From an optimization exercise on the open Yosys and OpenROAD flow, aimed at small area; shortcuts taken in it are not production practice.
RTL that was checked went through simulation tests only; none was proved equivalent to the original.
Some runs may be left out. An edit can pass the tests and still lose a function that they never use.
For run 3, only the layout was checked, not whether the RTL still works.

## design/flow/design.v

```verilog
module alu (
	input [1:0] op,
	input  signed [35:0] A,
	input  signed [35:0] B,
	output reg [35:0] Y,
	output reg error,
	input clk,
	input reset
);
parameter add = 0;
parameter sub = 1;
parameter mult = 2;
parameter div = 3;
always@ (posedge(clk)) begin
	if(reset==1'b1) begin
		Y <= 0;
		error <= 0;
	end
	else begin
        case(op)
            add: begin
                Y <= A+B;
				error <= 0;
            end
            sub: begin
                Y <= A-B;
				error <= 0;
            end
            mult: begin
                Y <= A*B;
				error <= 0;
            end
            div: begin
				if(B == 0)begin
					Y <= 0;
					error <= 1;
				end
				else begin
					Y <= A/B;
					error <= 0;
				end
            end
				default: begin
					Y <= 0;
					error <= 1;
				end
        endcase
	end
end
endmodule
module bcd (
	input [35:0] binary,
	output reg [3:0] ones,
	output reg [3:0] tens,
	output reg [3:0] hundreds,
	output reg [3:0] thousands,
	output reg [3:0] tenthousands,
	output reg [3:0] hundredthousands,
	output reg [3:0] millions,
	output reg [3:0] tenmillions,
	output reg [3:0] hundredmillions,
	output reg [3:0] billions
);
integer i;
always @(binary) begin
	ones = 0;
	tens = 0;
	hundreds = 0;
	thousands = 0;
	tenthousands = 0;
	hundredthousands = 0;
	millions = 0;
	tenmillions = 0;
	hundredmillions = 0;
	billions = 0;
	for(i = 35; i>=0; i = i-1) begin
		if(billions >= 5)
			billions = billions+3;
		if(hundredmillions >= 5)
			 hundredmillions = hundredmillions+3;
		if(tenmillions >= 5)
			tenmillions = tenmillions+3;
		if(millions >= 5)
			millions = millions+3;
		if(hundredthousands >= 5)
			hundredthousands = hundredthousands+3;
		if(tenthousands >= 5)
			tenthousands = tenthousands+3;
		if(thousands >= 5)
			thousands = thousands+3;
		if(hundreds >= 5)
			hundreds = hundreds+3;
		if(tens >= 5)
			tens = tens+3;
		if(ones >= 5)
			ones = ones+3;
		billions = billions << 1;
		billions[0] = hundredmillions[3];
		hundredmillions = hundredmillions << 1;
		hundredmillions[0] = tenmillions[3];
		tenmillions = tenmillions << 1;
		tenmillions[0] = millions[3];
		millions = millions << 1;
		millions[0] = hundredthousands[3];
		hundredthousands = hundredthousands << 1;
		hundredthousands[0] = tenthousands[3];
		tenthousands = tenthousands << 1;
		tenthousands[0] = thousands[3];
		thousands = thousands << 1;
		thousands[0] = hundreds[3];
		hundreds = hundreds << 1;
		hundreds[0] = tens[3];
		tens = tens << 1;
		tens[0] = ones[3];
		ones = ones << 1;
		ones[0] = binary[i];
	end
end
endmodule
module stack #(parameter WIDTH = 36, parameter DEPTH = 10) (
	input signed [WIDTH-1:0] d,
	output reg signed [WIDTH-1:0] q1,
	output reg signed [WIDTH-1:0] q2,
	input push,
	input pop,
	output logic [9:0] ptr,
	input reset,
	input clk
);
parameter SCAN = 2'b00;
parameter PUSH = 2'b01;
parameter POP = 2'b10;
logic [1:0] state;
reg [WIDTH - 1:0] mem [0: DEPTH - 1];
integer i;
always @(posedge clk) begin
	if (reset)begin
		ptr <= 0;
		q1 <= 0;
		q2 <= 0;
		for(i = 0; i < DEPTH; i = i+1)
		begin
			mem[i] <= 0;
		end
	end
	else
		if(push == 1'b1)begin
			mem[ptr+1] <= d;
			ptr <= ptr + 1;
		end
		else if(pop && (ptr > 0))begin
			if(ptr == 1)begin  
				q1 <= mem[ptr];
				q2 <= 0;
				ptr <= 0;
			end
			else begin
				q1 <= mem[ptr];
				q2 <= mem[ptr-1];
				ptr <= ptr - 2;
			end
		end
		else if(pop && (ptr < 1)) begin
			q1 <= 0;
			q2 <= 0;
		end
end
endmodule
module display(
	input clk,
	input signed [35:0] binary,
	input disp_en,
	input div0,
	output reg [6:0] sseg_a,
	output reg [9:0] sseg_c,
	output reg neg,
	input reset
);
wire [3:0] d0;
wire [3:0] d1;
wire [3:0] d2;
wire [3:0] d3;
wire [3:0] d4;
wire [3:0] d5;
wire [3:0] d6;
wire [3:0] d7;
wire [3:0] d8;
wire [3:0] d9;
parameter E = 10;
parameter r = 11;
parameter o = 12;
parameter off = 13;
reg [35:0] unsigned_bin;
always @(binary, reset) begin
	if(reset) begin
		unsigned_bin = 0;
		neg = 0;
	end
	else if(binary[35] == 1'b1) begin 
		unsigned_bin = ~binary;
		unsigned_bin = unsigned_bin + 1;
		neg = 1;
	end
	else begin 
		unsigned_bin = binary;
		neg = 0;
	end
end
bcd convert(
	.binary(unsigned_bin),
	.ones(d0),
	.tens(d1),
	.hundreds(d2),
	.thousands(d3),
	.tenthousands(d4),
	.hundredthousands(d5),
	.millions(d6),
	.tenmillions(d7),
	.hundredmillions(d8),
	.billions(d9)
);
reg [3:0] count;
reg clk_div;
parameter divider = 1;
always @ (posedge clk) begin
	if(reset) begin
		count <= 0;
		clk_div <= 0;
	end
	else begin
		if(count < divider)
			count <= count + 1;
		else begin
			count <= 0;
			clk_div <= ~clk_div;
		end
	end
end
reg [3:0] output_dig;
reg [3:0] sel_count;
wire div_tick = !(count < divider) && !clk_div;
always @(posedge clk or posedge reset)begin
	if(reset) begin
		sseg_c <= 10'b1111111110;
		sel_count <= 0;
	end
	else if(div_tick) begin
		sseg_c = {sseg_c[8:0], sseg_c[9]};
		if(sel_count == 9)
			sel_count <= 0;
		else
			sel_count++;
	end
end
always @(*) begin
	if(div0 == 0)begin
		case(sel_count)
			0:
				output_dig = d0;
			1:
				output_dig = d1;
			2:
				output_dig = d2;
			3:
				output_dig = d3;
			4:
				output_dig = d4;
			5:
				output_dig = d5;
			6:
				output_dig = d6;
			7:
				output_dig = d7;
			8:
				output_dig = d8;
			9:
				output_dig = d9;
			default:
				output_dig = 0;
		endcase
	end
	else begin
		case(sel_count)
			0:
				output_dig = r;
			1:
				output_dig = o;
			2:
				output_dig = r;
			3:
				output_dig = r;
			4:
				output_dig = E;
			5:
				output_dig = off;
			6:
				output_dig = off;
			7:
				output_dig = off;
			8:
				output_dig = off;
			9:
				output_dig = off;
			default:
				output_dig = 0;
		endcase
	end
end
always @(output_dig, disp_en) begin
    if(disp_en == 1)begin
        case(output_dig)
            0:
                sseg_a = 7'b1000000;
            1:
                sseg_a = 7'b1111001;
            2:
                sseg_a = 7'b0100100;
            3:
                sseg_a = 7'b0110000;
            4:
                sseg_a = 7'b0011001;
            5:
                sseg_a = 7'b0010010;
            6:
                sseg_a = 7'b0000010;
            7:
                sseg_a = 7'b1111000;
            8:
                sseg_a = 7'b0000000;
            9:
                sseg_a = 7'b0011000;
            E:
                sseg_a = 7'b0000110;
            r:
                sseg_a = 7'b0101111;
            o:
                sseg_a = 7'b0100011;
						off:
								sseg_a = 7'b1111111;
            default:
								sseg_a = 7'b1000000;
        endcase
    end
    else
        sseg_a = 7'b0000000;
end
endmodule
module input_control(
	output logic [3:0] key_col,
	input logic [3:0] key_row,
	output logic ev,
	output logic [3:0] row_o,
	output logic [3:0] col_o,
	input clk,
	input reset
);
logic count_en;
reg [3:0] count;
logic [2:0] state, next;
parameter SCAN = 0, EVENT = 1, WAIT_FOR_RELEASE = 2;
always @ (posedge(clk)) begin 
	if(reset == 1'b1)begin  
		count <= 4'b0111;
		row_o <= 4'b1111;
	end
	else if(count_en == 1'b0) begin
		count <= count;
		row_o <= key_row;
	end
	else begin  
		count <= {count[2:0], count[3]};  
	end
end
assign key_col = count;
always @(posedge clk or posedge reset) begin
	if(reset) begin
		state <= SCAN;
	end
	else
		state <= next;
end
assign count_en = (&key_row);
always @ (posedge clk or posedge reset) begin
	if(reset == 1'b1)begin
		ev <= 0;
		col_o <= 4'b1111;
	end
	else begin
		case (state)
			SCAN: begin
				ev <= 1'b0;
			end
			EVENT: begin
				ev <= 1'b1;
				col_o <= key_col; 
			end
			WAIT_FOR_RELEASE: begin
				ev <= 1'b0;
			end
		endcase
	end
end
always_comb begin
	case(state)
		SCAN: begin
			if(!(&key_row))
				next = EVENT;
			else
				next = SCAN;
		end
		EVENT: begin
			if(reset)
				next = SCAN;
			else
				next = WAIT_FOR_RELEASE;
		end
		WAIT_FOR_RELEASE: begin
			if(&key_row)
				next = SCAN;
			else
				next = WAIT_FOR_RELEASE;
		end
		default:
			next = SCAN;
	endcase
end
endmodule
module main_control (
	input [3:0] col,
	input [3:0] row,
	input ev,
	output reg disp_en,
	output reg valid,
	output reg [35:0] disp,
	output div0,
	input clk,
	input reset
);
parameter plus = 10, minus = 11, mult = 12, div = 13, enter = 14, clr = 15, no_button = 16;
typedef enum{
	SCAN =  0,
	CLEAR = 1,
	PUSH_DIG = 2,
	PUSH_MEM1 = 3,
	PUSH_MEM2 = 4,
	LOAD = 5,
	STORE = 6,
	POP_MEM = 7,
	PUSH_MEM3 = 8,
	WAIT_POP_MEM = 9,
	LOAD2 = 10,
	STORE2 = 11
} state_type;
logic [11:0] state, next;
reg [1:0] operator;
logic signed [35:0] A;
logic signed [35:0] B;
logic signed [35:0] Y;
reg push_digit;
reg pop_digit;
wire [9:0] dig_ptr;
reg push_mem;
reg pop_mem;
wire [9:0] mem_ptr;
wire [3:0] out_dig1;
wire [3:0] out_dig2;
wire [35:0] out_mem1;
wire [35:0] out_mem2;
reg [35:0] in_mem;
reg stack_reset;
reg [1:0] push_count;
wire [8:0] colrow_i;
wire [3:0] state_check;
reg [31:0] digit_i;
assign colrow_i = {col, row};
always @(colrow_i) begin
	case (colrow_i)
		8'b01110111:
			digit_i = 7;
		8'b10110111:
			digit_i = 8;
		8'b11010111:
			digit_i = 9;
		8'b11100111:
			digit_i = plus;
		8'b01111011:
			digit_i = 4;
		8'b10111011:
			digit_i = 5;
		8'b11011011:
			digit_i = 6;
		8'b11101011:
			digit_i = minus;
		8'b01111101:
			digit_i = 1;
		8'b10111101:
			digit_i = 2;
		8'b11011101:
			digit_i = 3;
		8'b11101101:
			digit_i = mult;
		8'b01111110:
			digit_i = clr;
		8'b10111110:
			digit_i = 0;
		8'b11011110:
			digit_i = enter;
		8'b11101110:
			digit_i = div;
		8'b11111111:
			digit_i = no_button;
		default:
			digit_i = 0;
	endcase
end
always @(posedge clk or posedge reset) begin
	if(reset) begin
		state <= 13'b1;  
	end
	else
		state <= next;
end
always_comb begin
	next = '0;  
	case(1'b1)
		state[SCAN] : begin
			if(ev == 1'b1) begin
				if(digit_i < plus)begin  
					next[PUSH_DIG] = 1'b1;
				end
				else if(digit_i == clr) begin
					next[CLEAR] = 1'b1;
				end
				else if(digit_i == enter) begin
					next[PUSH_MEM1] = 1'b1;
				end
				else  
					next[POP_MEM] = 1'b1;
			end
			else
				next[SCAN] = 1'b1;  
		end
		state[CLEAR]: begin
			next[SCAN] = 1'b1;
		end
		state[PUSH_DIG]: begin
			next[SCAN] = 1'b1;
		end
		state[PUSH_MEM1]: begin
			next[PUSH_MEM2] = 1'b1;
		end
		state[PUSH_MEM2]: begin
			next[PUSH_MEM3] = 1'b1;
		end
		state[PUSH_MEM3]: begin
			next[SCAN] = 1'b1;
		end
		state[POP_MEM]: begin
			next[WAIT_POP_MEM] = 1'b1;
		end
		state[WAIT_POP_MEM]: begin
			next[LOAD] = 1'b1;
		end
		state[LOAD]: begin
			next[LOAD2] = 1'b1;
		end
		state[LOAD2]: begin
			next[STORE] = 1'b1;
		end
		state[STORE]: begin
			next[STORE2] = 1'b1;
		end
		state[STORE2]:begin
			next[SCAN] = 1'b1;
		end
		default:
			next[SCAN] = 1'b1;
	endcase
end
always @ (posedge(clk) or posedge reset)
begin
	if(reset == 1'b1)begin
		disp_en <= 0;
		operator <= 0;
		A <= 0;
		B <= 0;
		pop_digit <= 0;
		push_count <= 0;
		pop_mem <= 0;
		stack_reset <= 1;
		push_digit <= 0;
		in_mem <= 0;
		push_mem <= 0;
		disp <= 0;
		valid <= 0;
	end
	else begin
		disp_en <= 1;
		case(1'b1)
			state[SCAN]: begin
				push_mem <= 0;
				push_digit <= 0;
				pop_digit <= 0;
				pop_mem <= 0;
				stack_reset <= 0;
				valid <= 0;
			end
			state[CLEAR]: begin
				stack_reset <= 1;
				disp <= 0;
				valid <= 0;
			end
			state[PUSH_DIG]: begin
				push_digit <= 1;
			end
			state[PUSH_MEM1]: begin
				pop_digit <= 1;
			end
			state[PUSH_MEM2]: begin
				pop_digit <= 1;
			end
			state[PUSH_MEM3]: begin
				pop_digit <= 0;
				in_mem <= out_dig1 + (out_dig2 * 10);
				push_mem <= 1;
			end
			state[POP_MEM]: begin
				pop_mem <= 1;
				operator <= digit_i -10;
			end
			state[WAIT_POP_MEM]: begin
				pop_mem <= 0;
			end
			state[LOAD]: begin
				B <= out_mem1;
				A <= out_mem2;
			end
			state[LOAD2]: begin
			end
			state[STORE]: begin
				in_mem <= Y;
				disp <= Y;
				valid <= 1;
			end
			state[STORE2]: begin
				push_mem <= 1;
			end
			default: begin
				push_mem <= 0;
				pop_mem <= 0;
				push_digit <= 0;
				pop_digit <= 0;
				stack_reset <= 0;
			end
		endcase
	end
end
alu calc(
	.op(operator),
	.A(A),
	.B(B),
	.Y(Y),
	.error(div0),
	.clk(clk),
	.reset(reset)
);
stack #(.WIDTH(4), .DEPTH(10))digit(
	.d(digit_i[3:0]),
	.q1(out_dig1),
	.q2(out_dig2),
	.push(push_digit),
	.pop(pop_digit),
	.ptr(dig_ptr),
	.clk(clk),
	.reset(stack_reset)
);
stack #(.WIDTH(36), .DEPTH(10))memory(
	.d(in_mem),
	.q1(out_mem1),
	.q2(out_mem2),
	.push(push_mem),
	.pop(pop_mem),
	.ptr(mem_ptr),
	.clk(clk),
	.reset(stack_reset)
);
endmodule
module calc (
	output [3:0] col,
	input [3:0] row,
	output [6:0] sseg_A,
	output [9:0] sseg_C,
	output [35:0] value,
  output valid,
	output neg,
	input clk,
	input reset
);
wire ev;
wire [3:0] row_o;
wire [3:0] col_o;
wire [35:0] disp;
wire div0;
input_control input_controller(
	.key_col(col),
	.key_row(row),
	.ev(ev),
	.row_o(row_o),
	.col_o(col_o),
	.clk(clk),
	.reset(reset));
wire disp_en;
main_control main_controller(
	.col(col_o),
	.row(row_o),
	.ev(ev),
	.disp_en(disp_en),
	.disp(disp),
  .valid(valid),
	.div0(div0),
	.clk(clk),
	.reset(reset)
);
display display_controller(
	.binary(disp),
	.disp_en(disp_en),
	.sseg_a(sseg_A),
	.sseg_c(sseg_C),
	.div0(div0),
	.neg(neg),
	.clk(clk),
	.reset(reset)
);
assign value = disp;
endmodule
```

## design/flow/run.sh

```bash
#!/bin/bash
# synth_recipe.tcl (not shown) runs the flow's synth.tcl, then flattens the netlist and writes it again
# the make line also repeats each setting of config.mk as NAME=value (left out here)
make -C /OpenROAD-flow-scripts/flow DESIGN_CONFIG=/design/flow/config.mk WORK_HOME=/design/flow/orfs CLKGATE_MAP_FILE= SYNTH_SCRIPT=/design/flow/synth_recipe.tcl finish
```

## design/flow/config.mk

```make
export PLATFORM = sky130hd
export DESIGN_NAME = calc
export DESIGN_NICKNAME = calc
export VERILOG_FILES = /design/flow/design.v
export SDC_FILE = /design/flow/constraint.sdc
export NUM_CORES = 4
export LEC_CHECK = 0
export CAP_MARGIN = 20
export CORE_MARGIN = 2
export CORE_UTILIZATION = 45
export SLEW_MARGIN = 20
```

## design/flow/constraint.sdc

```tcl
create_clock -name core_clock -period 170.0 [get_ports {clk}]
set_input_delay 34.0000 -clock core_clock [delete_from_list [all_inputs] [get_ports {clk}]]
set_output_delay 34.0000 -clock core_clock [all_outputs]
set_load 0.01 [all_outputs]
```

Figure 1. Sequential cells grouped by signal name (run 1).
Other sequential cells in the stronger grey, the rest of the logic in the fainter grey.
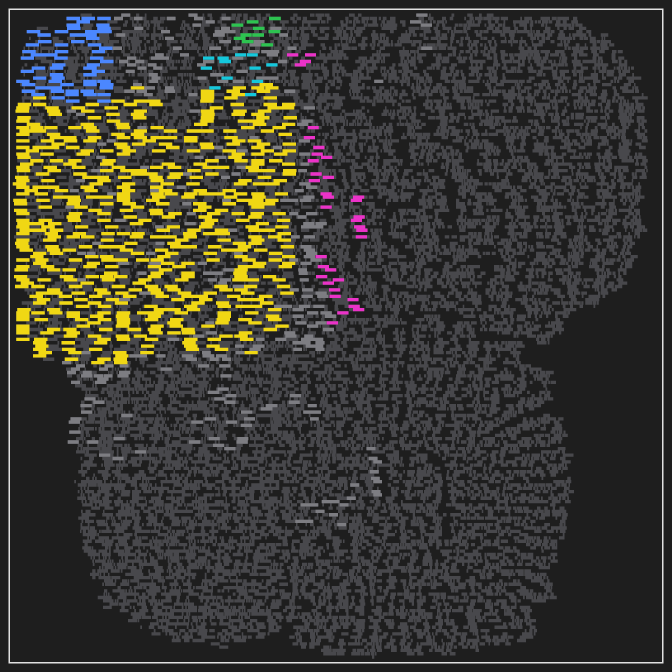
[main_controller.digit.mem] blue | placed flops: 64 | where: top left
[main_controller.state] cyan | placed flops: 12
[display_controller.sseg_c] green | placed flops: 10
[main_controller.memory.mem] yellow | placed flops: 576
[main_controller.disp] magenta | placed flops: 36
not coloured: 286
fraction of area in registers: 19.9%
final core occ: 48.4%

Figure 2. The worst timing path (run 1).
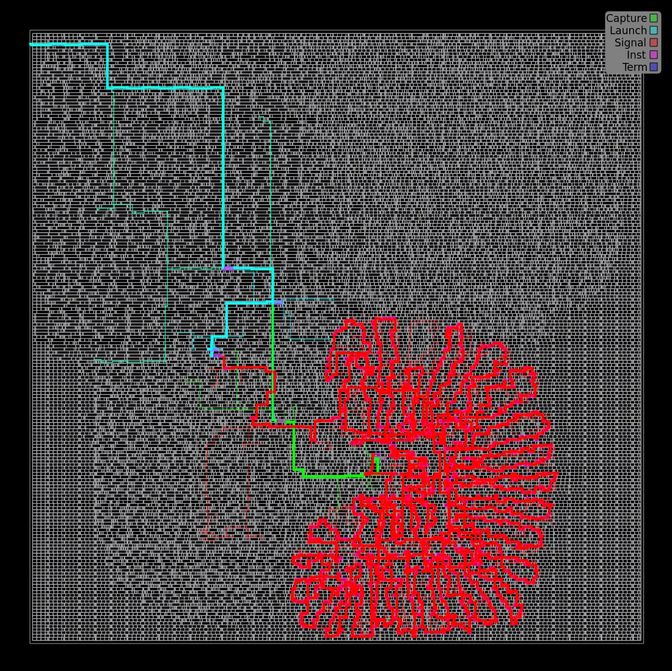
min Tclk post-route: 158.40 ns
setup slack after layout: 11.60 ns
setup TNS: 0 ns
Non-Filler Instances: 17800

Figure 3. Signal wires on met2 (run 1).
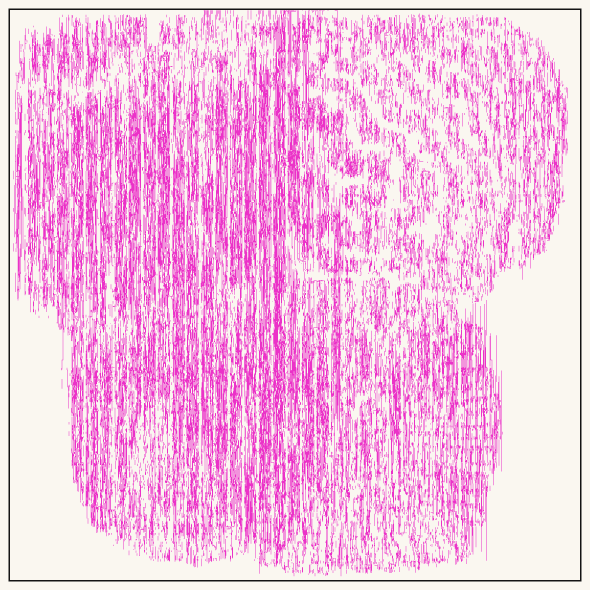
wire length on this layer: 177 mm
longest straight run: 143 um
nets with wire on the layer: 13257
share of all routed wire: 45%
main direction: vertical
DR vias: 108000
met2 Use GR: 43.2%
final wirelength: 393000 um

## run 1: cells by family (layout without fill, tap and decap cells)
group | Yosys count | after routing | synth area share [%]
flops | 984 | 984 | 21.2
buf+inv | 1774 | 1647 | 5.33
mux | 952 | 952 | 11.5
compound gates | 2997 | 2998 | 17.5
other cells | 2 | 6 | 0.00590
fa+ha+maj | 1842 | 1842 | 21.3
simple gates | 5159 | 5159 | 19.6
xor+xnor | 495 | 495 | 3.57
## run 1: sequential cells by signal, indices dropped and copies added, names as in the netlist, 10 cells and up, named ones only
| name | flops |
|---|---|
| main_controller.digit.mem | 64 |
| display_controller.sseg_c | 10 |
| main_controller.memory.q1 | 36 |
| main_controller.digit.ptr | 10 |
| main_controller.state | 12 |
| main_controller.A | 36 |
| main_controller.memory.mem | 576 |
| main_controller.memory.q2 | 36 |
| main_controller.calc.Y | 36 |
| main_controller.B | 36 |
| main_controller.in_mem | 36 |
| main_controller.memory.ptr | 10 |
| main_controller.disp | 36 |
## run 1: cells in the mapped netlist, drive strengths merged, types with 65 or more instances
| cell | number | area (sq um) |
|---|---|---|
| clkbuf | 473 | 1800 |
| xor2 | 213 | 1910 |
| nor3 | 710 | 3600 |
| o211ai | 105 | 837 |
| a31oi | 90 | 609 |
| edfxtp | 640 | 19200 |
| or2 | 127 | 802 |
| nand3 | 211 | 1060 |
| a21o | 156 | 1180 |
| o21a | 606 | 4560 |
| mux2 | 359 | 4100 |
| nor2 | 1090 | 4120 |
| o31ai | 404 | 3100 |
| inv | 1176 | 4420 |
| dfrtp | 171 | 4280 |
| mux2i | 235 | 2550 |
| nor4 | 81 | 591 |
| or3 | 89 | 584 |
| buf | 114 | 508 |
| dfxtp | 158 | 3160 |
| nand3b | 83 | 623 |
| a211oi | 108 | 886 |
| and2 | 345 | 2170 |
| fa | 536 | 10700 |
| a21oi | 424 | 2190 |
| nand2 | 1737 | 6550 |
| nand2b | 207 | 1290 |
| o21bai | 65 | 495 |
| nand4 | 87 | 544 |
| ha | 1306 | 16300 |
| mux4 | 358 | 8060 |
| xnor2 | 281 | 2610 |
| nor2b | 101 | 632 |
| and3 | 94 | 603 |
| o21ai | 339 | 1750 |
## run 1: repair_timing
item,CTS,global route
resized for setup,0,18
setup buffers,0,5
setup endpoints to repair,0,36
==> flow_summary.toml, run 1 <==
[synthesis]
ys.warnings.count = 7
ys_ff_latch = 984
synth_edf_count = 640
synthFlopType = "edfxtp_1"
ys_types = 181
syn_nets = 16100
synth-seq-area-share_pct = 21.2
synthCells = 14200
synth_area_sq_mm = 0.127
syn_avg_cell_area_sq_um = 8.97

[critical_path]
cp.buffers_inverters = 37
path_depth = 904
crit_start = "main_controller.B[2]"
start_kind = "register"
worstSetupPathType = "register to register"
reg2regPathDepth = 778
reg2reg_from = "main_controller.B[2]"
crit_end = "main_controller.calc.Y[31]"
arrival_ns = 158.98
path_max_fanout = 68
worstPathRequired_ns = 170.58
cpMaxStageDelayCell = "or3_1"
critPathCaptureType = "register"
critPathMaxStageDelay_ns = 0.62
cp_top_family = "compound AO/OA/AOI/OAI gates"
ff2ff_setup_slack_ns = 11.60

[clock_network]
insertion_delay_ns = 0.76
cts_buffer_depth = 3
cts_hold_buffers = 0
htree_levels = 3
clk_pin_slew_ns = 0.06
cts.sinks = 984
cts_tree = "yes"
root_buffer = "clkbuf_16"

[hold_path]
whs_endpoint = "main_controller.A[11]"
hp-class = "register to register"
holdCritStartpoint = "main_controller.memory.q2[11]"
whs_path_depth = 2

[final_layout]
nMultiInputCombCells = 11400
nNetsFinal = 15800
mostFrequentLayoutCells = "nand2_1 (1722), ha_1 (1305), inv_1 (1116)"
inv_count = 1186
final_area_sq_mm = 0.136
multiInputGateArea_sq_mm = 0.0943
multi_input_area_share_pct = 69.2
syn_to_final_growth_pct = 7.03
fill_cells = 26600
ff_latch_area_sq_mm = 0.0271
drive_gt1_share_pct = 12.1
seq_cells = 984
largest_class = "multi-input gates"
non_clock_buffer_count = 268
layout_commonest_cell = "nand2_1"
diodes = 4
final-nonclk-buf-share_pct = 1.62

[timing]
period_share_pct = 93.2
slew_headroom_pct = 19.9
final-setup-viol-count = 0
drv_slew = 0
fin_skew_ns = 0.0461
finalHoldViolations = 0
rsz0062_at_grt = "false"
fmax_ghz = 0.00631

[placement]
io_buffers = 64
detailed_place.area_sq_mm = 0.133
place_inst = 17600
dp_hpwl_um = 284000
dp_slack_ns = 10.08

[global_routing]
grt_max_degree = 95
busiest_layer = "met2"
antenna_found_initial = 4
use_met1_pct = 36.5
grt_usage_pct = 26.8
use_met3_pct = 3.60
first_global_vias = 102000
grt.overflow.total = 0

[die]
die_w_um = 536
placementRows = 195
die_area_sq_mm = 0.287
core-area_sq_mm = 0.282
num_tap_cells = 3743
start_util_pct = 45.2
ios = 65

[drt]
wl_met3_um = 28500
vias_per_cell = 6.04
wl_met2_um = 177000
drcViolationCount = 0
dr.pass1.iters = 7
wl_per_cell_um = 22.1
ant_nets = 0
drt_iter0_markers = 9270

[job]
maxCapViolations = 0

[outcome]
status = "no timing/DRC/antenna violations"
--- run 2 (changed files replaced; the others as in run 1) ---
==> design/flow/design.v <==
module calc (
	output [3:0] col,
	input [3:0] row,
	output [6:0] sseg_A,
	output [9:0] sseg_C,
	output [35:0] value,
	output valid,
	output neg,
	input clk,
	input reset
);
reg [1:0] ci;             
wire allhi = &row;
always @(posedge clk)
	if (reset) ci <= 2'd3;
	else if (allhi) ci <= ci + 2'd1;
assign col = ~(4'b0001 << ci);
reg held;                 
wire det = !held && !allhi;
always @(posedge clk or posedge reset)
	if (reset) held <= 1'b0;
	else if (det) held <= 1'b1;
	else if (allhi) held <= 1'b0;
reg [3:0] code;
always @(*) begin
	case ({row, ci})
		6'b0111_11: code = 4'd7;
		6'b0111_10: code = 4'd8;
		6'b0111_01: code = 4'd9;
		6'b0111_00: code = 4'd10;
		6'b1011_11: code = 4'd4;
		6'b1011_10: code = 4'd5;
		6'b1011_01: code = 4'd6;
		6'b1011_00: code = 4'd11;
		6'b1101_11: code = 4'd1;
		6'b1101_10: code = 4'd2;
		6'b1101_01: code = 4'd3;
		6'b1101_00: code = 4'd12;
		6'b1110_11: code = 4'd15;
		6'b1110_10: code = 4'd0;
		6'b1110_01: code = 4'd14;
		6'b1110_00: code = 4'd13;
		default:    code = 4'd0;
	endcase
end
reg [1:0] c4;             
reg [3:0] sel;            
wire tick = (c4 == 2'd1);
wire [3:0] seln = (sel == 4'd9) ? 4'd0 : sel + 4'd1;
always @(posedge clk or posedge reset)
	if (reset) begin
		c4 <= 2'd0;
		sel <= 4'd0;
	end else begin
		c4 <= c4 + 2'd1;
		if (tick) sel <= seln;
	end
assign sseg_C = ~(10'b1 << sel);
localparam IDLE = 4'd0, DIG = 4'd1, ENT = 4'd2, PUSH = 4'd3, CLR = 4'd4,
           OPW = 4'd5, OPB = 4'd6, OPPH = 4'd7, XFER = 4'd8, ITER = 4'd9,
           FIN = 4'd10, PREP = 4'd11, CONV = 4'd12, FIN2 = 4'd13, VAL = 4'd14;
reg [3:0] st;
reg [5:0] cnt;
reg [3:0] key;
reg [3:0] ph;             
reg [3:0] spn, spd;       
reg err, sgn;
wire isdiv = (key == 4'd13);
wire ismul = (key == 4'd12);
wire issub = (key == 4'd11);
wire isadd = (key == 4'd10);
wire addsub = isadd | issub;
wire isop = addsub | ismul | isdiv;
reg [36*9-1:0] nr;
reg [4*9-1:0] dr;
wire [35:0] nend = nr[36*9-1 -: 36];
wire [3:0] dend = dr[4*9-1 -: 4];
wire [3:0] dfirst = dr[3:0];
reg [35:0] V, P, Q;
reg xp, xs, sb, selV, selW, selE, inv, cin, vload;
wire [6:0] e1 = (spd >= 4'd1) ? {3'b0, dend} : 7'd0;
wire [3:0] e2 = (spd >= 4'd2) ? dfirst : 4'd0;
wire [6:0] e7 = {e2, 3'b0} + {2'b0, e2, 1'b0} + e1;
wire [35:0] X = ({36{xp}} & P) | ({36{xs}} & {P[34:0], 1'b0}) | {35'b0, sb};
wire [35:0] Y = ({36{selV}} & V) | ({36{selW}} & nend) | {29'b0, {7{selE}} & e7};
wire [35:0] S = X + (Y ^ {36{inv}}) + {35'b0, cin};
wire topn = (ph == spn) || (spn == 4'd0);
wire topd = (ph == spd) || (spd == 4'd0);
wire pushn = (ph == spn + 4'd1);
wire pushd = (ph == spd + 4'd1);
wire first = (cnt == 6'd0);
wire last = (cnt == 6'd35);
wire B35 = (spn >= 4'd1) & nend[35];
wire A35 = (spn >= 4'd2) & nend[35];
wire phok = (sel == 4'd2) && (c4 == (isdiv ? 2'd0 : 2'd2));
always @(*) begin
	xp = 0; xs = 0; sb = 0; selV = 0; selW = 0; selE = 0; inv = 0; cin = 0; vload = 0;
	case (st)
		ENT: selE = 1;
		PUSH: begin
			xp = !isop;
			selV = isop;
		end
		CLR: vload = 1;
		OPW: begin
			selW = (spn >= 4'd1);
			inv = issub | (isdiv & B35);
			cin = inv;
			vload = 1;
		end
		OPB: begin
			if (cnt == 6'd7) begin
				selW = (spn >= 4'd2);
				inv = isdiv & A35;
				cin = inv;
				xp = addsub;
				vload = addsub;
			end else
				xp = 1;
		end
		OPPH: xp = 1;
		XFER: xs = 1;
		ITER: begin
			xs = !first;
			if (isdiv) begin
				sb = Q[35];
				selV = 1;
				inv = first | ~P[35];
				cin = inv;
			end else
				selV = Q[35];
		end
		FIN: begin
			xp = 1;
			vload = ismul;
		end
		PREP: begin
			selV = 1;
			inv = V[35];
			cin = V[35];
		end
		CONV: begin
			xs = 1;
			sb = isdiv & (Q[35] ^ sgn);
		end
		FIN2: begin
			xp = isdiv & !err;
			cin = isdiv & sgn & !err;
			vload = isdiv;
		end
		default: ;
	endcase
end
always @(posedge clk or posedge reset)
	if (reset) begin
		st <= CLR;
		cnt <= 6'd0;
		key <= 4'd0;
		ph <= 4'd1;
		spn <= 4'd0;
		spd <= 4'd0;
		err <= 1'b0;
		sgn <= 1'b0;
	end else begin
		ph <= (ph == 4'd9) ? 4'd1 : ph + 4'd1;
		cnt <= cnt + 6'd1;
		case (st)
			IDLE: begin
				cnt <= 6'd0;
				if (det) begin
					key <= code;
					if (code < 4'd10) st <= DIG;
					else if (code == 4'd14) st <= ENT;
					else if (code == 4'd15) st <= CLR;
					else st <= OPW;
				end
			end
			DIG: if (pushd) begin
				spd <= spd + 4'd1;
				st <= IDLE;
			end
			ENT: if (topd) begin
				spd <= (spd >= 4'd4) ? spd - 4'd4 : 4'd0;
				st <= PUSH;
			end
			PUSH: if (pushn) begin
				spn <= spn + 4'd1;
				st <= IDLE;
			end
			CLR: begin
				spn <= 4'd0;
				spd <= 4'd0;
				if (cnt == 6'd39) st <= IDLE;
			end
			OPW: begin
				cnt <= 6'd0;
				if (topn) begin
					sgn <= isdiv & B35;
					st <= OPB;
				end
			end
			OPB: if (cnt == 6'd7) begin
				sgn <= sgn ^ (isdiv & A35);
				spn <= (spn >= 4'd2) ? spn - 4'd2 : 4'd0;
				st <= OPPH;
			end
			OPPH: begin
				cnt <= 6'd0;
				if (phok) st <= XFER;
			end
			XFER: if (last) begin
				cnt <= 6'd0;
				st <= ITER;
			end
			ITER: if (last) begin
				cnt <= 6'd0;
				st <= isdiv ? CONV : FIN;
			end
			FIN: st <= PREP;
			PREP: begin
				cnt <= 6'd0;
				st <= CONV;
			end
			CONV: begin
				if (first) err <= isdiv & Q[35] & Q[34];
				if (last) st <= FIN2;
			end
			FIN2: st <= VAL;
			VAL: st <= PUSH;
			default: st <= IDLE;
		endcase
	end
wire wrn = (st == PUSH) && pushn;
wire wrd = (st == DIG) && pushd;
always @(posedge clk) begin
	nr <= {nr[36*8-1:0], wrn ? S : nend};
	dr <= {dr[4*8-1:0], wrd ? key : dend};
	P <= S;
	Q <= {Q[34:0], (st == ITER && isdiv) ? ~S[35] : P[35]};
	if (vload) V <= S;
end
assign value = V;
assign neg = V[35];
assign valid = (st == VAL);
reg [39:0] b;
wire conv = (st == CONV);
wire rot = (st == IDLE) || (st == DIG) || (st == ENT) || (st == PUSH) ||
           (st == FIN2) || (st == VAL);
wire binbit = isdiv ? Q[35] : P[35];
reg [39:0] adj;
integer k;
always @(*) begin
	for (k = 0; k < 10; k = k + 1) begin
		if (conv && (b[4*k+3] || (b[4*k+2] && (b[4*k+1] || b[4*k]))))
			adj[4*k +: 4] = b[4*k +: 4] + 4'd3;
		else
			adj[4*k +: 4] = b[4*k +: 4];
	end
end
always @(posedge clk)
	b <= {adj[38:0], conv ? binbit : (rot & b[39])};
reg [3:0] dig;
reg [3:0] tap;
always @(*) begin
	case (seln)
		4'd0, 4'd5: tap = b[3:0];
		4'd1, 4'd6: tap = b[11:8];
		4'd2, 4'd7: tap = b[19:16];
		4'd3, 4'd8: tap = b[27:24];
		default:    tap = b[35:32];
	endcase
end
reg [3:0] ecode;
always @(*) begin
	case (seln)
		4'd0, 4'd2, 4'd3: ecode = 4'd11;
		4'd1: ecode = 4'd12;
		4'd4: ecode = 4'd10;
		default: ecode = 4'd13;
	endcase
end
always @(posedge clk)
	if (tick) dig <= err ? ecode : tap;
reg [6:0] sa;
always @(*) begin
	case (dig)
		4'd0: sa = 7'b1000000;
		4'd1: sa = 7'b1111001;
		4'd2: sa = 7'b0100100;
		4'd3: sa = 7'b0110000;
		4'd4: sa = 7'b0011001;
		4'd5: sa = 7'b0010010;
		4'd6: sa = 7'b0000010;
		4'd7: sa = 7'b1111000;
		4'd8: sa = 7'b0000000;
		4'd9: sa = 7'b0011000;
		4'd10: sa = 7'b0000110;
		4'd11: sa = 7'b0101111;
		4'd12: sa = 7'b0100011;
		4'd13: sa = 7'b1111111;
		default: sa = 7'b1000000;
	endcase
end
assign sseg_A = sa;
endmodule
Figure 4. Signal wires on met2 (run 2).
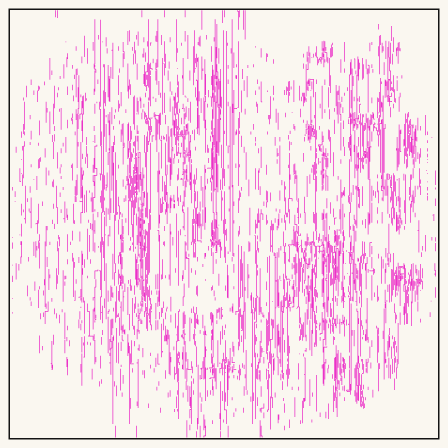
nets with wire on the layer: 1519
wire length on this layer: 16000 um
longest straight run: 82.3 um
DR vias: 11900
final wirelength: 35200 um
met2 Use GR: 26.3%

Figure 5. The worst timing path (run 2).
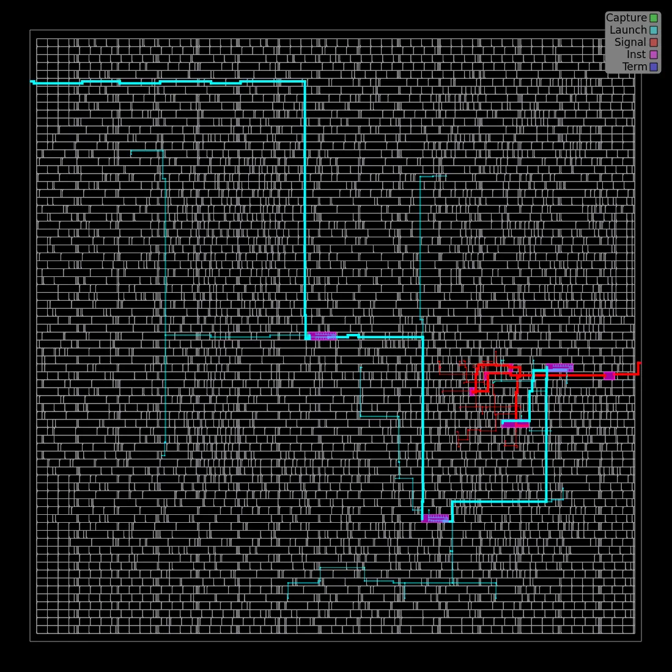
setup slack after layout: 133.42 ns
Non-Filler Instances: 2317
min Tclk post-route: 36.58 ns

==> flow_summary.toml, run 2 <==
[outcome]
status = "no timing/DRC/antenna violations"

[critical_path]
worstPathRequired_ns = 136.00
arrival_ns = 2.58
critPathCaptureType = "output pin"
critPathMaxStageDelay_ns = 0.73
worstSetupPathType = "register to output pin"
start_kind = "register"
cp.buffers_inverters = 2
cp_top_family = "buffers and inverters"
path_max_fanout = 21
cpMaxStageDelayCell = "dfrtp_1"
worstPathCellList = "clkinv_1 -> nand2_1 -> nor2_1 -> clkdlybuf4s50_1"

[clock_network]
cts_hold_buffers = 0
cts.sinks = 549
root_buffer = "clkbuf_16"
insertion_delay_ns = 0.60
cts_tree = "yes"
cts_resized = 0
postCtsSetupBuffers = 0
cts_buffer_depth = 3
htree_levels = 2
clk_pin_slew_ns = 0.06

[final_layout]
drive_gt1_share_pct = 9.22
utilization_pct = 52.5
nNetsFinal = 1834
diodes = 0
mostFrequentLayoutCells = "dfxtp_1 (474), nand2_1 (117), o21ai_0 (110)"
top_regs = "nr x324, b x40"
layout_commonest_cell = "dfxtp_1"
syn_to_final_growth_pct = 15.3
largest_reg_flops = 324
fill_cells = 3696
largest-register = "nr"

[drt]
wl_per_cell_um = 15.2
dr.pass1.iters = 5
drcViolationCount = 0
vias_per_cell = 5.12
ant_nets = 0
wl_met3_um = 1330
wl_met2_um = 16000
drt_iter0_markers = 783

[synthesis]
ys_types = 73
synthCells = 1672
synth_top_area_share_pct = 49.8
synthTopCellsByCount = "dfxtp_1 (474), nand2_1 (117), o21ai_0 (110)"
synth-seq-area-share_pct = 60.7
syn_nets = 1771
synth_area_sq_mm = 0.0190
synthFlopType = "dfxtp_1"
synth.most_common_cell = "dfxtp_1"
ys_ff_latch = 549
netlist_top_cells_area = "dfxtp_1 (50%), edfxtp_1 (6.3%), ha_1 (5.9%)"
syn_avg_cell_area_sq_um = 11.4
yosys.area.top_type = "dfxtp_1"
ys.warnings.count = 1

[timing]
final-setup-viol-count = 0
rsz0062_at_grt = "false"
slew_headroom_pct = 49.8
drv_slew = 0
fmax_ghz = 0.0273
finalHoldViolations = 0
fin_skew_ns = 0.0260
tns_ns = 0
period_share_pct = 21.5

[global_routing]
grt_max_degree = 44
antenna_found_initial = 0
use_met3_pct = 2.59
use_met1_pct = 22.0
grt.overflow.total = 0
busiest_layer = "met2"
first_global_vias = 11800
grt_usage_pct = 16.3

[placement]
dp_hpwl_um = 23300
place_inst = 2220

[die]
core-area_sq_mm = 0.0419
ios = 65
die_area_sq_mm = 0.0440
start_util_pct = 45.5
die_w_um = 210
placementRows = 75

[job]
maxCapViolations = 0

[hold_path]
hp-class = "register to register"
run 2: path summary, 6_finish.rpt:
check	slack, ns	endpoint	cells past startpoint	startpoint
setup / recovery	133.42	valid	4	st[0]
hold / removal	0.30	nr[134]	0	nr[98]
setup reg to reg	163.84	nr[32]	21	spd[0]
hold reg to reg	0.30	nr[134]	0	nr[98]
max in group asynchronous	135.78	ph[0]	3	reset
min in group asynchronous	33.82	sel[2]	3	reset
run 2: final cells by class:
| class | instances | area (sq um) | share of cell area, % |
|---|---|---|---|
| Tap cell | 539 | 674 | 3.07 |
| Inverter | 78 | 293 | 1.33 |
| Multi-Input combinational cell | 981 | 6960 | 31.7 |
| Clock inverter | 18 | 136 | 0.621 |
| Timing Repair Buffer | 73 | 708 | 3.22 |
| Sequential cell | 549 | 11600 | 52.7 |
| Clock buffer | 79 | 1620 | 7.38 |
run 2: through the flow:
stage | hold WS (ns) | worst slack, ns | instance area, sq um
after floorplan | 0.310 | 134.34 | 19000
after global placement | 0.310 | 133.77 | 20200
after detailed placement | 0.312 | 133.65 | 20200
after CTS | 0.305 | 133.40 | 22000
after global routing | 0.313 | 133.30 | 22000
final | 0.304 | 133.42 | 22000
run 2: cell families (layout without fill, tap and decap cells):
group | Yosys count | after routing | share of synthesized area (%)
AOI/OAI and AO/OA | 368 | 368 | 12.7
and+or+nand+nor | 352 | 352 | 9.00
adders and majority gates | 93 | 93 | 6.23
DFF | 549 | 549 | 60.7
xor gates and xnor gates | 111 | 111 | 5.10
buffers and inverters | 142 | 248 | 2.88
muxes | 57 | 57 | 3.39
run 2: worst register-to-register path, cell delays in order, from the launching register on:
cell and delay (ns):
dfrtp_1 0.47, inv_1 0.16, ha_1 0.22, nor3b_1 0.48, nand2b_1 0.28, xor2_1 0.17, ha_1 0.28, fa_1 0.47
a21o_1 0.20, a21oi_1 0.18, xnor2_1 0.12, a222oi_1 0.33, xnor2_1 0.13, ha_1 0.41, nand3_1 0.17, nor3_1 0.20
o21ai_0 0.17, a211oi_1 0.45, o2111ai_1 0.21, and2_1 0.20, o311ai_0 0.55, mux2_2 0.27
==> run 3: a larger rewrite; changed files in full <==
==> design/flow/design.v <==
module calc (
	output [3:0] col,
	input [3:0] row,
	output [6:0] sseg_A,
	output [9:0] sseg_C,
	output [35:0] value,
	output valid,
	output neg,
	input clk,
	input reset
);
wire det;
wire [3:0] code;
keyscan u_scan (.clk(clk), .reset(reset), .row(row), .col(col), .det(det), .code(code));
wire [3:0] sel;
wire [1:0] c4;
wire conv, rot, binbit, err;
display u_disp (.clk(clk), .reset(reset), .conv(conv), .rot(rot), .binbit(binbit),
	.err(err), .sel(sel), .c4(c4), .sseg_A(sseg_A), .sseg_C(sseg_C));
wire wrn, wrd;
wire [35:0] S, nend;
wire [3:0] key, dend, dfirst;
nring u_nring (.clk(clk), .wr(wrn), .d(S), .q(nend));
dring u_dring (.clk(clk), .wr(wrd), .d(key), .q(dend), .q0(dfirst));
wire xp, xs, sb, selV, selW, selE, inv, cin, vload, qdiv;
wire [6:0] e7;
wire [35:0] V;
wire P35, Q35, Q34;
datapath u_dp (.clk(clk), .xp(xp), .xs(xs), .sb(sb), .selV(selV), .selW(selW),
	.selE(selE), .inv(inv), .cin(cin), .vload(vload), .qdiv(qdiv), .e7(e7),
	.nend(nend), .S(S), .V(V), .P35(P35), .Q35(Q35), .Q34(Q34));
control u_ctl (.clk(clk), .reset(reset), .det(det), .code(code), .sel(sel), .c4(c4),
	.nend35(nend[35]), .dend(dend), .dfirst(dfirst), .P35(P35), .Q35(Q35),
	.Q34(Q34), .V35(V[35]), .S35(S[35]),
	.xp(xp), .xs(xs), .sb(sb), .selV(selV), .selW(selW), .selE(selE), .inv(inv),
	.cin(cin), .vload(vload), .qdiv(qdiv), .e7(e7), .wrn(wrn), .wrd(wrd), .key(key),
	.conv(conv), .rot(rot), .binbit(binbit), .err(err), .valid(valid));
assign value = V;
assign neg = V[35];
endmodule
module keyscan (
	input clk,
	input reset,
	input [3:0] row,
	output [3:0] col,
	output det,
	output reg [3:0] code
);
reg [1:0] ci;             
wire allhi = &row;
always @(posedge clk)
	if (reset) ci <= 2'd3;
	else if (allhi) ci <= ci + 2'd1;
assign col = ~(4'b0001 << ci);
reg held;                 
assign det = !held && !allhi;
always @(posedge clk or posedge reset)
	if (reset) held <= 1'b0;
	else if (det) held <= 1'b1;
	else if (allhi) held <= 1'b0;
always @(*) begin
	case ({row, ci})
		6'b0111_11: code = 4'd7;
		6'b0111_10: code = 4'd8;
		6'b0111_01: code = 4'd9;
		6'b0111_00: code = 4'd10;
		6'b1011_11: code = 4'd4;
		6'b1011_10: code = 4'd5;
		6'b1011_01: code = 4'd6;
		6'b1011_00: code = 4'd11;
		6'b1101_11: code = 4'd1;
		6'b1101_10: code = 4'd2;
		6'b1101_01: code = 4'd3;
		6'b1101_00: code = 4'd12;
		6'b1110_11: code = 4'd15;
		6'b1110_10: code = 4'd0;
		6'b1110_01: code = 4'd14;
		6'b1110_00: code = 4'd13;
		default:    code = 4'd0;
	endcase
end
endmodule
module display (
	input clk,
	input reset,
	input conv,               
	input rot,                
	input binbit,
	input err,
	output reg [3:0] sel,
	output reg [1:0] c4,
	output [6:0] sseg_A,
	output [9:0] sseg_C
);
wire tick = (c4 == 2'd1);
wire [3:0] seln = (sel == 4'd9) ? 4'd0 : sel + 4'd1;
always @(posedge clk or posedge reset)
	if (reset) begin
		c4 <= 2'd0;
		sel <= 4'd0;
	end else begin
		c4 <= c4 + 2'd1;
		if (tick) sel <= seln;
	end
assign sseg_C = ~(10'b1 << sel);
reg [39:0] b;
reg [39:0] adj;
integer k;
always @(*) begin
	for (k = 0; k < 10; k = k + 1) begin
		case ({conv, b[4*k +: 4]})
			5'h15: adj[4*k +: 4] = 4'd8;
			5'h16: adj[4*k +: 4] = 4'd9;
			5'h17: adj[4*k +: 4] = 4'd10;
			5'h18: adj[4*k +: 4] = 4'd11;
			5'h19: adj[4*k +: 4] = 4'd12;
			5'h1a: adj[4*k +: 4] = 4'd13;
			5'h1b: adj[4*k +: 4] = 4'd14;
			5'h1c: adj[4*k +: 4] = 4'd15;
			5'h1d: adj[4*k +: 4] = 4'd0;
			5'h1e: adj[4*k +: 4] = 4'd1;
			5'h1f: adj[4*k +: 4] = 4'd2;
			default: adj[4*k +: 4] = b[4*k +: 4];
		endcase
	end
end
always @(posedge clk)
	b <= {adj[38:0], conv ? binbit : (rot & b[39])};
reg [3:0] dig;
reg [3:0] tap;
always @(*) begin
	case (seln)
		4'd0, 4'd5: tap = b[3:0];
		4'd1, 4'd6: tap = b[11:8];
		4'd2, 4'd7: tap = b[19:16];
		4'd3, 4'd8: tap = b[27:24];
		default:    tap = b[35:32];
	endcase
end
reg [3:0] ecode;
always @(*) begin
	case (seln)
		4'd0, 4'd2, 4'd3: ecode = 4'd11;
		4'd1: ecode = 4'd12;
		4'd4: ecode = 4'd10;
		default: ecode = 4'd13;
	endcase
end
always @(posedge clk)
	if (tick) dig <= err ? ecode : tap;
reg [6:0] sa;
always @(*) begin
	case (dig)
		4'd0: sa = 7'b1000000;
		4'd1: sa = 7'b1111001;
		4'd2: sa = 7'b0100100;
		4'd3: sa = 7'b0110000;
		4'd4: sa = 7'b0011001;
		4'd5: sa = 7'b0010010;
		4'd6: sa = 7'b0000010;
		4'd7: sa = 7'b1111000;
		4'd8: sa = 7'b0000000;
		4'd9: sa = 7'b0011000;
		4'd10: sa = 7'b0000110;
		4'd11: sa = 7'b0101111;
		4'd12: sa = 7'b0100011;
		4'd13: sa = 7'b1111111;
		default: sa = 7'b1000000;
	endcase
end
assign sseg_A = sa;
endmodule
module nring (
	input clk,
	input wr,
	input [35:0] d,
	output [35:0] q
);
reg [36*9-1:0] r;
assign q = r[36*9-1 -: 36];
always @(posedge clk)
	r <= {r[36*8-1:0], wr ? d : q};
endmodule
module dring (
	input clk,
	input wr,
	input [3:0] d,
	output [3:0] q,
	output [3:0] q0
);
reg [4*9-1:0] r;
assign q = r[4*9-1 -: 4];
assign q0 = r[3:0];
always @(posedge clk)
	r <= {r[4*8-1:0], wr ? d : q};
endmodule
module datapath (
	input clk,
	input xp, xs, sb, selV, selW, selE, inv, cin, vload, qdiv,
	input [6:0] e7,
	input [35:0] nend,
	output [35:0] S,
	output reg [35:0] V,
	output P35, Q35, Q34
);
reg [35:0] P, Q;
wire [35:0] X = ({36{xp}} & P) | ({36{xs}} & {P[34:0], 1'b0}) | {35'b0, sb};
wire [35:0] Y = ({36{selV}} & V) | ({36{selW}} & nend) | {29'b0, {7{selE}} & e7};
wire [35:0] Yx = Y ^ {36{inv}};
wire [36:0] cy;
assign cy[0] = cin;
genvar gi;
generate
	for (gi = 0; gi < 36; gi = gi + 1) begin : rca
		assign S[gi] = X[gi] ^ Yx[gi] ^ cy[gi];
		assign cy[gi+1] = (X[gi] & Yx[gi]) | (cy[gi] & (X[gi] ^ Yx[gi]));
	end
endgenerate
always @(posedge clk) begin
	P <= S;
	Q <= {Q[34:0], qdiv ? ~S[35] : P[35]};
	if (vload) V <= S;
end
assign P35 = P[35];
assign Q35 = Q[35];
assign Q34 = Q[34];
endmodule
module control (
	input clk,
	input reset,
	input det,
	input [3:0] code,
	input [3:0] sel,
	input [1:0] c4,
	input nend35,
	input [3:0] dend, dfirst,
	input P35, Q35, Q34, V35, S35,
	output reg xp, xs, sb, selV, selW, selE, inv, cin, vload,
	output qdiv,
	output [6:0] e7,
	output wrn, wrd,
	output reg [3:0] key,
	output conv, rot, binbit,
	output reg err,
	output valid
);
localparam IDLE = 4'd0, DIG = 4'd1, ENT = 4'd2, PUSH = 4'd3, CLR = 4'd4,
           OPW = 4'd5, OPB = 4'd6, OPPH = 4'd7, XFER = 4'd8, ITER = 4'd9,
           FIN = 4'd10, PREP = 4'd11, CONV = 4'd12, FIN2 = 4'd13, VAL = 4'd14;
reg [3:0] st;
reg [5:0] cnt;
reg [3:0] ph;             
reg [3:0] spn, spd;       
reg sgn;
wire isdiv = (key == 4'd13);
wire ismul = (key == 4'd12);
wire issub = (key == 4'd11);
wire isadd = (key == 4'd10);
wire addsub = isadd | issub;
wire isop = addsub | ismul | isdiv;
wire [6:0] e1 = (spd >= 4'd1) ? {3'b0, dend} : 7'd0;
wire [3:0] e2 = (spd >= 4'd2) ? dfirst : 4'd0;
assign e7 = {e2, 3'b0} + {2'b0, e2, 1'b0} + e1;
wire topn = (ph == spn) || (spn == 4'd0);
wire topd = (ph == spd) || (spd == 4'd0);
wire pushn = (ph == spn + 4'd1);
wire pushd = (ph == spd + 4'd1);
wire first = (cnt == 6'd0);
wire last = (cnt == 6'd35);
wire B35 = (spn >= 4'd1) & nend35;
wire A35 = (spn >= 4'd2) & nend35;
wire phok = (sel == 4'd2) && (c4 == (isdiv ? 2'd0 : 2'd2));
always @(*) begin
	xp = 0; xs = 0; sb = 0; selV = 0; selW = 0; selE = 0; inv = 0; cin = 0; vload = 0;
	case (st)
		ENT: selE = 1;
		PUSH: begin
			xp = !isop;
			selV = isop;
		end
		CLR: vload = 1;
		OPW: begin
			selW = (spn >= 4'd1);
			inv = issub | (isdiv & B35);
			cin = inv;
			vload = 1;
		end
		OPB: begin
			if (cnt == 6'd7) begin
				selW = (spn >= 4'd2);
				inv = isdiv & A35;
				cin = inv;
				xp = addsub;
				vload = addsub;
			end else
				xp = 1;
		end
		OPPH: xp = 1;
		XFER: xs = 1;
		ITER: begin
			xs = !first;
			if (isdiv) begin
				sb = Q35;
				selV = 1;
				inv = first | ~P35;
				cin = inv;
			end else
				selV = Q35;
		end
		FIN: begin
			xp = 1;
			vload = ismul;
		end
		PREP: begin
			selV = 1;
			inv = V35;
			cin = V35;
		end
		CONV: begin
			xs = 1;
			sb = isdiv & (Q35 ^ sgn);
		end
		FIN2: begin
			xp = isdiv & !err;
			cin = isdiv & sgn & !err;
			vload = isdiv;
		end
		default: ;
	endcase
end
always @(posedge clk or posedge reset)
	if (reset) begin
		st <= CLR;
		cnt <= 6'd0;
		key <= 4'd0;
		ph <= 4'd1;
		spn <= 4'd0;
		spd <= 4'd0;
		err <= 1'b0;
		sgn <= 1'b0;
	end else begin
		ph <= (ph == 4'd9) ? 4'd1 : ph + 4'd1;
		cnt <= cnt + 6'd1;
		case (st)
			IDLE: begin
				cnt <= 6'd0;
				if (det) begin
					key <= code;
					if (code < 4'd10) st <= DIG;
					else if (code == 4'd14) st <= ENT;
					else if (code == 4'd15) st <= CLR;
					else st <= OPW;
				end
			end
			DIG: if (pushd) begin
				spd <= spd + 4'd1;
				st <= IDLE;
			end
			ENT: if (topd) begin
				spd <= (spd >= 4'd4) ? spd - 4'd4 : 4'd0;
				st <= PUSH;
			end
			PUSH: if (pushn) begin
				spn <= spn + 4'd1;
				st <= IDLE;
			end
			CLR: begin
				spn <= 4'd0;
				spd <= 4'd0;
				if (cnt == 6'd39) st <= IDLE;
			end
			OPW: begin
				cnt <= 6'd0;
				if (topn) begin
					sgn <= isdiv & B35;
					st <= OPB;
				end
			end
			OPB: if (cnt == 6'd7) begin
				sgn <= sgn ^ (isdiv & A35);
				spn <= (spn >= 4'd2) ? spn - 4'd2 : 4'd0;
				st <= OPPH;
			end
			OPPH: begin
				cnt <= 6'd0;
				if (phok) st <= XFER;
			end
			XFER: if (last) begin
				cnt <= 6'd0;
				st <= ITER;
			end
			ITER: if (last) begin
				cnt <= 6'd0;
				st <= isdiv ? CONV : FIN;
			end
			FIN: st <= PREP;
			PREP: begin
				cnt <= 6'd0;
				st <= CONV;
			end
			CONV: begin
				if (first) err <= isdiv & Q35 & Q34;
				if (last) st <= FIN2;
			end
			FIN2: st <= VAL;
			VAL: st <= PUSH;
			default: st <= IDLE;
		endcase
	end
assign wrn = (st == PUSH) && pushn;
assign wrd = (st == DIG) && pushd;
assign qdiv = (st == ITER) && isdiv;
assign valid = (st == VAL);
assign conv = (st == CONV);
assign rot = (st == IDLE) || (st == DIG) || (st == ENT) || (st == PUSH) ||
             (st == FIN2) || (st == VAL);
assign binbit = isdiv ? Q35 : P35;
endmodule
==> design/flow/config.mk <==
export PLATFORM = sky130hd
export DESIGN_NAME = calc
export DESIGN_NICKNAME = calc
export VERILOG_FILES = /design/flow/design.v
export SDC_FILE = /design/flow/constraint.sdc
export NUM_CORES = 4
export LEC_CHECK = 0
export CAP_MARGIN = 20
export CORE_MARGIN = 2
export CORE_UTILIZATION = 70
export CTS_BUF_LIST = sky130_fd_sc_hd__clkbuf_4
export SLEW_MARGIN = 20
Figure 6. Sequential cells grouped by signal name (run 3).
Other sequential cells in the stronger grey, the rest of the logic in the fainter grey.
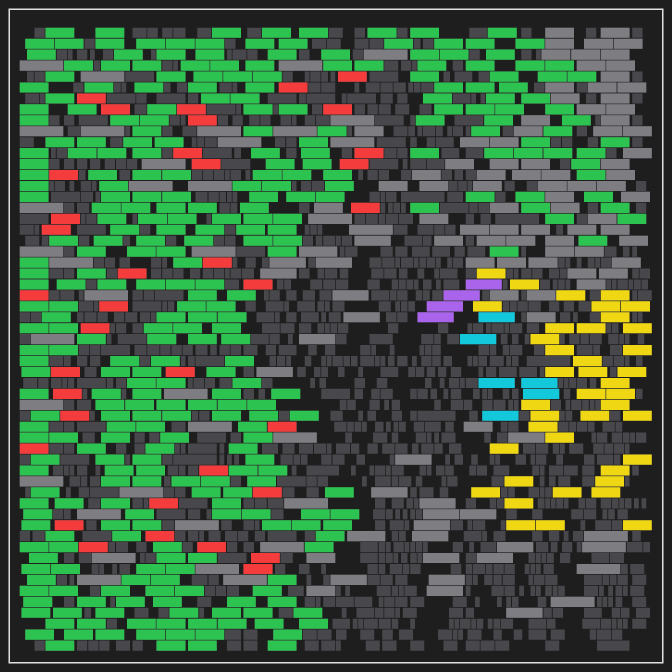
[u_dp.P] red | placed flops: 36
[u_disp.b] yellow | placed flops: 40 | where: right middle
[u_nring.r] green | placed flops: 324 | where: spread over the die
[u_ctl.cnt] cyan | placed flops: 6 | where: right middle
[u_ctl.spd] purple | placed flops: 4
not coloured: 139
fraction of area in registers: 57.4%

Figure 7. Signal wires on met3 (run 3).
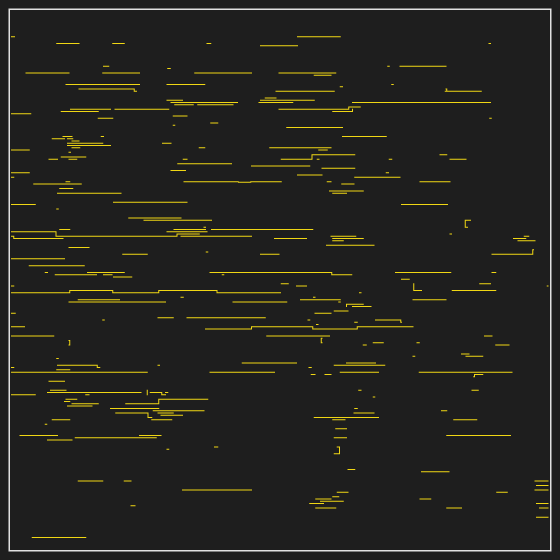
share of all routed wire: 5.6%
longest straight run: 41.4 um
wire length on this layer: 2090 um
main direction: horizontal
met3 Track Usage GR: 7.15%
DR vias: 11200
final wirelength: 37200 um

==> flow_summary.toml, run 3 <==
[timing]
setup_ws_ns = 133.45
tns_ns = 0
period_share_pct = 21.5
finalHoldViolations = 0
fin_skew_ns = 0.0638
rsz0062_at_grt = "false"
holdWs_ns = 0.296
slew_headroom_pct = 23.6
final-setup-viol-count = 0
drv_slew = 0
fmax_ghz = 0.0274

[synthesis]
syn_nets = 1504
synth_area_sq_mm = 0.0175
synthSimpleGateAreaFrac_pct = 7.55
synthCells = 1426
ys_ff_latch = 549
synthFlopType = "dfxtp_1"
synth-seq-area-share_pct = 66.1
yosys.area.top_type = "dfxtp_1"
netlist_top_cells_area = "dfxtp_1 (54%), edfxtp_1 (6.9%), dfrtp_1 (4.7%)"
ys.warnings.count = 6
synthMuxAreaShare_pct = 1.33
synth_top_family_by_area = "compound AO/OA/AOI/OAI gates"
synth_top_area_share_pct = 54.3
synth_xor_area_share_pct = 3.98
yosys.area_share.adder_pct = 6.74
synth.most_common_cell = "dfxtp_1"
ys_types = 76

[final_layout]
syn_to_final_growth_pct = 15.2
nNetsFinal = 1650
mostFrequentLayoutCells = "dfxtp_1 (474), clkbuf_4 (196), nand2_1 (112)"
top_regs = "u_nring.r x324, u_disp.b x40"
largest_reg_flops = 324
stdcell_count = 1995
final_area_sq_mm = 0.0201
utilization_pct = 82.6
drive_gt1_share_pct = 14.4
layout_commonest_cell = "dfxtp_1"

[drt]
drcViolationCount = 0
vias_per_cell = 5.62
dr.pass1.iters = 6
drt_iter0_markers = 1042

[critical_path]
worstPathCellList = "inv_1 -> ha_1 -> mux4_2 -> clkdlybuf4s50_1"
worstPathRequired_ns = 136.00
ff2ff_setup_slack_ns = 152.71
cp_top_family = "buffers and inverters"
critPathCaptureType = "output pin"
cp.buffers_inverters = 2
cpMaxStageDelayCell = "clkdlybuf4s50_1"
reg2regPathDepth = 46
crit_end = "sseg_A[0]"
critPathMaxStageDelay_ns = 0.49
r2r-end = "u_nring.r[35]"
path_max_fanout = 6
worstSetupPathType = "register to output pin"
arrival_ns = 2.55
path_depth = 4

[die]
die_area_sq_mm = 0.0263
core-area_sq_mm = 0.0244
placementRows = 57
start_util_pct = 71.7
die_w_um = 162
ios = 65

[clock_network]
htree_levels = 4
root_buffer = "clkbuf_4"
clk_pin_slew_ns = 0.07
cts_buffer_depth = 3
cts.sinks = 549
cts_resized = 0
insertion_delay_ns = 0.79
cts_tree = "yes"
cts_hold_buffers = 0
postCtsSetupBuffers = 0

[job]
maxCapViolations = 0

[placement]
dp_hpwl_um = 21200
place_inst = 1763
detailed_place.area_sq_mm = 0.0184
dp_slack_ns = 133.80

[global_routing]
grt_usage_pct = 29.6
grt_max_degree = 46
first_global_vias = 11800
antenna_found_initial = 2

[hold_path]
hp-class = "register to register"

[outcome]
status = "no timing/DRC/antenna violations"
## run 3: cell count changes after synthesis, moves of 17 or more
cell and delta:
ha_1 -55, o21ai_0 -55, mux2_2 -43, o21ai_1 +42
fa_1 +34, a21oi_1 -33, a22o_1 -32, a22oi_1 +30
xor2_1 -20, nor3_1 -17
## run 3: how the worst min path moves through the flow
stage,from,endpoint,slack (ns),depth (start not counted)
after floorplan,u_dp.Q[9],u_dp.Q[10],0.31,0
after global placement,u_nring.r[144],u_nring.r[180],0.31,0
after detailed placement,u_nring.r[226],u_nring.r[262],0.31,0
after CTS,u_dp.Q[2],u_dp.Q[3],0.28,0
after global routing,u_dp.Q[2],u_dp.Q[3],0.29,0
final,u_dp.Q[2],u_dp.Q[3],0.30,0
## run 3: area by class of cell
class | count | area (sq um)
Antenna cell | 1 | 2.50
Clock inverter | 35 | 269
Clock buffer | 196 | 1470
Tap cell | 324 | 405
Timing Repair Buffer | 72 | 701
Multi-Input combinational cell | 748 | 5460
Inverter | 70 | 263
Fill cell | 1351 | 4250
Sequential cell | 549 | 11600
## run 3: worst reg2reg max path, delay by kind of cell, from the launching register on
| family | cells | cell delay (ns) |
|---|---|---|
| AOI/OAI and AO/OA | 3 | 0.73 |
| adders and majority gates | 35 | 13.54 |
| DFF | 1 | 0.49 |
| muxes | 1 | 0.26 |
| buffers and inverters | 2 | 0.55 |
| and+or+nand+nor | 3 | 1.01 |
| xor gates and xnor gates | 2 | 0.61 |
## run 3: logic make-up (layout without fill, tap and decap cells)
logic type	after synthesis	in the layout
AO/OA/AOI/OAI	303	303
flip-flops	549	549
other	0	1
adder cells (fa/ha/maj)	72	72
buffers and inverters	129	373
multiplexers	20	20
AND/OR/NAND/NOR	275	275
XOR/XNOR	78	78
## run 3: layer usage
metal | share of wire [%] | up-vias | track usage [%]
li1 | - | 5272 | -
met1 | 41 | 5430 | 36.0
met2 | 51 | 406 | 50.8
met3 | 5.6 | 108 | 7.15
met4 | 3.1 | 2 | 12.1
met5 | 0.035 | - | 0
--- run 4 (changed files replaced; the others as in run 3) ---
removed: design/flow/run.sh
==> design/flow/design.v <==
module calc (
	output [3:0] col,
	input [3:0] row,
	output [6:0] sseg_A,
	output [9:0] sseg_C,
	output [35:0] value,
	output valid,
	output neg,
	input clk,
	input reset
);
wire det;
wire [3:0] code;
keyscan u_scan (.clk(clk), .reset(reset), .row(row), .col(col), .det(det), .code(code));
wire [3:0] sel;
wire [1:0] c4;
wire conv, rot, qin, err, setu;
wire Q35, Q34;
display u_disp (.clk(clk), .reset(reset), .conv(conv), .rot(rot), .qin(qin),
	.err(err), .setu(setu), .sel(sel), .c4(c4), .q35(Q35), .q34(Q34),
	.sseg_A(sseg_A), .sseg_C(sseg_C));
wire wrn, wrd;
wire [35:0] S, nend;
wire [3:0] key, dend, dfirst;
nring u_nring (.clk(clk), .wr(wrn), .d(S), .q(nend));
dring u_dring (.clk(clk), .wr(wrd), .d(key), .q(dend), .q0(dfirst));
wire xp, xs, sb, selV, selW, selE, inv, cin, vload;
wire [6:0] e7;
wire [35:0] V;
wire P35;
datapath u_dp (.clk(clk), .xp(xp), .xs(xs), .sb(sb), .selV(selV), .selW(selW),
	.selE(selE), .inv(inv), .cin(cin), .vload(vload), .e7(e7),
	.nend(nend), .S(S), .V(V), .P35(P35));
control u_ctl (.clk(clk), .reset(reset), .det(det), .code(code), .sel(sel), .c4(c4),
	.nend35(nend[35]), .dend(dend), .dfirst(dfirst), .P35(P35), .Q35(Q35),
	.Q34(Q34), .V35(V[35]), .S35(S[35]),
	.xp(xp), .xs(xs), .sb(sb), .selV(selV), .selW(selW), .selE(selE), .inv(inv),
	.cin(cin), .vload(vload), .e7(e7), .wrn(wrn), .wrd(wrd), .key(key),
	.conv(conv), .rot(rot), .qin(qin), .setu(setu), .err(err), .valid(valid));
assign value = V;
assign neg = V[35];
endmodule
module keyscan (
	input clk,
	input reset,
	input [3:0] row,
	output [3:0] col,
	output det,
	output reg [3:0] code
);
reg [1:0] ci;             
wire allhi = &row;
always @(posedge clk)
	if (reset) ci <= 2'd3;
	else if (allhi) ci <= ci + 2'd1;
assign col = ~(4'b0001 << ci);
reg held;                 
assign det = !held && !allhi;
always @(posedge clk)
	if (det) held <= 1'b1;
	else if (allhi) held <= 1'b0;
wire [1:0] ri = {~row[3] | ~row[2], ~row[3] | ~row[1]};
always @(*) begin
	case ({ri, ci})
		4'b11_11: code = 4'd7;
		4'b11_10: code = 4'd8;
		4'b11_01: code = 4'd9;
		4'b11_00: code = 4'd10;
		4'b10_11: code = 4'd4;
		4'b10_10: code = 4'd5;
		4'b10_01: code = 4'd6;
		4'b10_00: code = 4'd11;
		4'b01_11: code = 4'd1;
		4'b01_10: code = 4'd2;
		4'b01_01: code = 4'd3;
		4'b01_00: code = 4'd12;
		4'b00_11: code = 4'd15;
		4'b00_10: code = 4'd0;
		4'b00_01: code = 4'd14;
		default:  code = 4'd13;
	endcase
end
endmodule
module display (
	input clk,
	input reset,
	input conv,               
	input rot,                
	input qin,
	input err,
	input setu,               
	output reg [3:0] sel,
	output reg [1:0] c4,
	output q35, q34,
	output [6:0] sseg_A,
	output [9:0] sseg_C
);
wire tick = ~c4[1] & c4[0];
always @(posedge clk or posedge reset)
	if (reset) begin
		c4 <= 2'd0;
		sel <= 4'd0;
	end else begin
		c4 <= c4 + 2'd1;
		if (tick) sel <= (sel == 4'd9) ? 4'd0 : sel + 4'd1;
	end
wire [3:0] s = sel;
assign sseg_C[0] = ~(~s[3] & ~s[2] & ~s[1] & ~s[0]);
assign sseg_C[1] = ~(~s[3] & ~s[2] & ~s[1] & s[0]);
assign sseg_C[2] = ~(~s[2] & s[1] & ~s[0]);
assign sseg_C[3] = ~(~s[2] & s[1] & s[0]);
assign sseg_C[4] = ~(s[2] & ~s[1] & ~s[0]);
assign sseg_C[5] = ~(s[2] & ~s[1] & s[0]);
assign sseg_C[6] = ~(s[2] & s[1] & ~s[0]);
assign sseg_C[7] = ~(s[2] & s[1] & s[0]);
assign sseg_C[8] = ~(s[3] & ~s[0]);
assign sseg_C[9] = ~(s[3] & s[0]);
reg [39:0] b;
wire [39:0] a;
genvar gk;
generate
	for (gk = 0; gk < 10; gk = gk + 1) begin : adjd
		wire [3:0] d = b[4*gk +: 4];
		wire t = d[1] | d[0];
		wire g = conv & (d[3] | (d[2] & t));
		assign a[4*gk]   = d[0] ^ g;
		assign a[4*gk+1] = d[1] ^ (g & ~d[0]);
		assign a[4*gk+2] = d[2] ^ (g & t);
		if (gk == 9)
			assign a[4*gk+3] = d[3] ^ (g & d[2] & t);
		else
			assign a[4*gk+3] = d[3] | g;
	end
endgenerate
always @(posedge clk)
	b <= {a[38:0], rot ? b[39] : qin};
assign q35 = b[35];
assign q34 = b[34];
reg [2:0] u;
always @(posedge clk)
	if (setu) begin
		case (sel)
			4'd0: u <= 3'd1;
			4'd2: u <= 3'd2;
			4'd4: u <= 3'd3;
			4'd6: u <= 3'd4;
			default: u <= 3'd0;
		endcase
	end else if (tick)
		u <= (u == 3'd4) ? 3'd0 : u + 3'd1;
reg [3:0] dig;
reg [3:0] tap;
always @(*) begin
	case (u)
		3'd0: tap = b[6:3];
		3'd1: tap = b[14:11];
		3'd2: tap = b[22:19];
		3'd3: tap = b[30:27];
		default: tap = b[38:35];
	endcase
end
reg [3:0] ecode;
always @(*) begin
	case (sel)
		4'd9, 4'd1, 4'd2: ecode = 4'd11;
		4'd0: ecode = 4'd12;
		4'd3: ecode = 4'd10;
		default: ecode = 4'd13;
	endcase
end
always @(posedge clk)
	if (tick) dig <= err ? ecode : tap;
reg [6:0] sa;
always @(*) begin
	case (dig)
		4'd0: sa = 7'b1000000;
		4'd1: sa = 7'b1111001;
		4'd2: sa = 7'b0100100;
		4'd3: sa = 7'b0110000;
		4'd4: sa = 7'b0011001;
		4'd5: sa = 7'b0010010;
		4'd6: sa = 7'b0000010;
		4'd7: sa = 7'b1111000;
		4'd8: sa = 7'b0000000;
		4'd9: sa = 7'b0011000;
		4'd10: sa = 7'b0000110;
		4'd11: sa = 7'b0101111;
		4'd12: sa = 7'b0100011;
		4'd13: sa = 7'b1111111;
		default: sa = 7'b1000000;
	endcase
end
assign sseg_A = sa;
endmodule
module nring (
	input clk,
	input wr,
	input [35:0] d,
	output [35:0] q
);
reg [36*9-1:0] r;
assign q = r[36*9-1 -: 36];
always @(posedge clk)
	r <= {r[36*8-1:0], wr ? d : q};
endmodule
module dring (
	input clk,
	input wr,
	input [3:0] d,
	output [3:0] q,
	output [3:0] q0
);
reg [4*9-1:0] r;
assign q = r[4*9-1 -: 4];
assign q0 = r[3:0];
always @(posedge clk)
	r <= {r[4*8-1:0], wr ? d : q};
endmodule
module datapath (
	input clk,
	input xp, xs, sb, selV, selW, selE, inv, cin, vload,
	input [6:0] e7,
	input [35:0] nend,
	output [35:0] S,
	output reg [35:0] V,
	output P35
);
reg [35:0] P;
wire [35:0] X = ({36{xp}} & P) | ({36{xs}} & {P[34:0], 1'b0}) | {35'b0, sb};
wire [35:0] Y = ({36{selV}} & V) | ({36{selW}} & nend) | {29'b0, {7{selE}} & e7};
wire [35:0] Yx = Y ^ {36{inv}};
wire [36:0] cy;
assign cy[0] = cin;
genvar gi;
generate
	for (gi = 0; gi < 36; gi = gi + 1) begin : rca
		assign S[gi] = X[gi] ^ Yx[gi] ^ cy[gi];
		assign cy[gi+1] = (X[gi] & Yx[gi]) | (cy[gi] & (X[gi] ^ Yx[gi]));
	end
endgenerate
always @(posedge clk) begin
	P <= S;
	if (vload) V <= S;
end
assign P35 = P[35];
endmodule
module control (
	input clk,
	input reset,
	input det,
	input [3:0] code,
	input [3:0] sel,
	input [1:0] c4,
	input nend35,
	input [3:0] dend, dfirst,
	input P35, Q35, Q34, V35, S35,
	output reg xp, xs, sb, selV, selW, selE, inv, cin, vload,
	output [6:0] e7,
	output wrn, wrd,
	output reg [3:0] key,
	output conv, rot, qin, setu,
	output reg err,
	output valid
);
localparam IDLE = 4'd0, DIG = 4'd1, ENT = 4'd2, PUSH = 4'd3, CLR = 4'd4,
           OPW = 4'd5, OPB = 4'd6, ALGN = 4'd7, XFER = 4'd8, ITER = 4'd9,
           FIN = 4'd10, PREP = 4'd11, CONV = 4'd12, FIN2 = 4'd13, VAL = 4'd14,
           BACK = 4'd15;
reg [3:0] st;
reg [5:0] cnt;
reg [3:0] ph;             
reg [3:0] spn, spd;       
reg sgn;
wire isdiv = (key == 4'd13);
wire ismul = (key == 4'd12);
wire issub = (key == 4'd11);
wire isadd = (key == 4'd10);
wire addsub = isadd | issub;
wire isop = addsub | ismul | isdiv;
wire [6:0] e1 = (spd >= 4'd1) ? {3'b0, dend} : 7'd0;
wire [3:0] e2 = (spd >= 4'd2) ? dfirst : 4'd0;
assign e7 = {e2, 3'b0} + {2'b0, e2, 1'b0} + e1;
wire zn = (spn == 4'd0);
wire zd = (spd == 4'd0);
wire topn = (ph == {spn[3] | zn, spn[2:1], spn[0] | zn});
wire topd = (ph == {spd[3] | zd, spd[2:1], spd[0] | zd});
reg pushn, pushd;
always @(posedge clk) begin
	pushn <= topn;
	pushd <= topd;
end
wire first = (cnt == 6'd0);
wire last = (cnt == 6'd35);
wire B35 = (spn >= 4'd1) & nend35;
wire A35 = (spn >= 4'd2) & nend35;
wire phok = (c4 == 2'd1) && sel[0] && (cnt >= 6'd2);
always @(*) begin
	xp = 0; xs = 0; sb = 0; selV = 0; selW = 0; selE = 0; inv = 0; cin = 0; vload = 0;
	case (st)
		ENT: selE = 1;
		PUSH: begin
			xp = !isop;
			selV = isop;
		end
		CLR: vload = 1;
		OPW: begin
			selW = (spn >= 4'd1);
			inv = issub | (isdiv & B35);
			cin = inv;
			vload = 1;
		end
		OPB: begin
			if (cnt == 6'd7) begin
				selW = (spn >= 4'd2);
				inv = isdiv & A35;
				cin = inv;
				xp = addsub;
				vload = addsub;
			end else
				xp = 1;
		end
		ALGN: xp = 1;
		XFER: xs = 1;
		ITER: begin
			xs = !first;
			if (isdiv) begin
				sb = Q35;
				selV = 1;
				inv = first | ~P35;
				cin = inv;
			end else
				selV = Q35;
		end
		FIN: begin
			xp = 1;
			vload = ismul;
		end
		PREP: begin
			selV = 1;
			inv = V35;
			cin = V35;
		end
		CONV: xs = 1;
		BACK: begin
			xs = (cnt < 6'd36);
			xp = !xs;
			sb = xs & (Q35 ^ sgn);
		end
		FIN2: begin
			xp = isdiv & !err;
			cin = isdiv & sgn & !err;
			vload = isdiv;
		end
		default: ;
	endcase
end
always @(posedge clk or posedge reset)
	if (reset) begin
		st <= CLR;
		cnt <= 6'd0;
		ph <= 4'd1;
		err <= 1'b0;
	end else begin
		ph <= (ph == 4'd9) ? 4'd1 : ph + 4'd1;
		cnt <= cnt + 6'd1;
		case (st)
			IDLE: begin
				cnt <= 6'd0;
				if (det) begin
					if (code < 4'd10) st <= DIG;
					else if (code == 4'd14) st <= ENT;
					else if (code == 4'd15) st <= CLR;
					else st <= OPW;
				end
			end
			DIG: if (pushd) st <= IDLE;
			ENT: if (topd) st <= PUSH;
			PUSH: if (pushn) st <= IDLE;
			CLR: if (cnt == 6'd39) st <= IDLE;
			OPW: begin
				cnt <= 6'd0;
				if (topn) st <= OPB;
			end
			OPB: if (cnt == 6'd7) begin
				cnt <= 6'd0;
				st <= XFER;
			end
			XFER: if (last) begin
				cnt <= 6'd0;
				st <= ITER;
			end
			ITER: if (last) begin
				cnt <= 6'd0;
				st <= isdiv ? BACK : FIN;
			end
			BACK: begin
				if (first) err <= Q35 & Q34;
				if (cnt == 6'd39) st <= FIN2;
			end
			FIN2: st <= PREP;
			FIN: begin
				err <= 1'b0;
				st <= PREP;
			end
			PREP: begin
				cnt <= 6'd0;
				st <= ALGN;
			end
			ALGN: if (phok) begin
				cnt <= 6'd0;
				st <= CONV;
			end
			CONV: if (last) st <= VAL;
			VAL: st <= PUSH;
			default: st <= IDLE;
		endcase
	end
always @(posedge clk) begin
	if (st == IDLE && det) key <= code;
	if (st == CLR) begin
		spn <= 4'd0;
		spd <= 4'd0;
	end
	if (st == DIG && pushd) spd <= spd + 4'd1;
	if (st == ENT && topd) spd <= (spd >= 4'd4) ? spd - 4'd4 : 4'd0;
	if (st == PUSH && pushn) spn <= spn + 4'd1;
	if (st == OPW && topn) sgn <= isdiv & B35;
	if (st == OPB && cnt == 6'd7) begin
		sgn <= sgn ^ (isdiv & A35);
		spn <= (spn >= 4'd2) ? spn - 4'd2 : 4'd0;
	end
end
assign wrn = (st == PUSH) && pushn;
assign wrd = (st == DIG) && pushd;
assign valid = (st == VAL);
assign conv = (st == CONV);
assign rot = (st == IDLE) || (st == DIG) || (st == ENT) || (st == PUSH) ||
             (st == VAL);
assign qin = (st == CONV || st == XFER) ? P35 :
             (st == ITER && isdiv) ? ~S35 : 1'b0;
assign setu = conv && last;
endmodule
==> design/flow/flow/run.sh <==
#!/bin/bash
# Layout flow: the standard flow (standard.sh) with three changes to how the
# layout is built:
#  - ABC maps the logic with an area-oriented script (abc_area.script beside
#    this file) in place of ORFS's; the registers are mapped before ABC runs, so
#    they are the standard synthesis's;
#  - ports are buffered with the smallest buffer;
#  - the clock tree uses small clock buffers in larger sink clusters, without
#    dummy loads.
# The make output goes to standard.log; ORFS keeps each step's log in orfs/logs.
set -euo pipefail
here=$(pwd)
rm -rf "$here/scripts"
cp -r "$FLOW_HOME/scripts" "$here/scripts"
cp "$here/flow/abc_area.script" "$here/scripts/abc_area.script"
bash standard.sh \
	"SCRIPTS_DIR=$here/scripts" \
	"ABC_AREA=1" \
	"CTS_ARGS=-sink_clustering_enable -repair_clock_nets -dont_use_dummy_load -buf_list sky130_fd_sc_hd__clkbuf_4 -sink_clustering_size 10 -sink_clustering_max_diameter 40" \
	"BUFFER_PORTS_ARGS=-buffer_cell sky130_fd_sc_hd__buf_1" \
	finish > standard.log 2>&1
==> design/flow/flow/abc_area.script <==
strash
&get -n
&fraig -x
&put
scorr
dc2
strash
&get -n
&dch -f
&nf -R 1000
&put
==> design/flow/standard.sh <==
#!/bin/bash
# synth_recipe.tcl (not shown) runs the flow's synth.tcl, then flattens the netlist and writes it again
# the make line also repeats each setting of config.mk as NAME=value (left out here)
make -C /OpenROAD-flow-scripts/flow DESIGN_CONFIG=/design/flow/config.mk WORK_HOME=/design/flow/orfs CLKGATE_MAP_FILE= SYNTH_SCRIPT=/design/flow/synth_recipe.tcl "${@:-finish}"
==> design/flow/config.mk <==
export PLATFORM = sky130hd
export DESIGN_NAME = calc
export DESIGN_NICKNAME = calc
export VERILOG_FILES = /design/flow/design.v
export SDC_FILE = /design/flow/constraint.sdc
export NUM_CORES = 4
export LEC_CHECK = 0
export CAP_MARGIN = 20
export CORE_MARGIN = 2
export CORE_UTILIZATION = 75
export SLEW_MARGIN = 20
Figure 8. Signal wires on met2 (run 4).
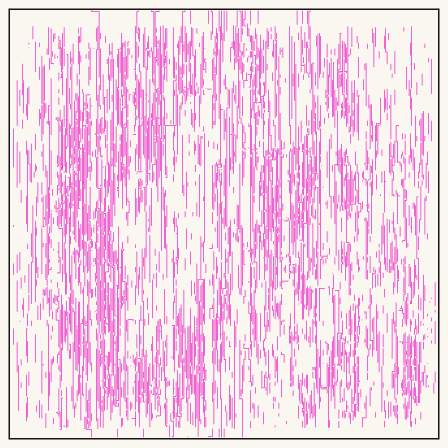
share of all routed wire: 49%
main direction: vertical
nets with wire on the layer: 1344
DR vias: 9922
met2 Use GR: 50.4%
final wirelength: 32900 um

Figure 9. Routed metal per tile (run 4).
Scale bar: 50 um. 30 x 30 tiles, from dark blue (low) to red (high), scaled to the fullest tile. Values are wire area over tile area, all layers added.
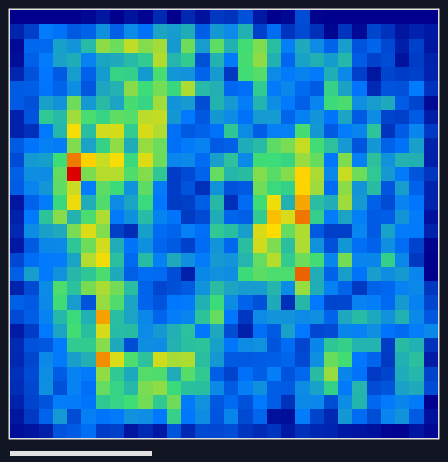
mean over tiles: 0.23
fullest tile: 0.75
emptiest ninth of the die: top right
nearly empty tiles: 3.3%
tiles over half the peak: 16%
total track usage: 29.9%
Wirelength per Cell: 19.4 um

==> flow_summary.toml, run 4 <==
[clock_network]
cts_resized = 0
cts_buffer_depth = 3
root_buffer = "clkbuf_4"
cts_tree = "yes"

[drt]
drcViolationCount = 0
drt_iter0_markers = 579
vias_per_cell = 5.86
dr.pass1.iters = 5

[timing]
drv_slew = 0
tns_ns = 0
fin_skew_ns = 0.147
fmax_ghz = 0.0277
finalHoldViolations = 0
slew_headroom_pct = 44.9

[die]
placementRows = 53
start_util_pct = 76.8

[final_layout]
layout_commonest_cell = "dfxtp_1"
nNetsFinal = 1510
mostFrequentLayoutCells = "dfxtp_1 (441), nand2_1 (103), clkinv_1 (93)"
largest_reg_flops = 324
drive_gt1_share_pct = 5.30

[placement]
dp_hpwl_um = 21300
detailed_place.area_sq_mm = 0.0169

[synthesis]
ys_types = 51
synth.most_common_cell = "dfxtp_1"
synth-seq-area-share_pct = 67.9
synth_xor_area_share_pct = 3.72
synthMuxAreaShare_pct = 0.408
yosys.area.top_type = "dfxtp_1"
ys_ff_latch = 518
ys.warnings.count = 6
synthCells = 1284
synthSimpleGateAreaFrac_pct = 7.99
yosys.area_share.adder_pct = 8.33

[critical_path]
r2r-end = "u_disp.b[0]"
ff2ff_setup_slack_ns = 152.40
critPathCaptureType = "output pin"
arrival_ns = 2.05
worstSetupPathType = "register to output pin"

[global_routing]
use_met3_pct = 5.60
use_met1_pct = 37.7
busiest_layer = "met2"
antenna_found_initial = 1

[hold_path]
whs_path_depth = 0
hp-class = "register to register"

[outcome]
status = "no timing/DRC/antenna violations"
-- run 4: per-layer routing --
| layer | up-vias | share of wire (%) |
|---|---|---|
| met2 | 389 | 49 |
| met5 | - | 0 |
| li1 | 4640 | - |
| met3 | 84 | 5.7 |
| met4 | 0 | 3.6 |
| met1 | 4809 | 41 |
-- run 4: kinds of logic after synthesis --
| logic type | count (synthesis) |
|---|---|
| multiplexers | 6 |
| AND/OR/NAND/NOR | 275 |
| AO/OA/AOI/OAI | 236 |
| adder cells (fa/ha/maj) | 86 |
| XOR/XNOR | 69 |
| buffers and inverters | 94 |
| flip-flops | 518 |
-- run 4: worst max-delay path by stage --
stage                   to  slack, ns  cells after the start
2_1_floorplan  u_ctl.st[3]     134.35                      8
3_3_place_gp   u_ctl.st[3]     134.04                      9
3_5_place_dp   u_ctl.st[3]     133.97                      9
4_1_cts          sseg_A[3]     133.91                      4
5_1_grt          sseg_A[3]     133.78                      4
6_report             valid     133.95                      4
-- run 4: metrics by stage --
step | util [%] | instances
2_1_floorplan | - | 1284
3_3_place_gp | 79.9 | 1631
3_5_place_dp | 79.9 | 1631
4_1_cts | 82.1 | 1691
5_1_grt | 82.1 | 1692
6_report | 82.1 | 1692
-- run 4: critical path, stage by stage (launching register included) --
cell and delay, ns:
dfrtp_1 0.67, clkinv_1 0.24, nand2_1 0.20, nor2_1 0.11, buf_1 0.17
-- run 4: final cells by class --
cell class	instances	area (sq um)
sequential	518	11000
multi-input combinational	672	4870
fill	1165	3790
clock buffer	60	450
inverter	93	349
tap	275	344
timing repair buffer	73	308
antenna	1	2.50
## Run 5: what changed since run 4
--- a/design/flow/design.v
+++ b/design/flow/design.v
@@ -21,9 +21,9 @@
 	.sseg_A(sseg_A), .sseg_C(sseg_C));
 wire wrn, wrd;
 wire [35:0] S, nend;
-wire [3:0] key, dend, dfirst;
+wire [3:0] dwd, dend, dfirst;
 nring u_nring (.clk(clk), .wr(wrn), .d(S), .q(nend));
-dring u_dring (.clk(clk), .wr(wrd), .d(key), .q(dend), .q0(dfirst));
+dring u_dring (.clk(clk), .wr(wrd), .d(dwd), .q(dend), .q0(dfirst));
 wire xp, xs, sb, selV, selW, selE, inv, cin, vload;
 wire [6:0] e7;
 wire [35:0] V;
@@ -35,7 +35,7 @@
 	.nend35(nend[35]), .dend(dend), .dfirst(dfirst), .P35(P35), .Q35(Q35),
 	.Q34(Q34), .V35(V[35]), .S35(S[35]),
 	.xp(xp), .xs(xs), .sb(sb), .selV(selV), .selW(selW), .selE(selE), .inv(inv),
-	.cin(cin), .vload(vload), .e7(e7), .wrn(wrn), .wrd(wrd), .key(key),
+	.cin(cin), .vload(vload), .e7(e7), .wrn(wrn), .wrd(wrd), .dwd(dwd),
 	.conv(conv), .rot(rot), .qin(qin), .setu(setu), .err(err), .valid(valid));
 assign value = V;
 assign neg = V[35];
@@ -257,19 +257,18 @@
 	output reg xp, xs, sb, selV, selW, selE, inv, cin, vload,
 	output [6:0] e7,
 	output wrn, wrd,
-	output reg [3:0] key,
+	output [3:0] dwd,
 	output conv, rot, qin, setu,
 	output reg err,
 	output valid
 );
-localparam IDLE = 4'd0, DIG = 4'd1, ENT = 4'd2, PUSH = 4'd3, CLR = 4'd4,
-           OPW = 4'd5, OPB = 4'd6, ALGN = 4'd7, XFER = 4'd8, ITER = 4'd9,
-           FIN = 4'd10, PREP = 4'd11, CONV = 4'd12, FIN2 = 4'd13, VAL = 4'd14,
-           BACK = 4'd15;
+localparam IDLE = 4'd0, DIG = 4'd1, ENT = 4'd2, ENTZ = 4'd3, PUSH = 4'd4, CLR = 4'd5,
+           OPW = 4'd6, OPB = 4'd7, XFER = 4'd8, ITER = 4'd9, FIN = 4'd10, PREP = 4'd11,
+           BACK = 4'd12, ALGN = 4'd13, CONV = 4'd14, VAL = 4'd15;
 reg [3:0] st;
 reg [5:0] cnt;
-reg [3:0] ph;             
-reg [3:0] spn, spd;       
+reg [3:0] key;
+reg [3:0] rn, rd;
 reg sgn;
 wire isdiv = (key == 4'd13);
 wire ismul = (key == 4'd12);
@@ -277,42 +276,43 @@
 wire isadd = (key == 4'd10);
 wire addsub = isadd | issub;
 wire isop = addsub | ismul | isdiv;
-wire [6:0] e1 = (spd >= 4'd1) ? {3'b0, dend} : 7'd0;
-wire [3:0] e2 = (spd >= 4'd2) ? dfirst : 4'd0;
-assign e7 = {e2, 3'b0} + {2'b0, e2, 1'b0} + e1;
-wire zn = (spn == 4'd0);
-wire zd = (spd == 4'd0);
-wire topn = (ph == {spn[3] | zn, spn[2:1], spn[0] | zn});
-wire topd = (ph == {spd[3] | zd, spd[2:1], spd[0] | zd});
-reg pushn, pushd;
-always @(posedge clk) begin
-	pushn <= topn;
-	pushd <= topd;
-end
+assign e7 = {dfirst, 3'b0} + {2'b0, dfirst, 1'b0} + {3'b0, dend};
+wire rn0 = (rn == 4'd0);
+wire rn1 = (rn == 4'd1);
+wire rd0 = (rd == 4'd0);
+wire rd1 = (rd == 4'd1);
 wire first = (cnt == 6'd0);
 wire last = (cnt == 6'd35);
-wire B35 = (spn >= 4'd1) & nend35;
-wire A35 = (spn >= 4'd2) & nend35;
 wire phok = (c4 == 2'd1) && sel[0] && (cnt >= 6'd2);
+wire holdn = (st == PUSH && !isop && rn1) || (st == XFER && cnt < 6'd8);
+wire holdd = (st == DIG && rd1) || (st == ENTZ && cnt < 6'd5);
+always @(posedge clk) begin
+	if (!holdn) rn <= (rn == 4'd8) ? 4'd0 : rn + 4'd1;
+	if (!holdd) rd <= (rd == 4'd8) ? 4'd0 : rd + 4'd1;
+	if (st == IDLE && det) key <= code;
+	if (st == OPW && rn0) sgn <= isdiv & nend35;
+	if (st == OPB && cnt == 6'd7) sgn <= sgn ^ (isdiv & nend35);
+end
 always @(*) begin
 	xp = 0; xs = 0; sb = 0; selV = 0; selW = 0; selE = 0; inv = 0; cin = 0; vload = 0;
 	case (st)
 		ENT: selE = 1;
+		ENTZ: xp = 1;
 		PUSH: begin
 			xp = !isop;
-			selV = isop;
+			selV = isop & rn0;
 		end
 		CLR: vload = 1;
 		OPW: begin
-			selW = (spn >= 4'd1);
-			inv = issub | (isdiv & B35);
+			selW = 1;
+			inv = issub | (isdiv & nend35);
 			cin = inv;
 			vload = 1;
 		end
 		OPB: begin
 			if (cnt == 6'd7) begin
-				selW = (spn >= 4'd2);
-				inv = isdiv & A35;
+				selW = 1;
+				inv = isdiv & nend35;
 				cin = inv;
 				xp = addsub;
 				vload = addsub;
@@ -332,8 +332,9 @@
 				selV = Q35;
 		end
 		FIN: begin
-			xp = 1;
-			vload = ismul;
+			xp = !(isdiv & err);
+			cin = isdiv & sgn & !err;
+			vload = ismul | isdiv;
 		end
 		PREP: begin
 			selV = 1;
@@ -342,14 +343,8 @@
 		end
 		CONV: xs = 1;
 		BACK: begin
-			xs = (cnt < 6'd36);
-			xp = !xs;
-			sb = xs & (Q35 ^ sgn);
-		end
-		FIN2: begin
-			xp = isdiv & !err;
-			cin = isdiv & sgn & !err;
-			vload = isdiv;
+			xs = 1;
+			sb = Q35 ^ sgn;
 		end
 		default: ;
 	endcase
@@ -358,10 +353,8 @@
 	if (reset) begin
 		st <= CLR;
 		cnt <= 6'd0;
-		ph <= 4'd1;
 		err <= 1'b0;
 	end else begin
-		ph <= (ph == 4'd9) ? 4'd1 : ph + 4'd1;
 		cnt <= cnt + 6'd1;
 		case (st)
 			IDLE: begin
@@ -373,13 +366,17 @@
 					else st <= OPW;
 				end
 			end
-			DIG: if (pushd) st <= IDLE;
-			ENT: if (topd) st <= PUSH;
-			PUSH: if (pushn) st <= IDLE;
+			DIG: if (rd1) st <= IDLE;
+			ENT: begin
+				cnt <= 6'd0;
+				if (rd0) st <= ENTZ;
+			end
+			ENTZ: if (cnt == 6'd7) st <= PUSH;
+			PUSH: if (rn1) st <= IDLE;
 			CLR: if (cnt == 6'd39) st <= IDLE;
 			OPW: begin
 				cnt <= 6'd0;
-				if (topn) st <= OPB;
+				if (rn0) st <= OPB;
 			end
 			OPB: if (cnt == 6'd7) begin
 				cnt <= 6'd0;
@@ -391,17 +388,17 @@
 			end
 			ITER: if (last) begin
 				cnt <= 6'd0;
-				st <= isdiv ? BACK : FIN;
+				if (isdiv) st <= BACK;
+				else begin
+					err <= 1'b0;
+					st <= FIN;
+				end
 			end
 			BACK: begin
 				if (first) err <= Q35 & Q34;
-				if (cnt == 6'd39) st <= FIN2;
-			end
-			FIN2: st <= PREP;
-			FIN: begin
-				err <= 1'b0;
-				st <= PREP;
+				if (last) st <= FIN;
 			end
+			FIN: st <= PREP;
 			PREP: begin
 				cnt <= 6'd0;
 				st <= ALGN;
@@ -411,31 +408,18 @@
 				st <= CONV;
 			end
 			CONV: if (last) st <= VAL;
-			VAL: st <= PUSH;
+			VAL: if (rn == 4'd8) st <= PUSH;
 			default: st <= IDLE;
 		endcase
 	end
-always @(posedge clk) begin
-	if (st == IDLE && det) key <= code;
-	if (st == CLR) begin
-		spn <= 4'd0;
-		spd <= 4'd0;
-	end
-	if (st == DIG && pushd) spd <= spd + 4'd1;
-	if (st == ENT && topd) spd <= (spd >= 4'd4) ? spd - 4'd4 : 4'd0;
-	if (st == PUSH && pushn) spn <= spn + 4'd1;
-	if (st == OPW && topn) sgn <= isdiv & B35;
-	if (st == OPB && cnt == 6'd7) begin
-		sgn <= sgn ^ (isdiv & A35);
-		spn <= (spn >= 4'd2) ? spn - 4'd2 : 4'd0;
-	end
-end
-assign wrn = (st == PUSH) && pushn;
-assign wrd = (st == DIG) && pushd;
+assign wrd = (st == DIG && rd1) || (st == ENT && rd0) ||
+             (st == ENTZ && cnt >= 6'd5) || (st == CLR);
+assign dwd = (st == DIG) ? key : 4'd0;
+assign wrn = (st == PUSH && (rn1 || (isop && rn0))) || (st == CLR);
 assign valid = (st == VAL);
 assign conv = (st == CONV);
-assign rot = (st == IDLE) || (st == DIG) || (st == ENT) || (st == PUSH) ||
-             (st == VAL);
+assign rot = (st == IDLE) || (st == DIG) || (st == ENT) || (st == ENTZ) ||
+             (st == PUSH) || (st == VAL);
 assign qin = (st == CONV || st == XFER) ? P35 :
              (st == ITER && isdiv) ? ~S35 : 1'b0;
 assign setu = conv && last;
Figure 10. Signal wires on met3 (run 5).
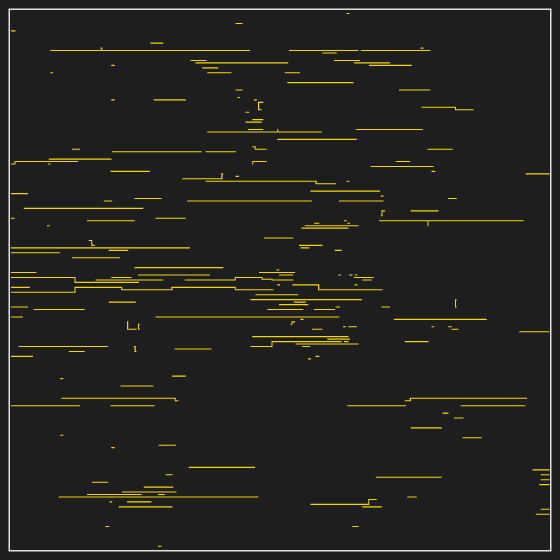
longest straight run: 54.7 um
wire length on this layer: 1770 um
nets with wire on the layer: 106
met3 Track Usage GR: 5.17%
final wirelength: 29900 um
DR vias: 9303

Figure 11. Sequential cells grouped by signal name (run 5).
Other sequential cells in the stronger grey, the rest of the logic in the fainter grey.
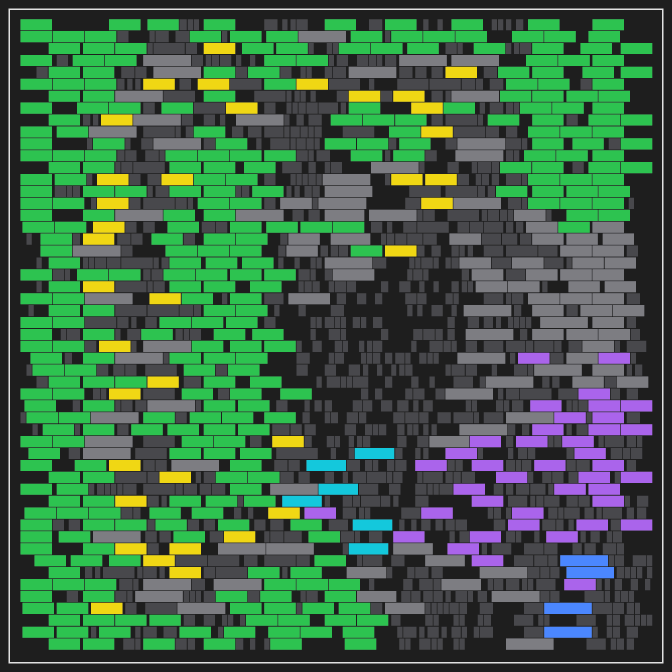
[u_dp.P] yellow | placed flops: 36
[u_ctl.cnt] cyan | placed flops: 6 | where: bottom middle
[u_disp.dig] blue | placed flops: 4 | where: bottom right
[u_disp.b] purple | placed flops: 40
[u_nring.r] green | placed flops: 324 | where: spread over the die
register area: 0.0109 sq mm

==> flow_summary.toml, run 5 <==
[drt]
wl_per_cell_um = 18.2
maxUsedRoutingLayer = "met4"
dr.pass1.iters = 6
drt_iter0_markers = 653
drcViolationCount = 0
met1Wirelength_um = 12600
wl_met2_um = 14600
vias_per_cell = 5.68
wl_met3_um = 1770

[global_routing]
first_global_vias = 9700
grt_max_degree = 43
antenna_found_initial = 2
grt_usage_pct = 27.9

[timing]
drv_slew = 0
finalHoldViolations = 0
final-setup-viol-count = 0
rsz0062_at_grt = "false"
tns_ns = 0
fmax_ghz = 0.0277
fin_skew_ns = 0.0957
slew_headroom_pct = 44.1
tightestPinTransition_ns = 0.839

[critical_path]
arrival_ns = 2.08
cpMaxStageDelayCell = "dfstp_2"
critPathCaptureType = "output pin"
worstPathCellList = "nand2_1 -> nor2_1 -> buf_1"
worstPathRequired_ns = 136.00
critPathMaxStageDelay_ns = 0.68
worstSetupPathType = "register to output pin"

[synthesis]
ys_ff_latch = 512
ys_types = 52
synth-seq-area-share_pct = 69.2
yosys.area.top_type = "dfxtp_1"
synth.most_common_cell = "dfxtp_1"
ys.warnings.count = 6
synthCells = 1231

[hold_path]
hp-class = "register to register"

[die]
die_area_sq_mm = 0.0222
start_util_pct = 75.6
placementRows = 53

[outcome]
status = "no timing/DRC/antenna violations"

[final_layout]
mostFrequentLayoutCells = "dfxtp_1 (439), clkinv_1 (92), nor2_1 (81)"
largest-register = "u_nring.r"
largest_reg_flops = 324
stdcell_count = 1639
layout_commonest_cell = "dfxtp_1"
drive_gt1_share_pct = 5.28
fill_cells = 1162
nNetsFinal = 1450

[clock_network]
cts.sinks = 512
cts_resized = 0
insertion_delay_ns = 0.73
root_buffer = "clkbuf_4"
cts_tree = "yes"
cts_buffer_depth = 3

[placement]
dp_hpwl_um = 20200
place_inst = 1579
==> run 5: metrics by stage <==
step / setup WS, ns / instance area [sq um] / util [%] / hold WS, ns
4_1_cts: 133.90 / 16800 / 80.9 / 0.301
5_1_grt: 133.83 / 16900 / 81.0 / 0.300
2_1_floorplan: 134.66 / 15700 / - / 0.310
3_3_place_gp: 134.38 / 16400 / 78.8 / 0.310
3_5_place_dp: 134.12 / 16400 / 78.8 / 0.312
6_report: 133.92 / 16900 / 81.0 / 0.298
==> run 5: cell families (layout without fill, tap and decap cells) <==
kind of cell	after synthesis	after routing	synth area share (%)
flip-flops	512	512	69.2
multiplexers	2	2	0.143
adder cells (fa/ha/maj)	79	79	8.04
XOR/XNOR	60	60	3.34
other	0	1	0
buffers and inverters	93	225	2.24
AND/OR/NAND/NOR	250	250	7.29
AO/OA/AOI/OAI	235	235	9.73
==> run 5: area by class of cell <==
class / instances / area [sq um] / share of cell area, %
antenna: 1 / 2.50 / 0.0148
clock buffer: 58 / 435 / 2.58
inverter: 92 / 345 / 2.05
multi-input combinational: 626 / 4510 / 26.7
sequential: 512 / 10900 / 64.6
tap: 275 / 344 / 2.04
timing repair buffer: 75 / 327 / 1.94
==> run 5: worst max-delay path, delay by kind of cell (launching register included) <==
kind / cells / cell delay, ns
AND/OR/NAND/NOR: 2 / 0.45
buffers and inverters: 1 / 0.24
flip-flops: 1 / 0.68
==> run 5: path summary, 6_finish.rpt <==
kind | endpoint | start | cells past startpoint | slack (ns)
max in group asynchronous | u_disp.sel[2] | reset | 2 | 136.27
setup reg to reg | u_nring.r[35] | u_ctl.st[0] | 46 | 152.57
hold reg to reg | u_nring.r[286] | u_nring.r[250] | 0 | 0.30
hold / removal | u_nring.r[286] | u_nring.r[250] | 0 | 0.30
min in group asynchronous | u_ctl.cnt[0] | reset | 2 | 33.31
setup / recovery | valid | u_ctl.st[0] | 3 | 133.92
==> run 5: layer usage <==
layer  GRT usage [%]  vias to the layer above
met1            36.1                     4455
met4            10.7                        0
met2            47.2                      291
li1                -                     4467
met5               0                        -
met3            5.17                       90
## Run 6: what changed since run 5
--- a/design/flow/design.v
+++ b/design/flow/design.v
@@ -11,7 +11,9 @@
 );
 wire det;
 wire [3:0] code;
-keyscan u_scan (.clk(clk), .reset(reset), .row(row), .col(col), .det(det), .code(code));
+wire idle;
+keyscan u_scan (.clk(clk), .reset(reset), .row(row), .take(idle), .col(col), .det(det),
+	.code(code));
 wire [3:0] sel;
 wire [1:0] c4;
 wire conv, rot, qin, err, setu;
@@ -24,19 +26,22 @@
 wire [3:0] dwd, dend, dfirst;
 nring u_nring (.clk(clk), .wr(wrn), .d(S), .q(nend));
 dring u_dring (.clk(clk), .wr(wrd), .d(dwd), .q(dend), .q0(dfirst));
-wire xp, xs, sb, selV, selW, selE, inv, cin, vload;
-wire [6:0] e7;
+wire xp, xs, sb, selV, selW, inv, cin, vload;
+wire selE8, selE2, selE1;
+wire [3:0] dend_c, dfirst_c;
 wire [35:0] V;
 wire P35;
 datapath u_dp (.clk(clk), .xp(xp), .xs(xs), .sb(sb), .selV(selV), .selW(selW),
-	.selE(selE), .inv(inv), .cin(cin), .vload(vload), .e7(e7),
+	.selE8(selE8), .selE2(selE2), .selE1(selE1), .dend(dend), .dfirst(dfirst),
+	.inv(inv), .cin(cin), .vload(vload),
 	.nend(nend), .S(S), .V(V), .P35(P35));
 control u_ctl (.clk(clk), .reset(reset), .det(det), .code(code), .sel(sel), .c4(c4),
 	.nend35(nend[35]), .dend(dend), .dfirst(dfirst), .P35(P35), .Q35(Q35),
 	.Q34(Q34), .V35(V[35]), .S35(S[35]),
-	.xp(xp), .xs(xs), .sb(sb), .selV(selV), .selW(selW), .selE(selE), .inv(inv),
-	.cin(cin), .vload(vload), .e7(e7), .wrn(wrn), .wrd(wrd), .dwd(dwd),
-	.conv(conv), .rot(rot), .qin(qin), .setu(setu), .err(err), .valid(valid));
+	.xp(xp), .xs(xs), .sb(sb), .selV(selV), .selW(selW), .selE8(selE8), .selE2(selE2),
+	.selE1(selE1), .inv(inv), .cin(cin), .vload(vload), .wrn(wrn), .wrd(wrd), .dwd(dwd),
+	.conv(conv), .rot(rot), .qin(qin), .setu(setu), .err(err), .valid(valid),
+	.idle(idle));
 assign value = V;
 assign neg = V[35];
 endmodule
@@ -44,6 +49,7 @@
 	input clk,
 	input reset,
 	input [3:0] row,
+	input take,               
 	output [3:0] col,
 	output det,
 	output reg [3:0] code
@@ -56,8 +62,9 @@
 assign col = ~(4'b0001 << ci);
 reg held;                 
 assign det = !held && !allhi;
-always @(posedge clk)
-	if (det) held <= 1'b1;
+always @(posedge clk or posedge reset)
+	if (reset) held <= 1'b0;
+	else if (det && take) held <= 1'b1;
 	else if (allhi) held <= 1'b0;
 wire [1:0] ri = {~row[3] | ~row[2], ~row[3] | ~row[1]};
 always @(*) begin
@@ -218,8 +225,9 @@
 endmodule
 module datapath (
 	input clk,
-	input xp, xs, sb, selV, selW, selE, inv, cin, vload,
-	input [6:0] e7,
+	input xp, xs, sb, selV, selW, inv, cin, vload,
+	input selE8, selE2, selE1,      
+	input [3:0] dend, dfirst,
 	input [35:0] nend,
 	output [35:0] S,
 	output reg [35:0] V,
@@ -227,7 +235,9 @@
 );
 reg [35:0] P;
 wire [35:0] X = ({36{xp}} & P) | ({36{xs}} & {P[34:0], 1'b0}) | {35'b0, sb};
-wire [35:0] Y = ({36{selV}} & V) | ({36{selW}} & nend) | {29'b0, {7{selE}} & e7};
+wire [6:0] E = ({7{selE8}} & {dend, 3'b0}) | ({7{selE2}} & {2'b0, dfirst, 1'b0}) |
+               ({7{selE1}} & {3'b0, dfirst});
+wire [35:0] Y = ({36{selV}} & V) | ({36{selW}} & nend) | {29'b0, E};
 wire [35:0] Yx = Y ^ {36{inv}};
 wire [36:0] cy;
 assign cy[0] = cin;
@@ -254,13 +264,13 @@
 	input nend35,
 	input [3:0] dend, dfirst,
 	input P35, Q35, Q34, V35, S35,
-	output reg xp, xs, sb, selV, selW, selE, inv, cin, vload,
-	output [6:0] e7,
+	output reg xp, xs, sb, selV, selW, selE8, selE2, selE1, inv, cin, vload,
 	output wrn, wrd,
 	output [3:0] dwd,
 	output conv, rot, qin, setu,
 	output reg err,
-	output valid
+	output valid,
+	output idle
 );
 localparam IDLE = 4'd0, DIG = 4'd1, ENT = 4'd2, ENTZ = 4'd3, PUSH = 4'd4, CLR = 4'd5,
            OPW = 4'd6, OPB = 4'd7, XFER = 4'd8, ITER = 4'd9, FIN = 4'd10, PREP = 4'd11,
@@ -276,16 +286,16 @@
 wire isadd = (key == 4'd10);
 wire addsub = isadd | issub;
 wire isop = addsub | ismul | isdiv;
-assign e7 = {dfirst, 3'b0} + {2'b0, dfirst, 1'b0} + {3'b0, dend};
 wire rn0 = (rn == 4'd0);
 wire rn1 = (rn == 4'd1);
 wire rd0 = (rd == 4'd0);
+wire rd8 = (rd == 4'd8);
 wire rd1 = (rd == 4'd1);
 wire first = (cnt == 6'd0);
 wire last = (cnt == 6'd35);
 wire phok = (c4 == 2'd1) && sel[0] && (cnt >= 6'd2);
 wire holdn = (st == PUSH && !isop && rn1) || (st == XFER && cnt < 6'd8);
-wire holdd = (st == DIG && rd1) || (st == ENTZ && cnt < 6'd5);
+wire holdd = (st == DIG && rd1) || (st == ENTZ && cnt >= 6'd1 && cnt < 6'd6);
 always @(posedge clk) begin
 	if (!holdn) rn <= (rn == 4'd8) ? 4'd0 : rn + 4'd1;
 	if (!holdd) rd <= (rd == 4'd8) ? 4'd0 : rd + 4'd1;
@@ -294,10 +304,15 @@
 	if (st == OPB && cnt == 6'd7) sgn <= sgn ^ (isdiv & nend35);
 end
 always @(*) begin
-	xp = 0; xs = 0; sb = 0; selV = 0; selW = 0; selE = 0; inv = 0; cin = 0; vload = 0;
+	xp = 0; xs = 0; sb = 0; selV = 0; selW = 0; selE8 = 0; selE2 = 0; selE1 = 0;
+	inv = 0; cin = 0; vload = 0;
 	case (st)
-		ENT: selE = 1;
-		ENTZ: xp = 1;
+		ENT: selE8 = 1;
+		ENTZ: begin
+			xp = 1;
+			selE2 = (cnt == 6'd0);
+			selE1 = (cnt == 6'd1);
+		end
 		PUSH: begin
 			xp = !isop;
 			selV = isop & rn0;
@@ -352,7 +367,7 @@
 always @(posedge clk or posedge reset)
 	if (reset) begin
 		st <= CLR;
-		cnt <= 6'd0;
+		cnt <= 6'd31;
 		err <= 1'b0;
 	end else begin
 		cnt <= cnt + 6'd1;
@@ -369,9 +384,9 @@
 			DIG: if (rd1) st <= IDLE;
 			ENT: begin
 				cnt <= 6'd0;
-				if (rd0) st <= ENTZ;
+				if (rd8) st <= ENTZ;
 			end
-			ENTZ: if (cnt == 6'd7) st <= PUSH;
+			ENTZ: if (cnt == 6'd9) st <= PUSH;
 			PUSH: if (rn1) st <= IDLE;
 			CLR: if (cnt == 6'd39) st <= IDLE;
 			OPW: begin
@@ -412,14 +427,18 @@
 			default: st <= IDLE;
 		endcase
 	end
-assign wrd = (st == DIG && rd1) || (st == ENT && rd0) ||
-             (st == ENTZ && cnt >= 6'd5) || (st == CLR);
+assign wrd = (st == DIG && rd1) || (st == ENTZ && cnt >= 6'd6) || (st == CLR);
 assign dwd = (st == DIG) ? key : 4'd0;
 assign wrn = (st == PUSH && (rn1 || (isop && rn0))) || (st == CLR);
 assign valid = (st == VAL);
+assign idle = (st == IDLE);
 assign conv = (st == CONV);
-assign rot = (st == IDLE) || (st == DIG) || (st == ENT) || (st == ENTZ) ||
-             (st == PUSH) || (st == VAL);
+reg bok;
+always @(posedge clk or posedge reset)
+	if (reset) bok <= 1'b0;
+	else if (sel == 4'd0 && c4 == 2'd3) bok <= 1'b1;
+assign rot = bok && ((st == IDLE) || (st == DIG) || (st == ENT) || (st == ENTZ) ||
+             (st == PUSH) || (st == VAL));
 assign qin = (st == CONV || st == XFER) ? P35 :
              (st == ITER && isdiv) ? ~S35 : 1'b0;
 assign setu = conv && last;
Figure 12. Signal wires on met2 (run 6).
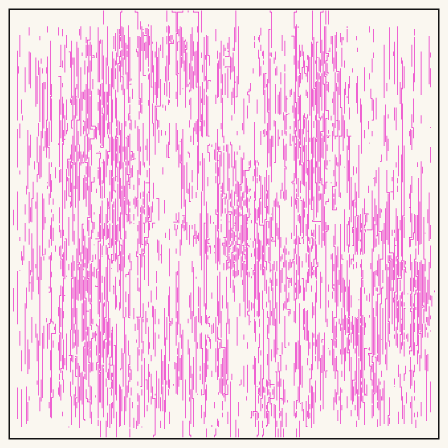
main direction: vertical
longest straight run: 55.9 um
wire length on this layer: 15200 um
nets with wire on the layer: 1283
DR vias: 9470
final wirelength: 31000 um
met2 Use GR: 48.4%

Figure 13. The worst timing path (run 6).
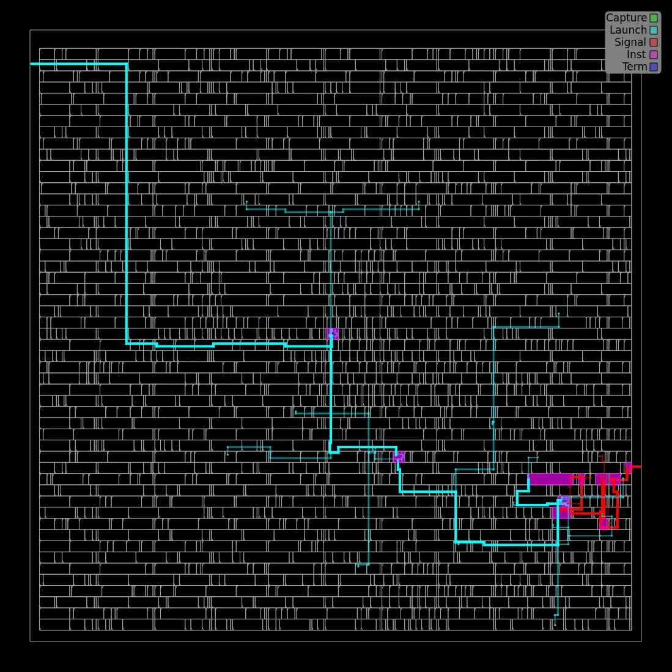
final core occ: 82.5%
setup slack after layout: 134.00 ns

==> flow_summary.toml, run 6 <==
[outcome]
status = "no timing/DRC/antenna violations"

[global_routing]
grt.overflow.total = 0
grt_max_degree = 45
antenna_found_initial = 1
first_global_vias = 9782
grt_usage_pct = 29.0
grt_pass1_wl_um = 49900

[die]
start_util_pct = 77.1
die_w_um = 149
die_area_sq_mm = 0.0221
core-area_sq_mm = 0.0204
placementRows = 52

[timing]
tns_ns = 0
period_share_pct = 21.2
drv_slew = 0
slew_headroom_pct = 48.7
rsz0062_at_grt = "false"
finalHoldViolations = 0
fmax_ghz = 0.0278
tightestPinTransition_ns = 0.765
holdWs_ns = 0.309
fin_skew_ns = 0.0581
final-setup-viol-count = 0

[drt]
drcViolationCount = 0
dr.pass1.iters = 5
vias_per_cell = 5.82
drt_iter0_markers = 755
wl_per_cell_um = 19.0

[final_layout]
stdcell_count = 1628
nNetsFinal = 1436
largest-register = "u_nring.r"
largest_reg_flops = 324
final_area_sq_mm = 0.0168
multiInputGateArea_sq_mm = 0.00445
drive_gt1_share_pct = 5.75
layout_commonest_cell = "dfxtp_1"
mostFrequentLayoutCells = "dfxtp_1 (438), clkinv_1 (85), nor2_1 (85)"
ff_latch_area_sq_mm = 0.0109
fill_cells = 1118

[clock_network]
postCtsSetupBuffers = 0
insertion_delay_ns = 0.70
cts_resized = 0
root_buffer = "clkbuf_4"
numCtsBuffers = 58
cts_tree = "yes"
cts_buffer_depth = 3
cts.sinks = 513
clk_pin_slew_ns = 0.12

[critical_path]
critPathCaptureType = "output pin"
crit_start = "u_disp.dig[1]"
worstSetupPathType = "register to output pin"
arrival_ns = 2.00
worstPathRequired_ns = 136.00
reg2reg_from = "u_ctl.st[2]"

[hold_path]
hp-class = "register to register"
holdCritStartpoint = "u_nring.r[228]"

[synthesis]
synthArstFlopShare_pct = 3.70
ys_types = 52
synth_top_area_share_pct = 55.9
ys.warnings.count = 6
synthCells = 1226
synth-seq-area-share_pct = 69.7
netlist_top_cells_area = "dfxtp_1 (56%), edfxtp_1 (11%), fa_1 (4.5%)"
synthFlopType = "dfxtp_1"
ys_ff_latch = 513
synthTopCellsByCount = "dfxtp_1 (438), clkinv_1 (85), nor2_1 (85)"
syn_avg_cell_area_sq_um = 12.8
yosys.area.top_type = "dfxtp_1"
synth.most_common_cell = "dfxtp_1"
syn_nets = 1303

[placement]
dp_hpwl_um = 20600
detailed_place.area_sq_mm = 0.0163
gp_congestion = 0.938
place_inst = 1567
dp_slack_ns = 134.32

[job]
maxCapViolations = 0
## run 6: cell families (layout without fill, tap and decap cells)
family / count (synthesis) / count (layout) / synth area share, %
and+or+nand+nor: 261 / 261 / 7.77
other: 0 / 1 / 0
buffers and inverters: 86 / 217 / 2.08
muxes: 3 / 3 / 0.215
AOI/OAI and AO/OA: 233 / 233 / 9.64
adders and majority gates: 71 / 71 / 7.33
DFF: 513 / 513 / 69.7
xor gates and xnor gates: 59 / 59 / 3.29
## run 6: worst paths after layout
path | depth (start not counted) | slack, ns | end
max in group asynchronous | 2 | 136.20 | u_ctl.err
setup / recovery | 6 | 134.00 | sseg_A[3]
hold reg to reg | 0 | 0.31 | u_nring.r[264]
min in group asynchronous | 2 | 33.39 | u_scan.held
setup reg to reg | 46 | 153.22 | u_nring.r[35]
hold / removal | 0 | 0.31 | u_nring.r[264]
## run 6: metal layers
layer	vias to the layer above	wire (um)	GRT usage, %
met3	86	1820	5.43
li1	4449	-	-
met4	0	963	11.0
met1	4572	13000	38.3
met5	-	0	0
met2	363	15200	48.4
## run 6: worst max-delay path, cell delays in order (launching register included)
cell and delay (ns):
edfxtp_1 0.41, clkinv_1 0.13, ha_1 0.23, o21bai_1 0.19, a21oi_1 0.08, a21o_1 0.17, buf_1 0.12
## run 6: area by class of cell
class	instances	area share, %
timing repair buffer	74	1.90
multi-input combinational	627	26.5
tap	270	2.01
antenna	1	0.0149
inverter	85	1.90
sequential	513	65.1
clock buffer	58	2.59
## Run 7: what changed since run 6
--- a/design/flow/flow/run.sh
+++ b/design/flow/flow/run.sh
@@ -2,8 +2,9 @@
 # Layout flow: the standard flow (standard.sh) with three changes to how the
 # layout is built:
 #  - ABC maps the logic with an area-oriented script (abc_area.script beside
-#    this file) in place of ORFS's; the registers are mapped before ABC runs, so
-#    they are the standard synthesis's;
+#    this file) in place of ORFS's, and Yosys extracts only full adders before
+#    it (no half adders); the registers are mapped before either runs, so they
+#    are the standard synthesis's;
 #  - ports are buffered with the smallest buffer;
 #  - the clock tree uses small clock buffers in larger sink clusters, without
 #    dummy loads.
@@ -13,6 +14,9 @@
 rm -rf "$here/scripts"
 cp -r "$FLOW_HOME/scripts" "$here/scripts"
 cp "$here/flow/abc_area.script" "$here/scripts/abc_area.script"
+# extract only full adders (the ALU's adder); leave other logic to ABC
+sed -i 's/^  extract_fa {\*}\[dont_use_extract_fa_args\]$/  extract_fa -fa/' "$here/scripts/synth.tcl"
+grep -q '^  extract_fa -fa$' "$here/scripts/synth.tcl"
 bash standard.sh \
 	"SCRIPTS_DIR=$here/scripts" \
 	"ABC_AREA=1" \
Figure 14. The worst timing path (run 7).
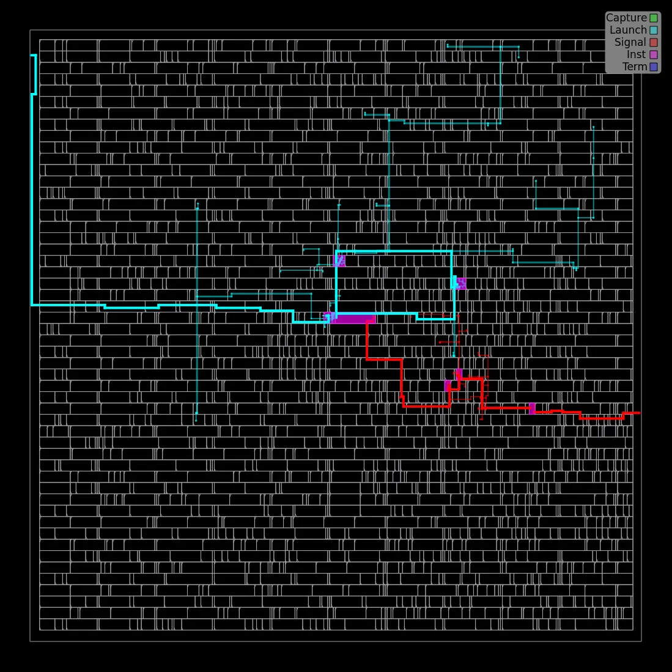
final core occ: 81.2%
Non-Filler Instances: 1565

Figure 15. Signal wires on met2 (run 7).
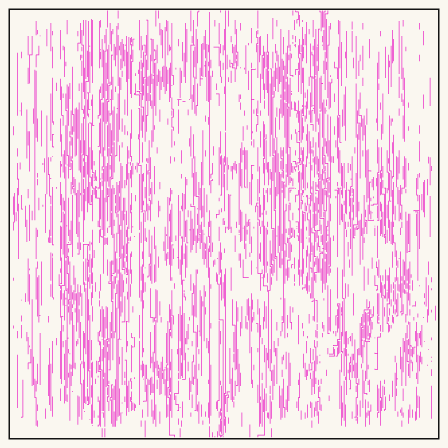
share of all routed wire: 48%
nets with wire on the layer: 1210
main direction: vertical
longest straight run: 59.2 um
final wirelength: 29500 um
met2 Use GR: 46.7%
DR vias: 9095

==> flow_summary.toml, run 7 <==
[placement]
detailed_place.area_sq_mm = 0.0159
dp_slack_ns = 134.09
dp_hpwl_um = 19100

[clock_network]
insertion_delay_ns = 0.73
postCtsSetupBuffers = 0
cts_resized = 0
clk_pin_slew_ns = 0.10
cts_buffer_depth = 3
cts_tree = "yes"
cts.sinks = 513

[global_routing]
grt_max_degree = 57
grt.overflow.total = 0
grt_pass1_wl_um = 47800

[synthesis]
ys_types = 54
yosys.area.top_type = "dfxtp_1"
synth_top_area_share_pct = 57.6
netlist_top_cells_area = "dfxtp_1 (58%), edfxtp_1 (11%), fa_1 (4.6%)"
synthCells = 1160
synth-seq-area-share_pct = 71.8
syn_nets = 1201
ys_ff_latch = 513

[final_layout]
mostFrequentLayoutCells = "dfxtp_1 (438), nor2_1 (99), a22oi_1 (73)"
nNetsFinal = 1335
drive_gt1_share_pct = 6.04
largest_reg_flops = 324
layout_commonest_cell = "dfxtp_1"

[timing]
tns_ns = 0
tightestPinTransition_ns = 0.819
rsz0062_at_grt = "false"
fin_skew_ns = 0.137
final-setup-viol-count = 0
fmax_ghz = 0.0278

[critical_path]
worstPathCellList = "nand2_1 -> nor2_1 -> buf_1"
arrival_ns = 2.00
cp.buffers_inverters = 1

[job]
maxCapViolations = 0

[outcome]
status = "no timing/DRC/antenna violations"

[drt]
drcViolationCount = 0
vias_per_cell = 5.81

[hold_path]
whs_path_depth = 0
hp-class = "register to register"
run 7: worst paths after layout:
path	from	end	slack, ns
min in group asynchronous	reset	u_scan.held	33.33
worst min register to register	u_dring.r[6]	u_dring.r[10]	0.24
worst min-delay path	u_dring.r[6]	u_dring.r[10]	0.24
max in group asynchronous	reset	u_ctl.cnt[3]	136.20
worst max register to register	u_ctl.st[2]	u_nring.r[35]	152.68
worst max-delay path	u_ctl.st[0]	valid	134.00
run 7: final cells by class:
cell class / instances / area, sq um
diodes: 3 / 7.51
clock buffers: 58 / 435
fillers: 1098 / 3780
inverters: 46 / 173
multi-input cells: 600 / 4110
flip-flops and latches: 513 / 10900
well taps: 270 / 338
repair buffers: 75 / 327
run 7: cell families after synthesis:
family	synth area share (%)
multiplexers	0.288
AND/OR/NAND/NOR	7.89
AO/OA/AOI/OAI	9.96
buffers and inverters	1.18
adder cells (fa/ha/maj)	4.60
flip-flops	71.8
XOR/XNOR	4.26
run 7: through the flow:
stage                     hold slack, ns  std cells
after global routing               0.247       1564
after global placement             0.310       1502
final                              0.239       1565
after floorplan                    0.310       1160
after CTS                          0.262       1561
after detailed placement           0.312       1503
run 7: metal layers:
layer,wire length [um],global-route usage (%)
met4,707,10.3
met3,1950,5.25
met1,12600,38.0
met2,14200,46.7
met5,0,0

==> screenshots <==
The worst timing path.
Plate I
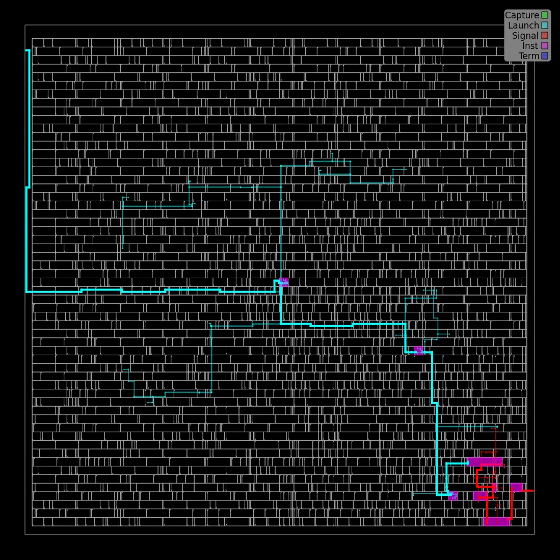
Plate II
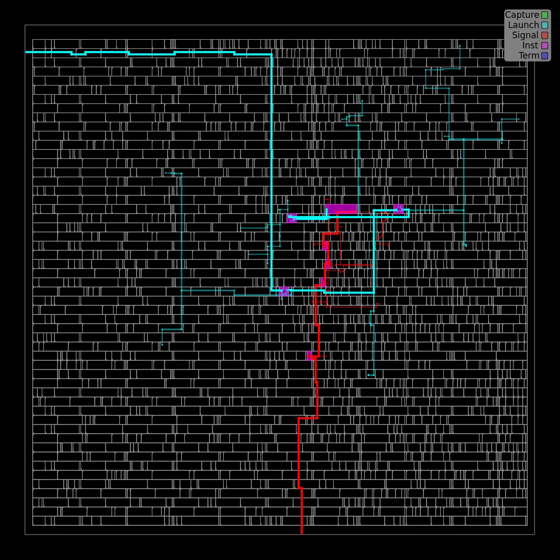
Plate III
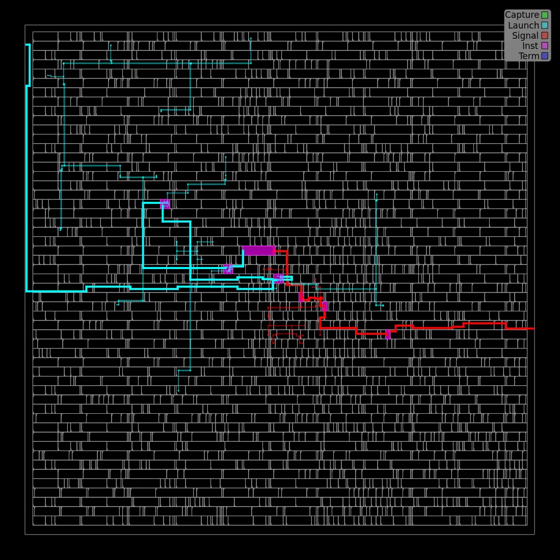
| from | picture |
|---|---|
| run 4 | Plate II |
| run 5 | Plate III |
| run 3 | Plate I |
The one with the most cells is Plate I.


==> gallery <==
Sequential cells grouped by signal name.
Other sequential cells in the stronger grey, the rest of the logic in the fainter grey.
picture 1
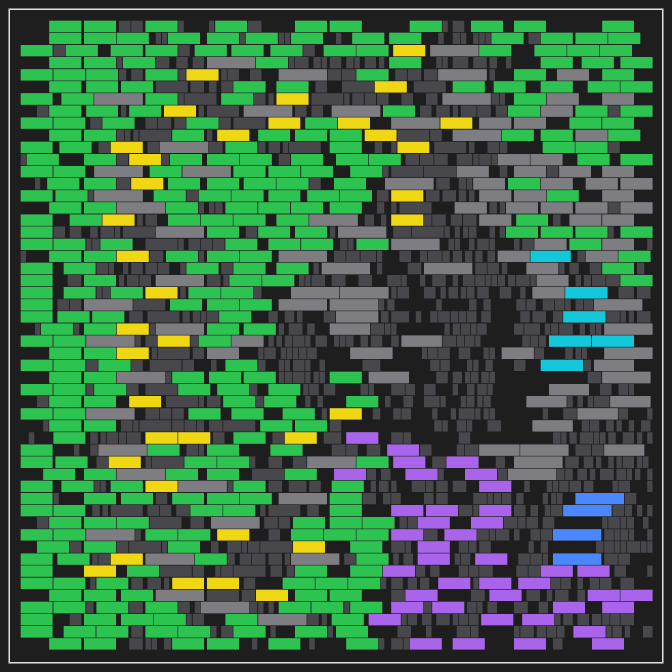
picture 2
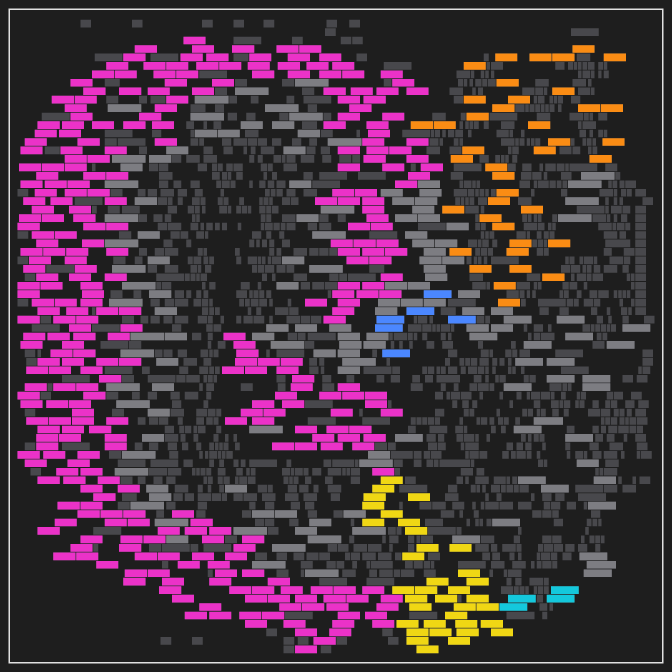
picture 3
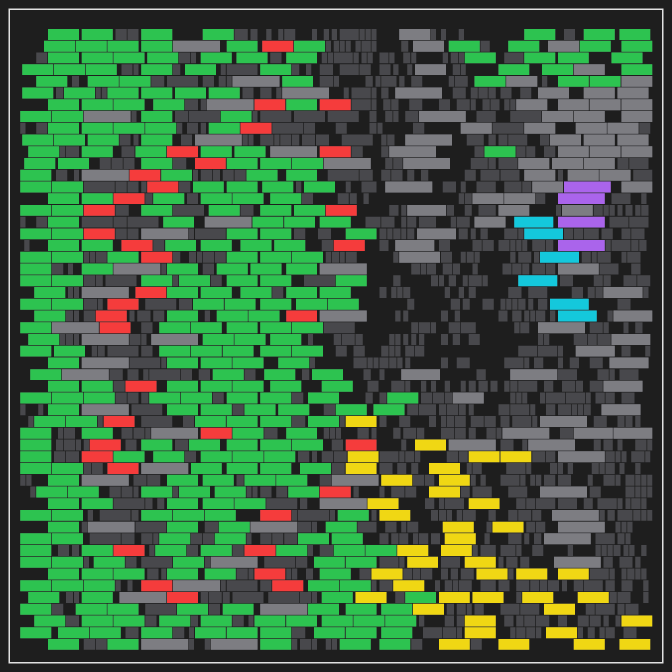
picture 4
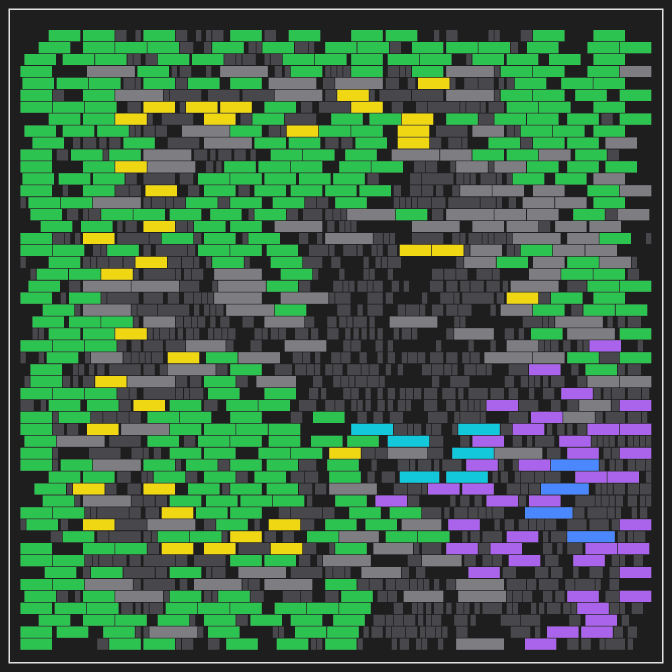
Of these, most cells: picture 2
For run 6, see picture 4.
For run 4, see picture 3.
For run 2, see picture 2.
For run 7, see picture 1.

afterwards: timing with drivers on the ports:
No port has a modelled driver above. Below, the same layouts with a new extraction and two added sets of constraints.
Step 1 (the two cells are an assumption about what drives the block):
set clk [get_ports {clk}]
set_driving_cell -lib_cell sky130_fd_sc_hd__clkbuf_16 $clk
set_driving_cell -lib_cell sky130_fd_sc_hd__buf_2 [delete_from_list [all_inputs] $clk]
Step 2 times the ports against the registers' clock, not the clock port: input delays grow and output delays shrink by t, the midpoint of the rising clock arrivals with the driver on.
Three values: ideal ports, drivers, drivers and shift; two values: the first two.
| run | t, ns | setup WS [ns] | worst slew at a driven data input, ns |
|---|---|---|---|
| run 1 | 0.824 | 11.605 / 11.605 / 11.605 | 0.04 |
| run 2 | 0.643 | 133.420 / 133.369 / 133.593 | 0.03 |
| run 3 | 0.798 | 133.451 / 133.407 / 133.735 | 0.03 |
| run 4 | 0.746 | 133.950 / 133.904 / 133.847 | 0.03 |
| run 5 | 0.720 | 133.916 / 133.875 / 134.041 | 0.07 |
| run 6 | 0.722 | 133.997 / 133.952 / 134.219 | 0.04 |
| run 7 | 0.704 | 133.999 / 133.959 / 133.969 | 0.07 |
After both steps every run listed still meets setup and hold. The setup slack of run 4, which loses most, moves by -0.046 ns with the drivers and by -0.103 ns with both steps.
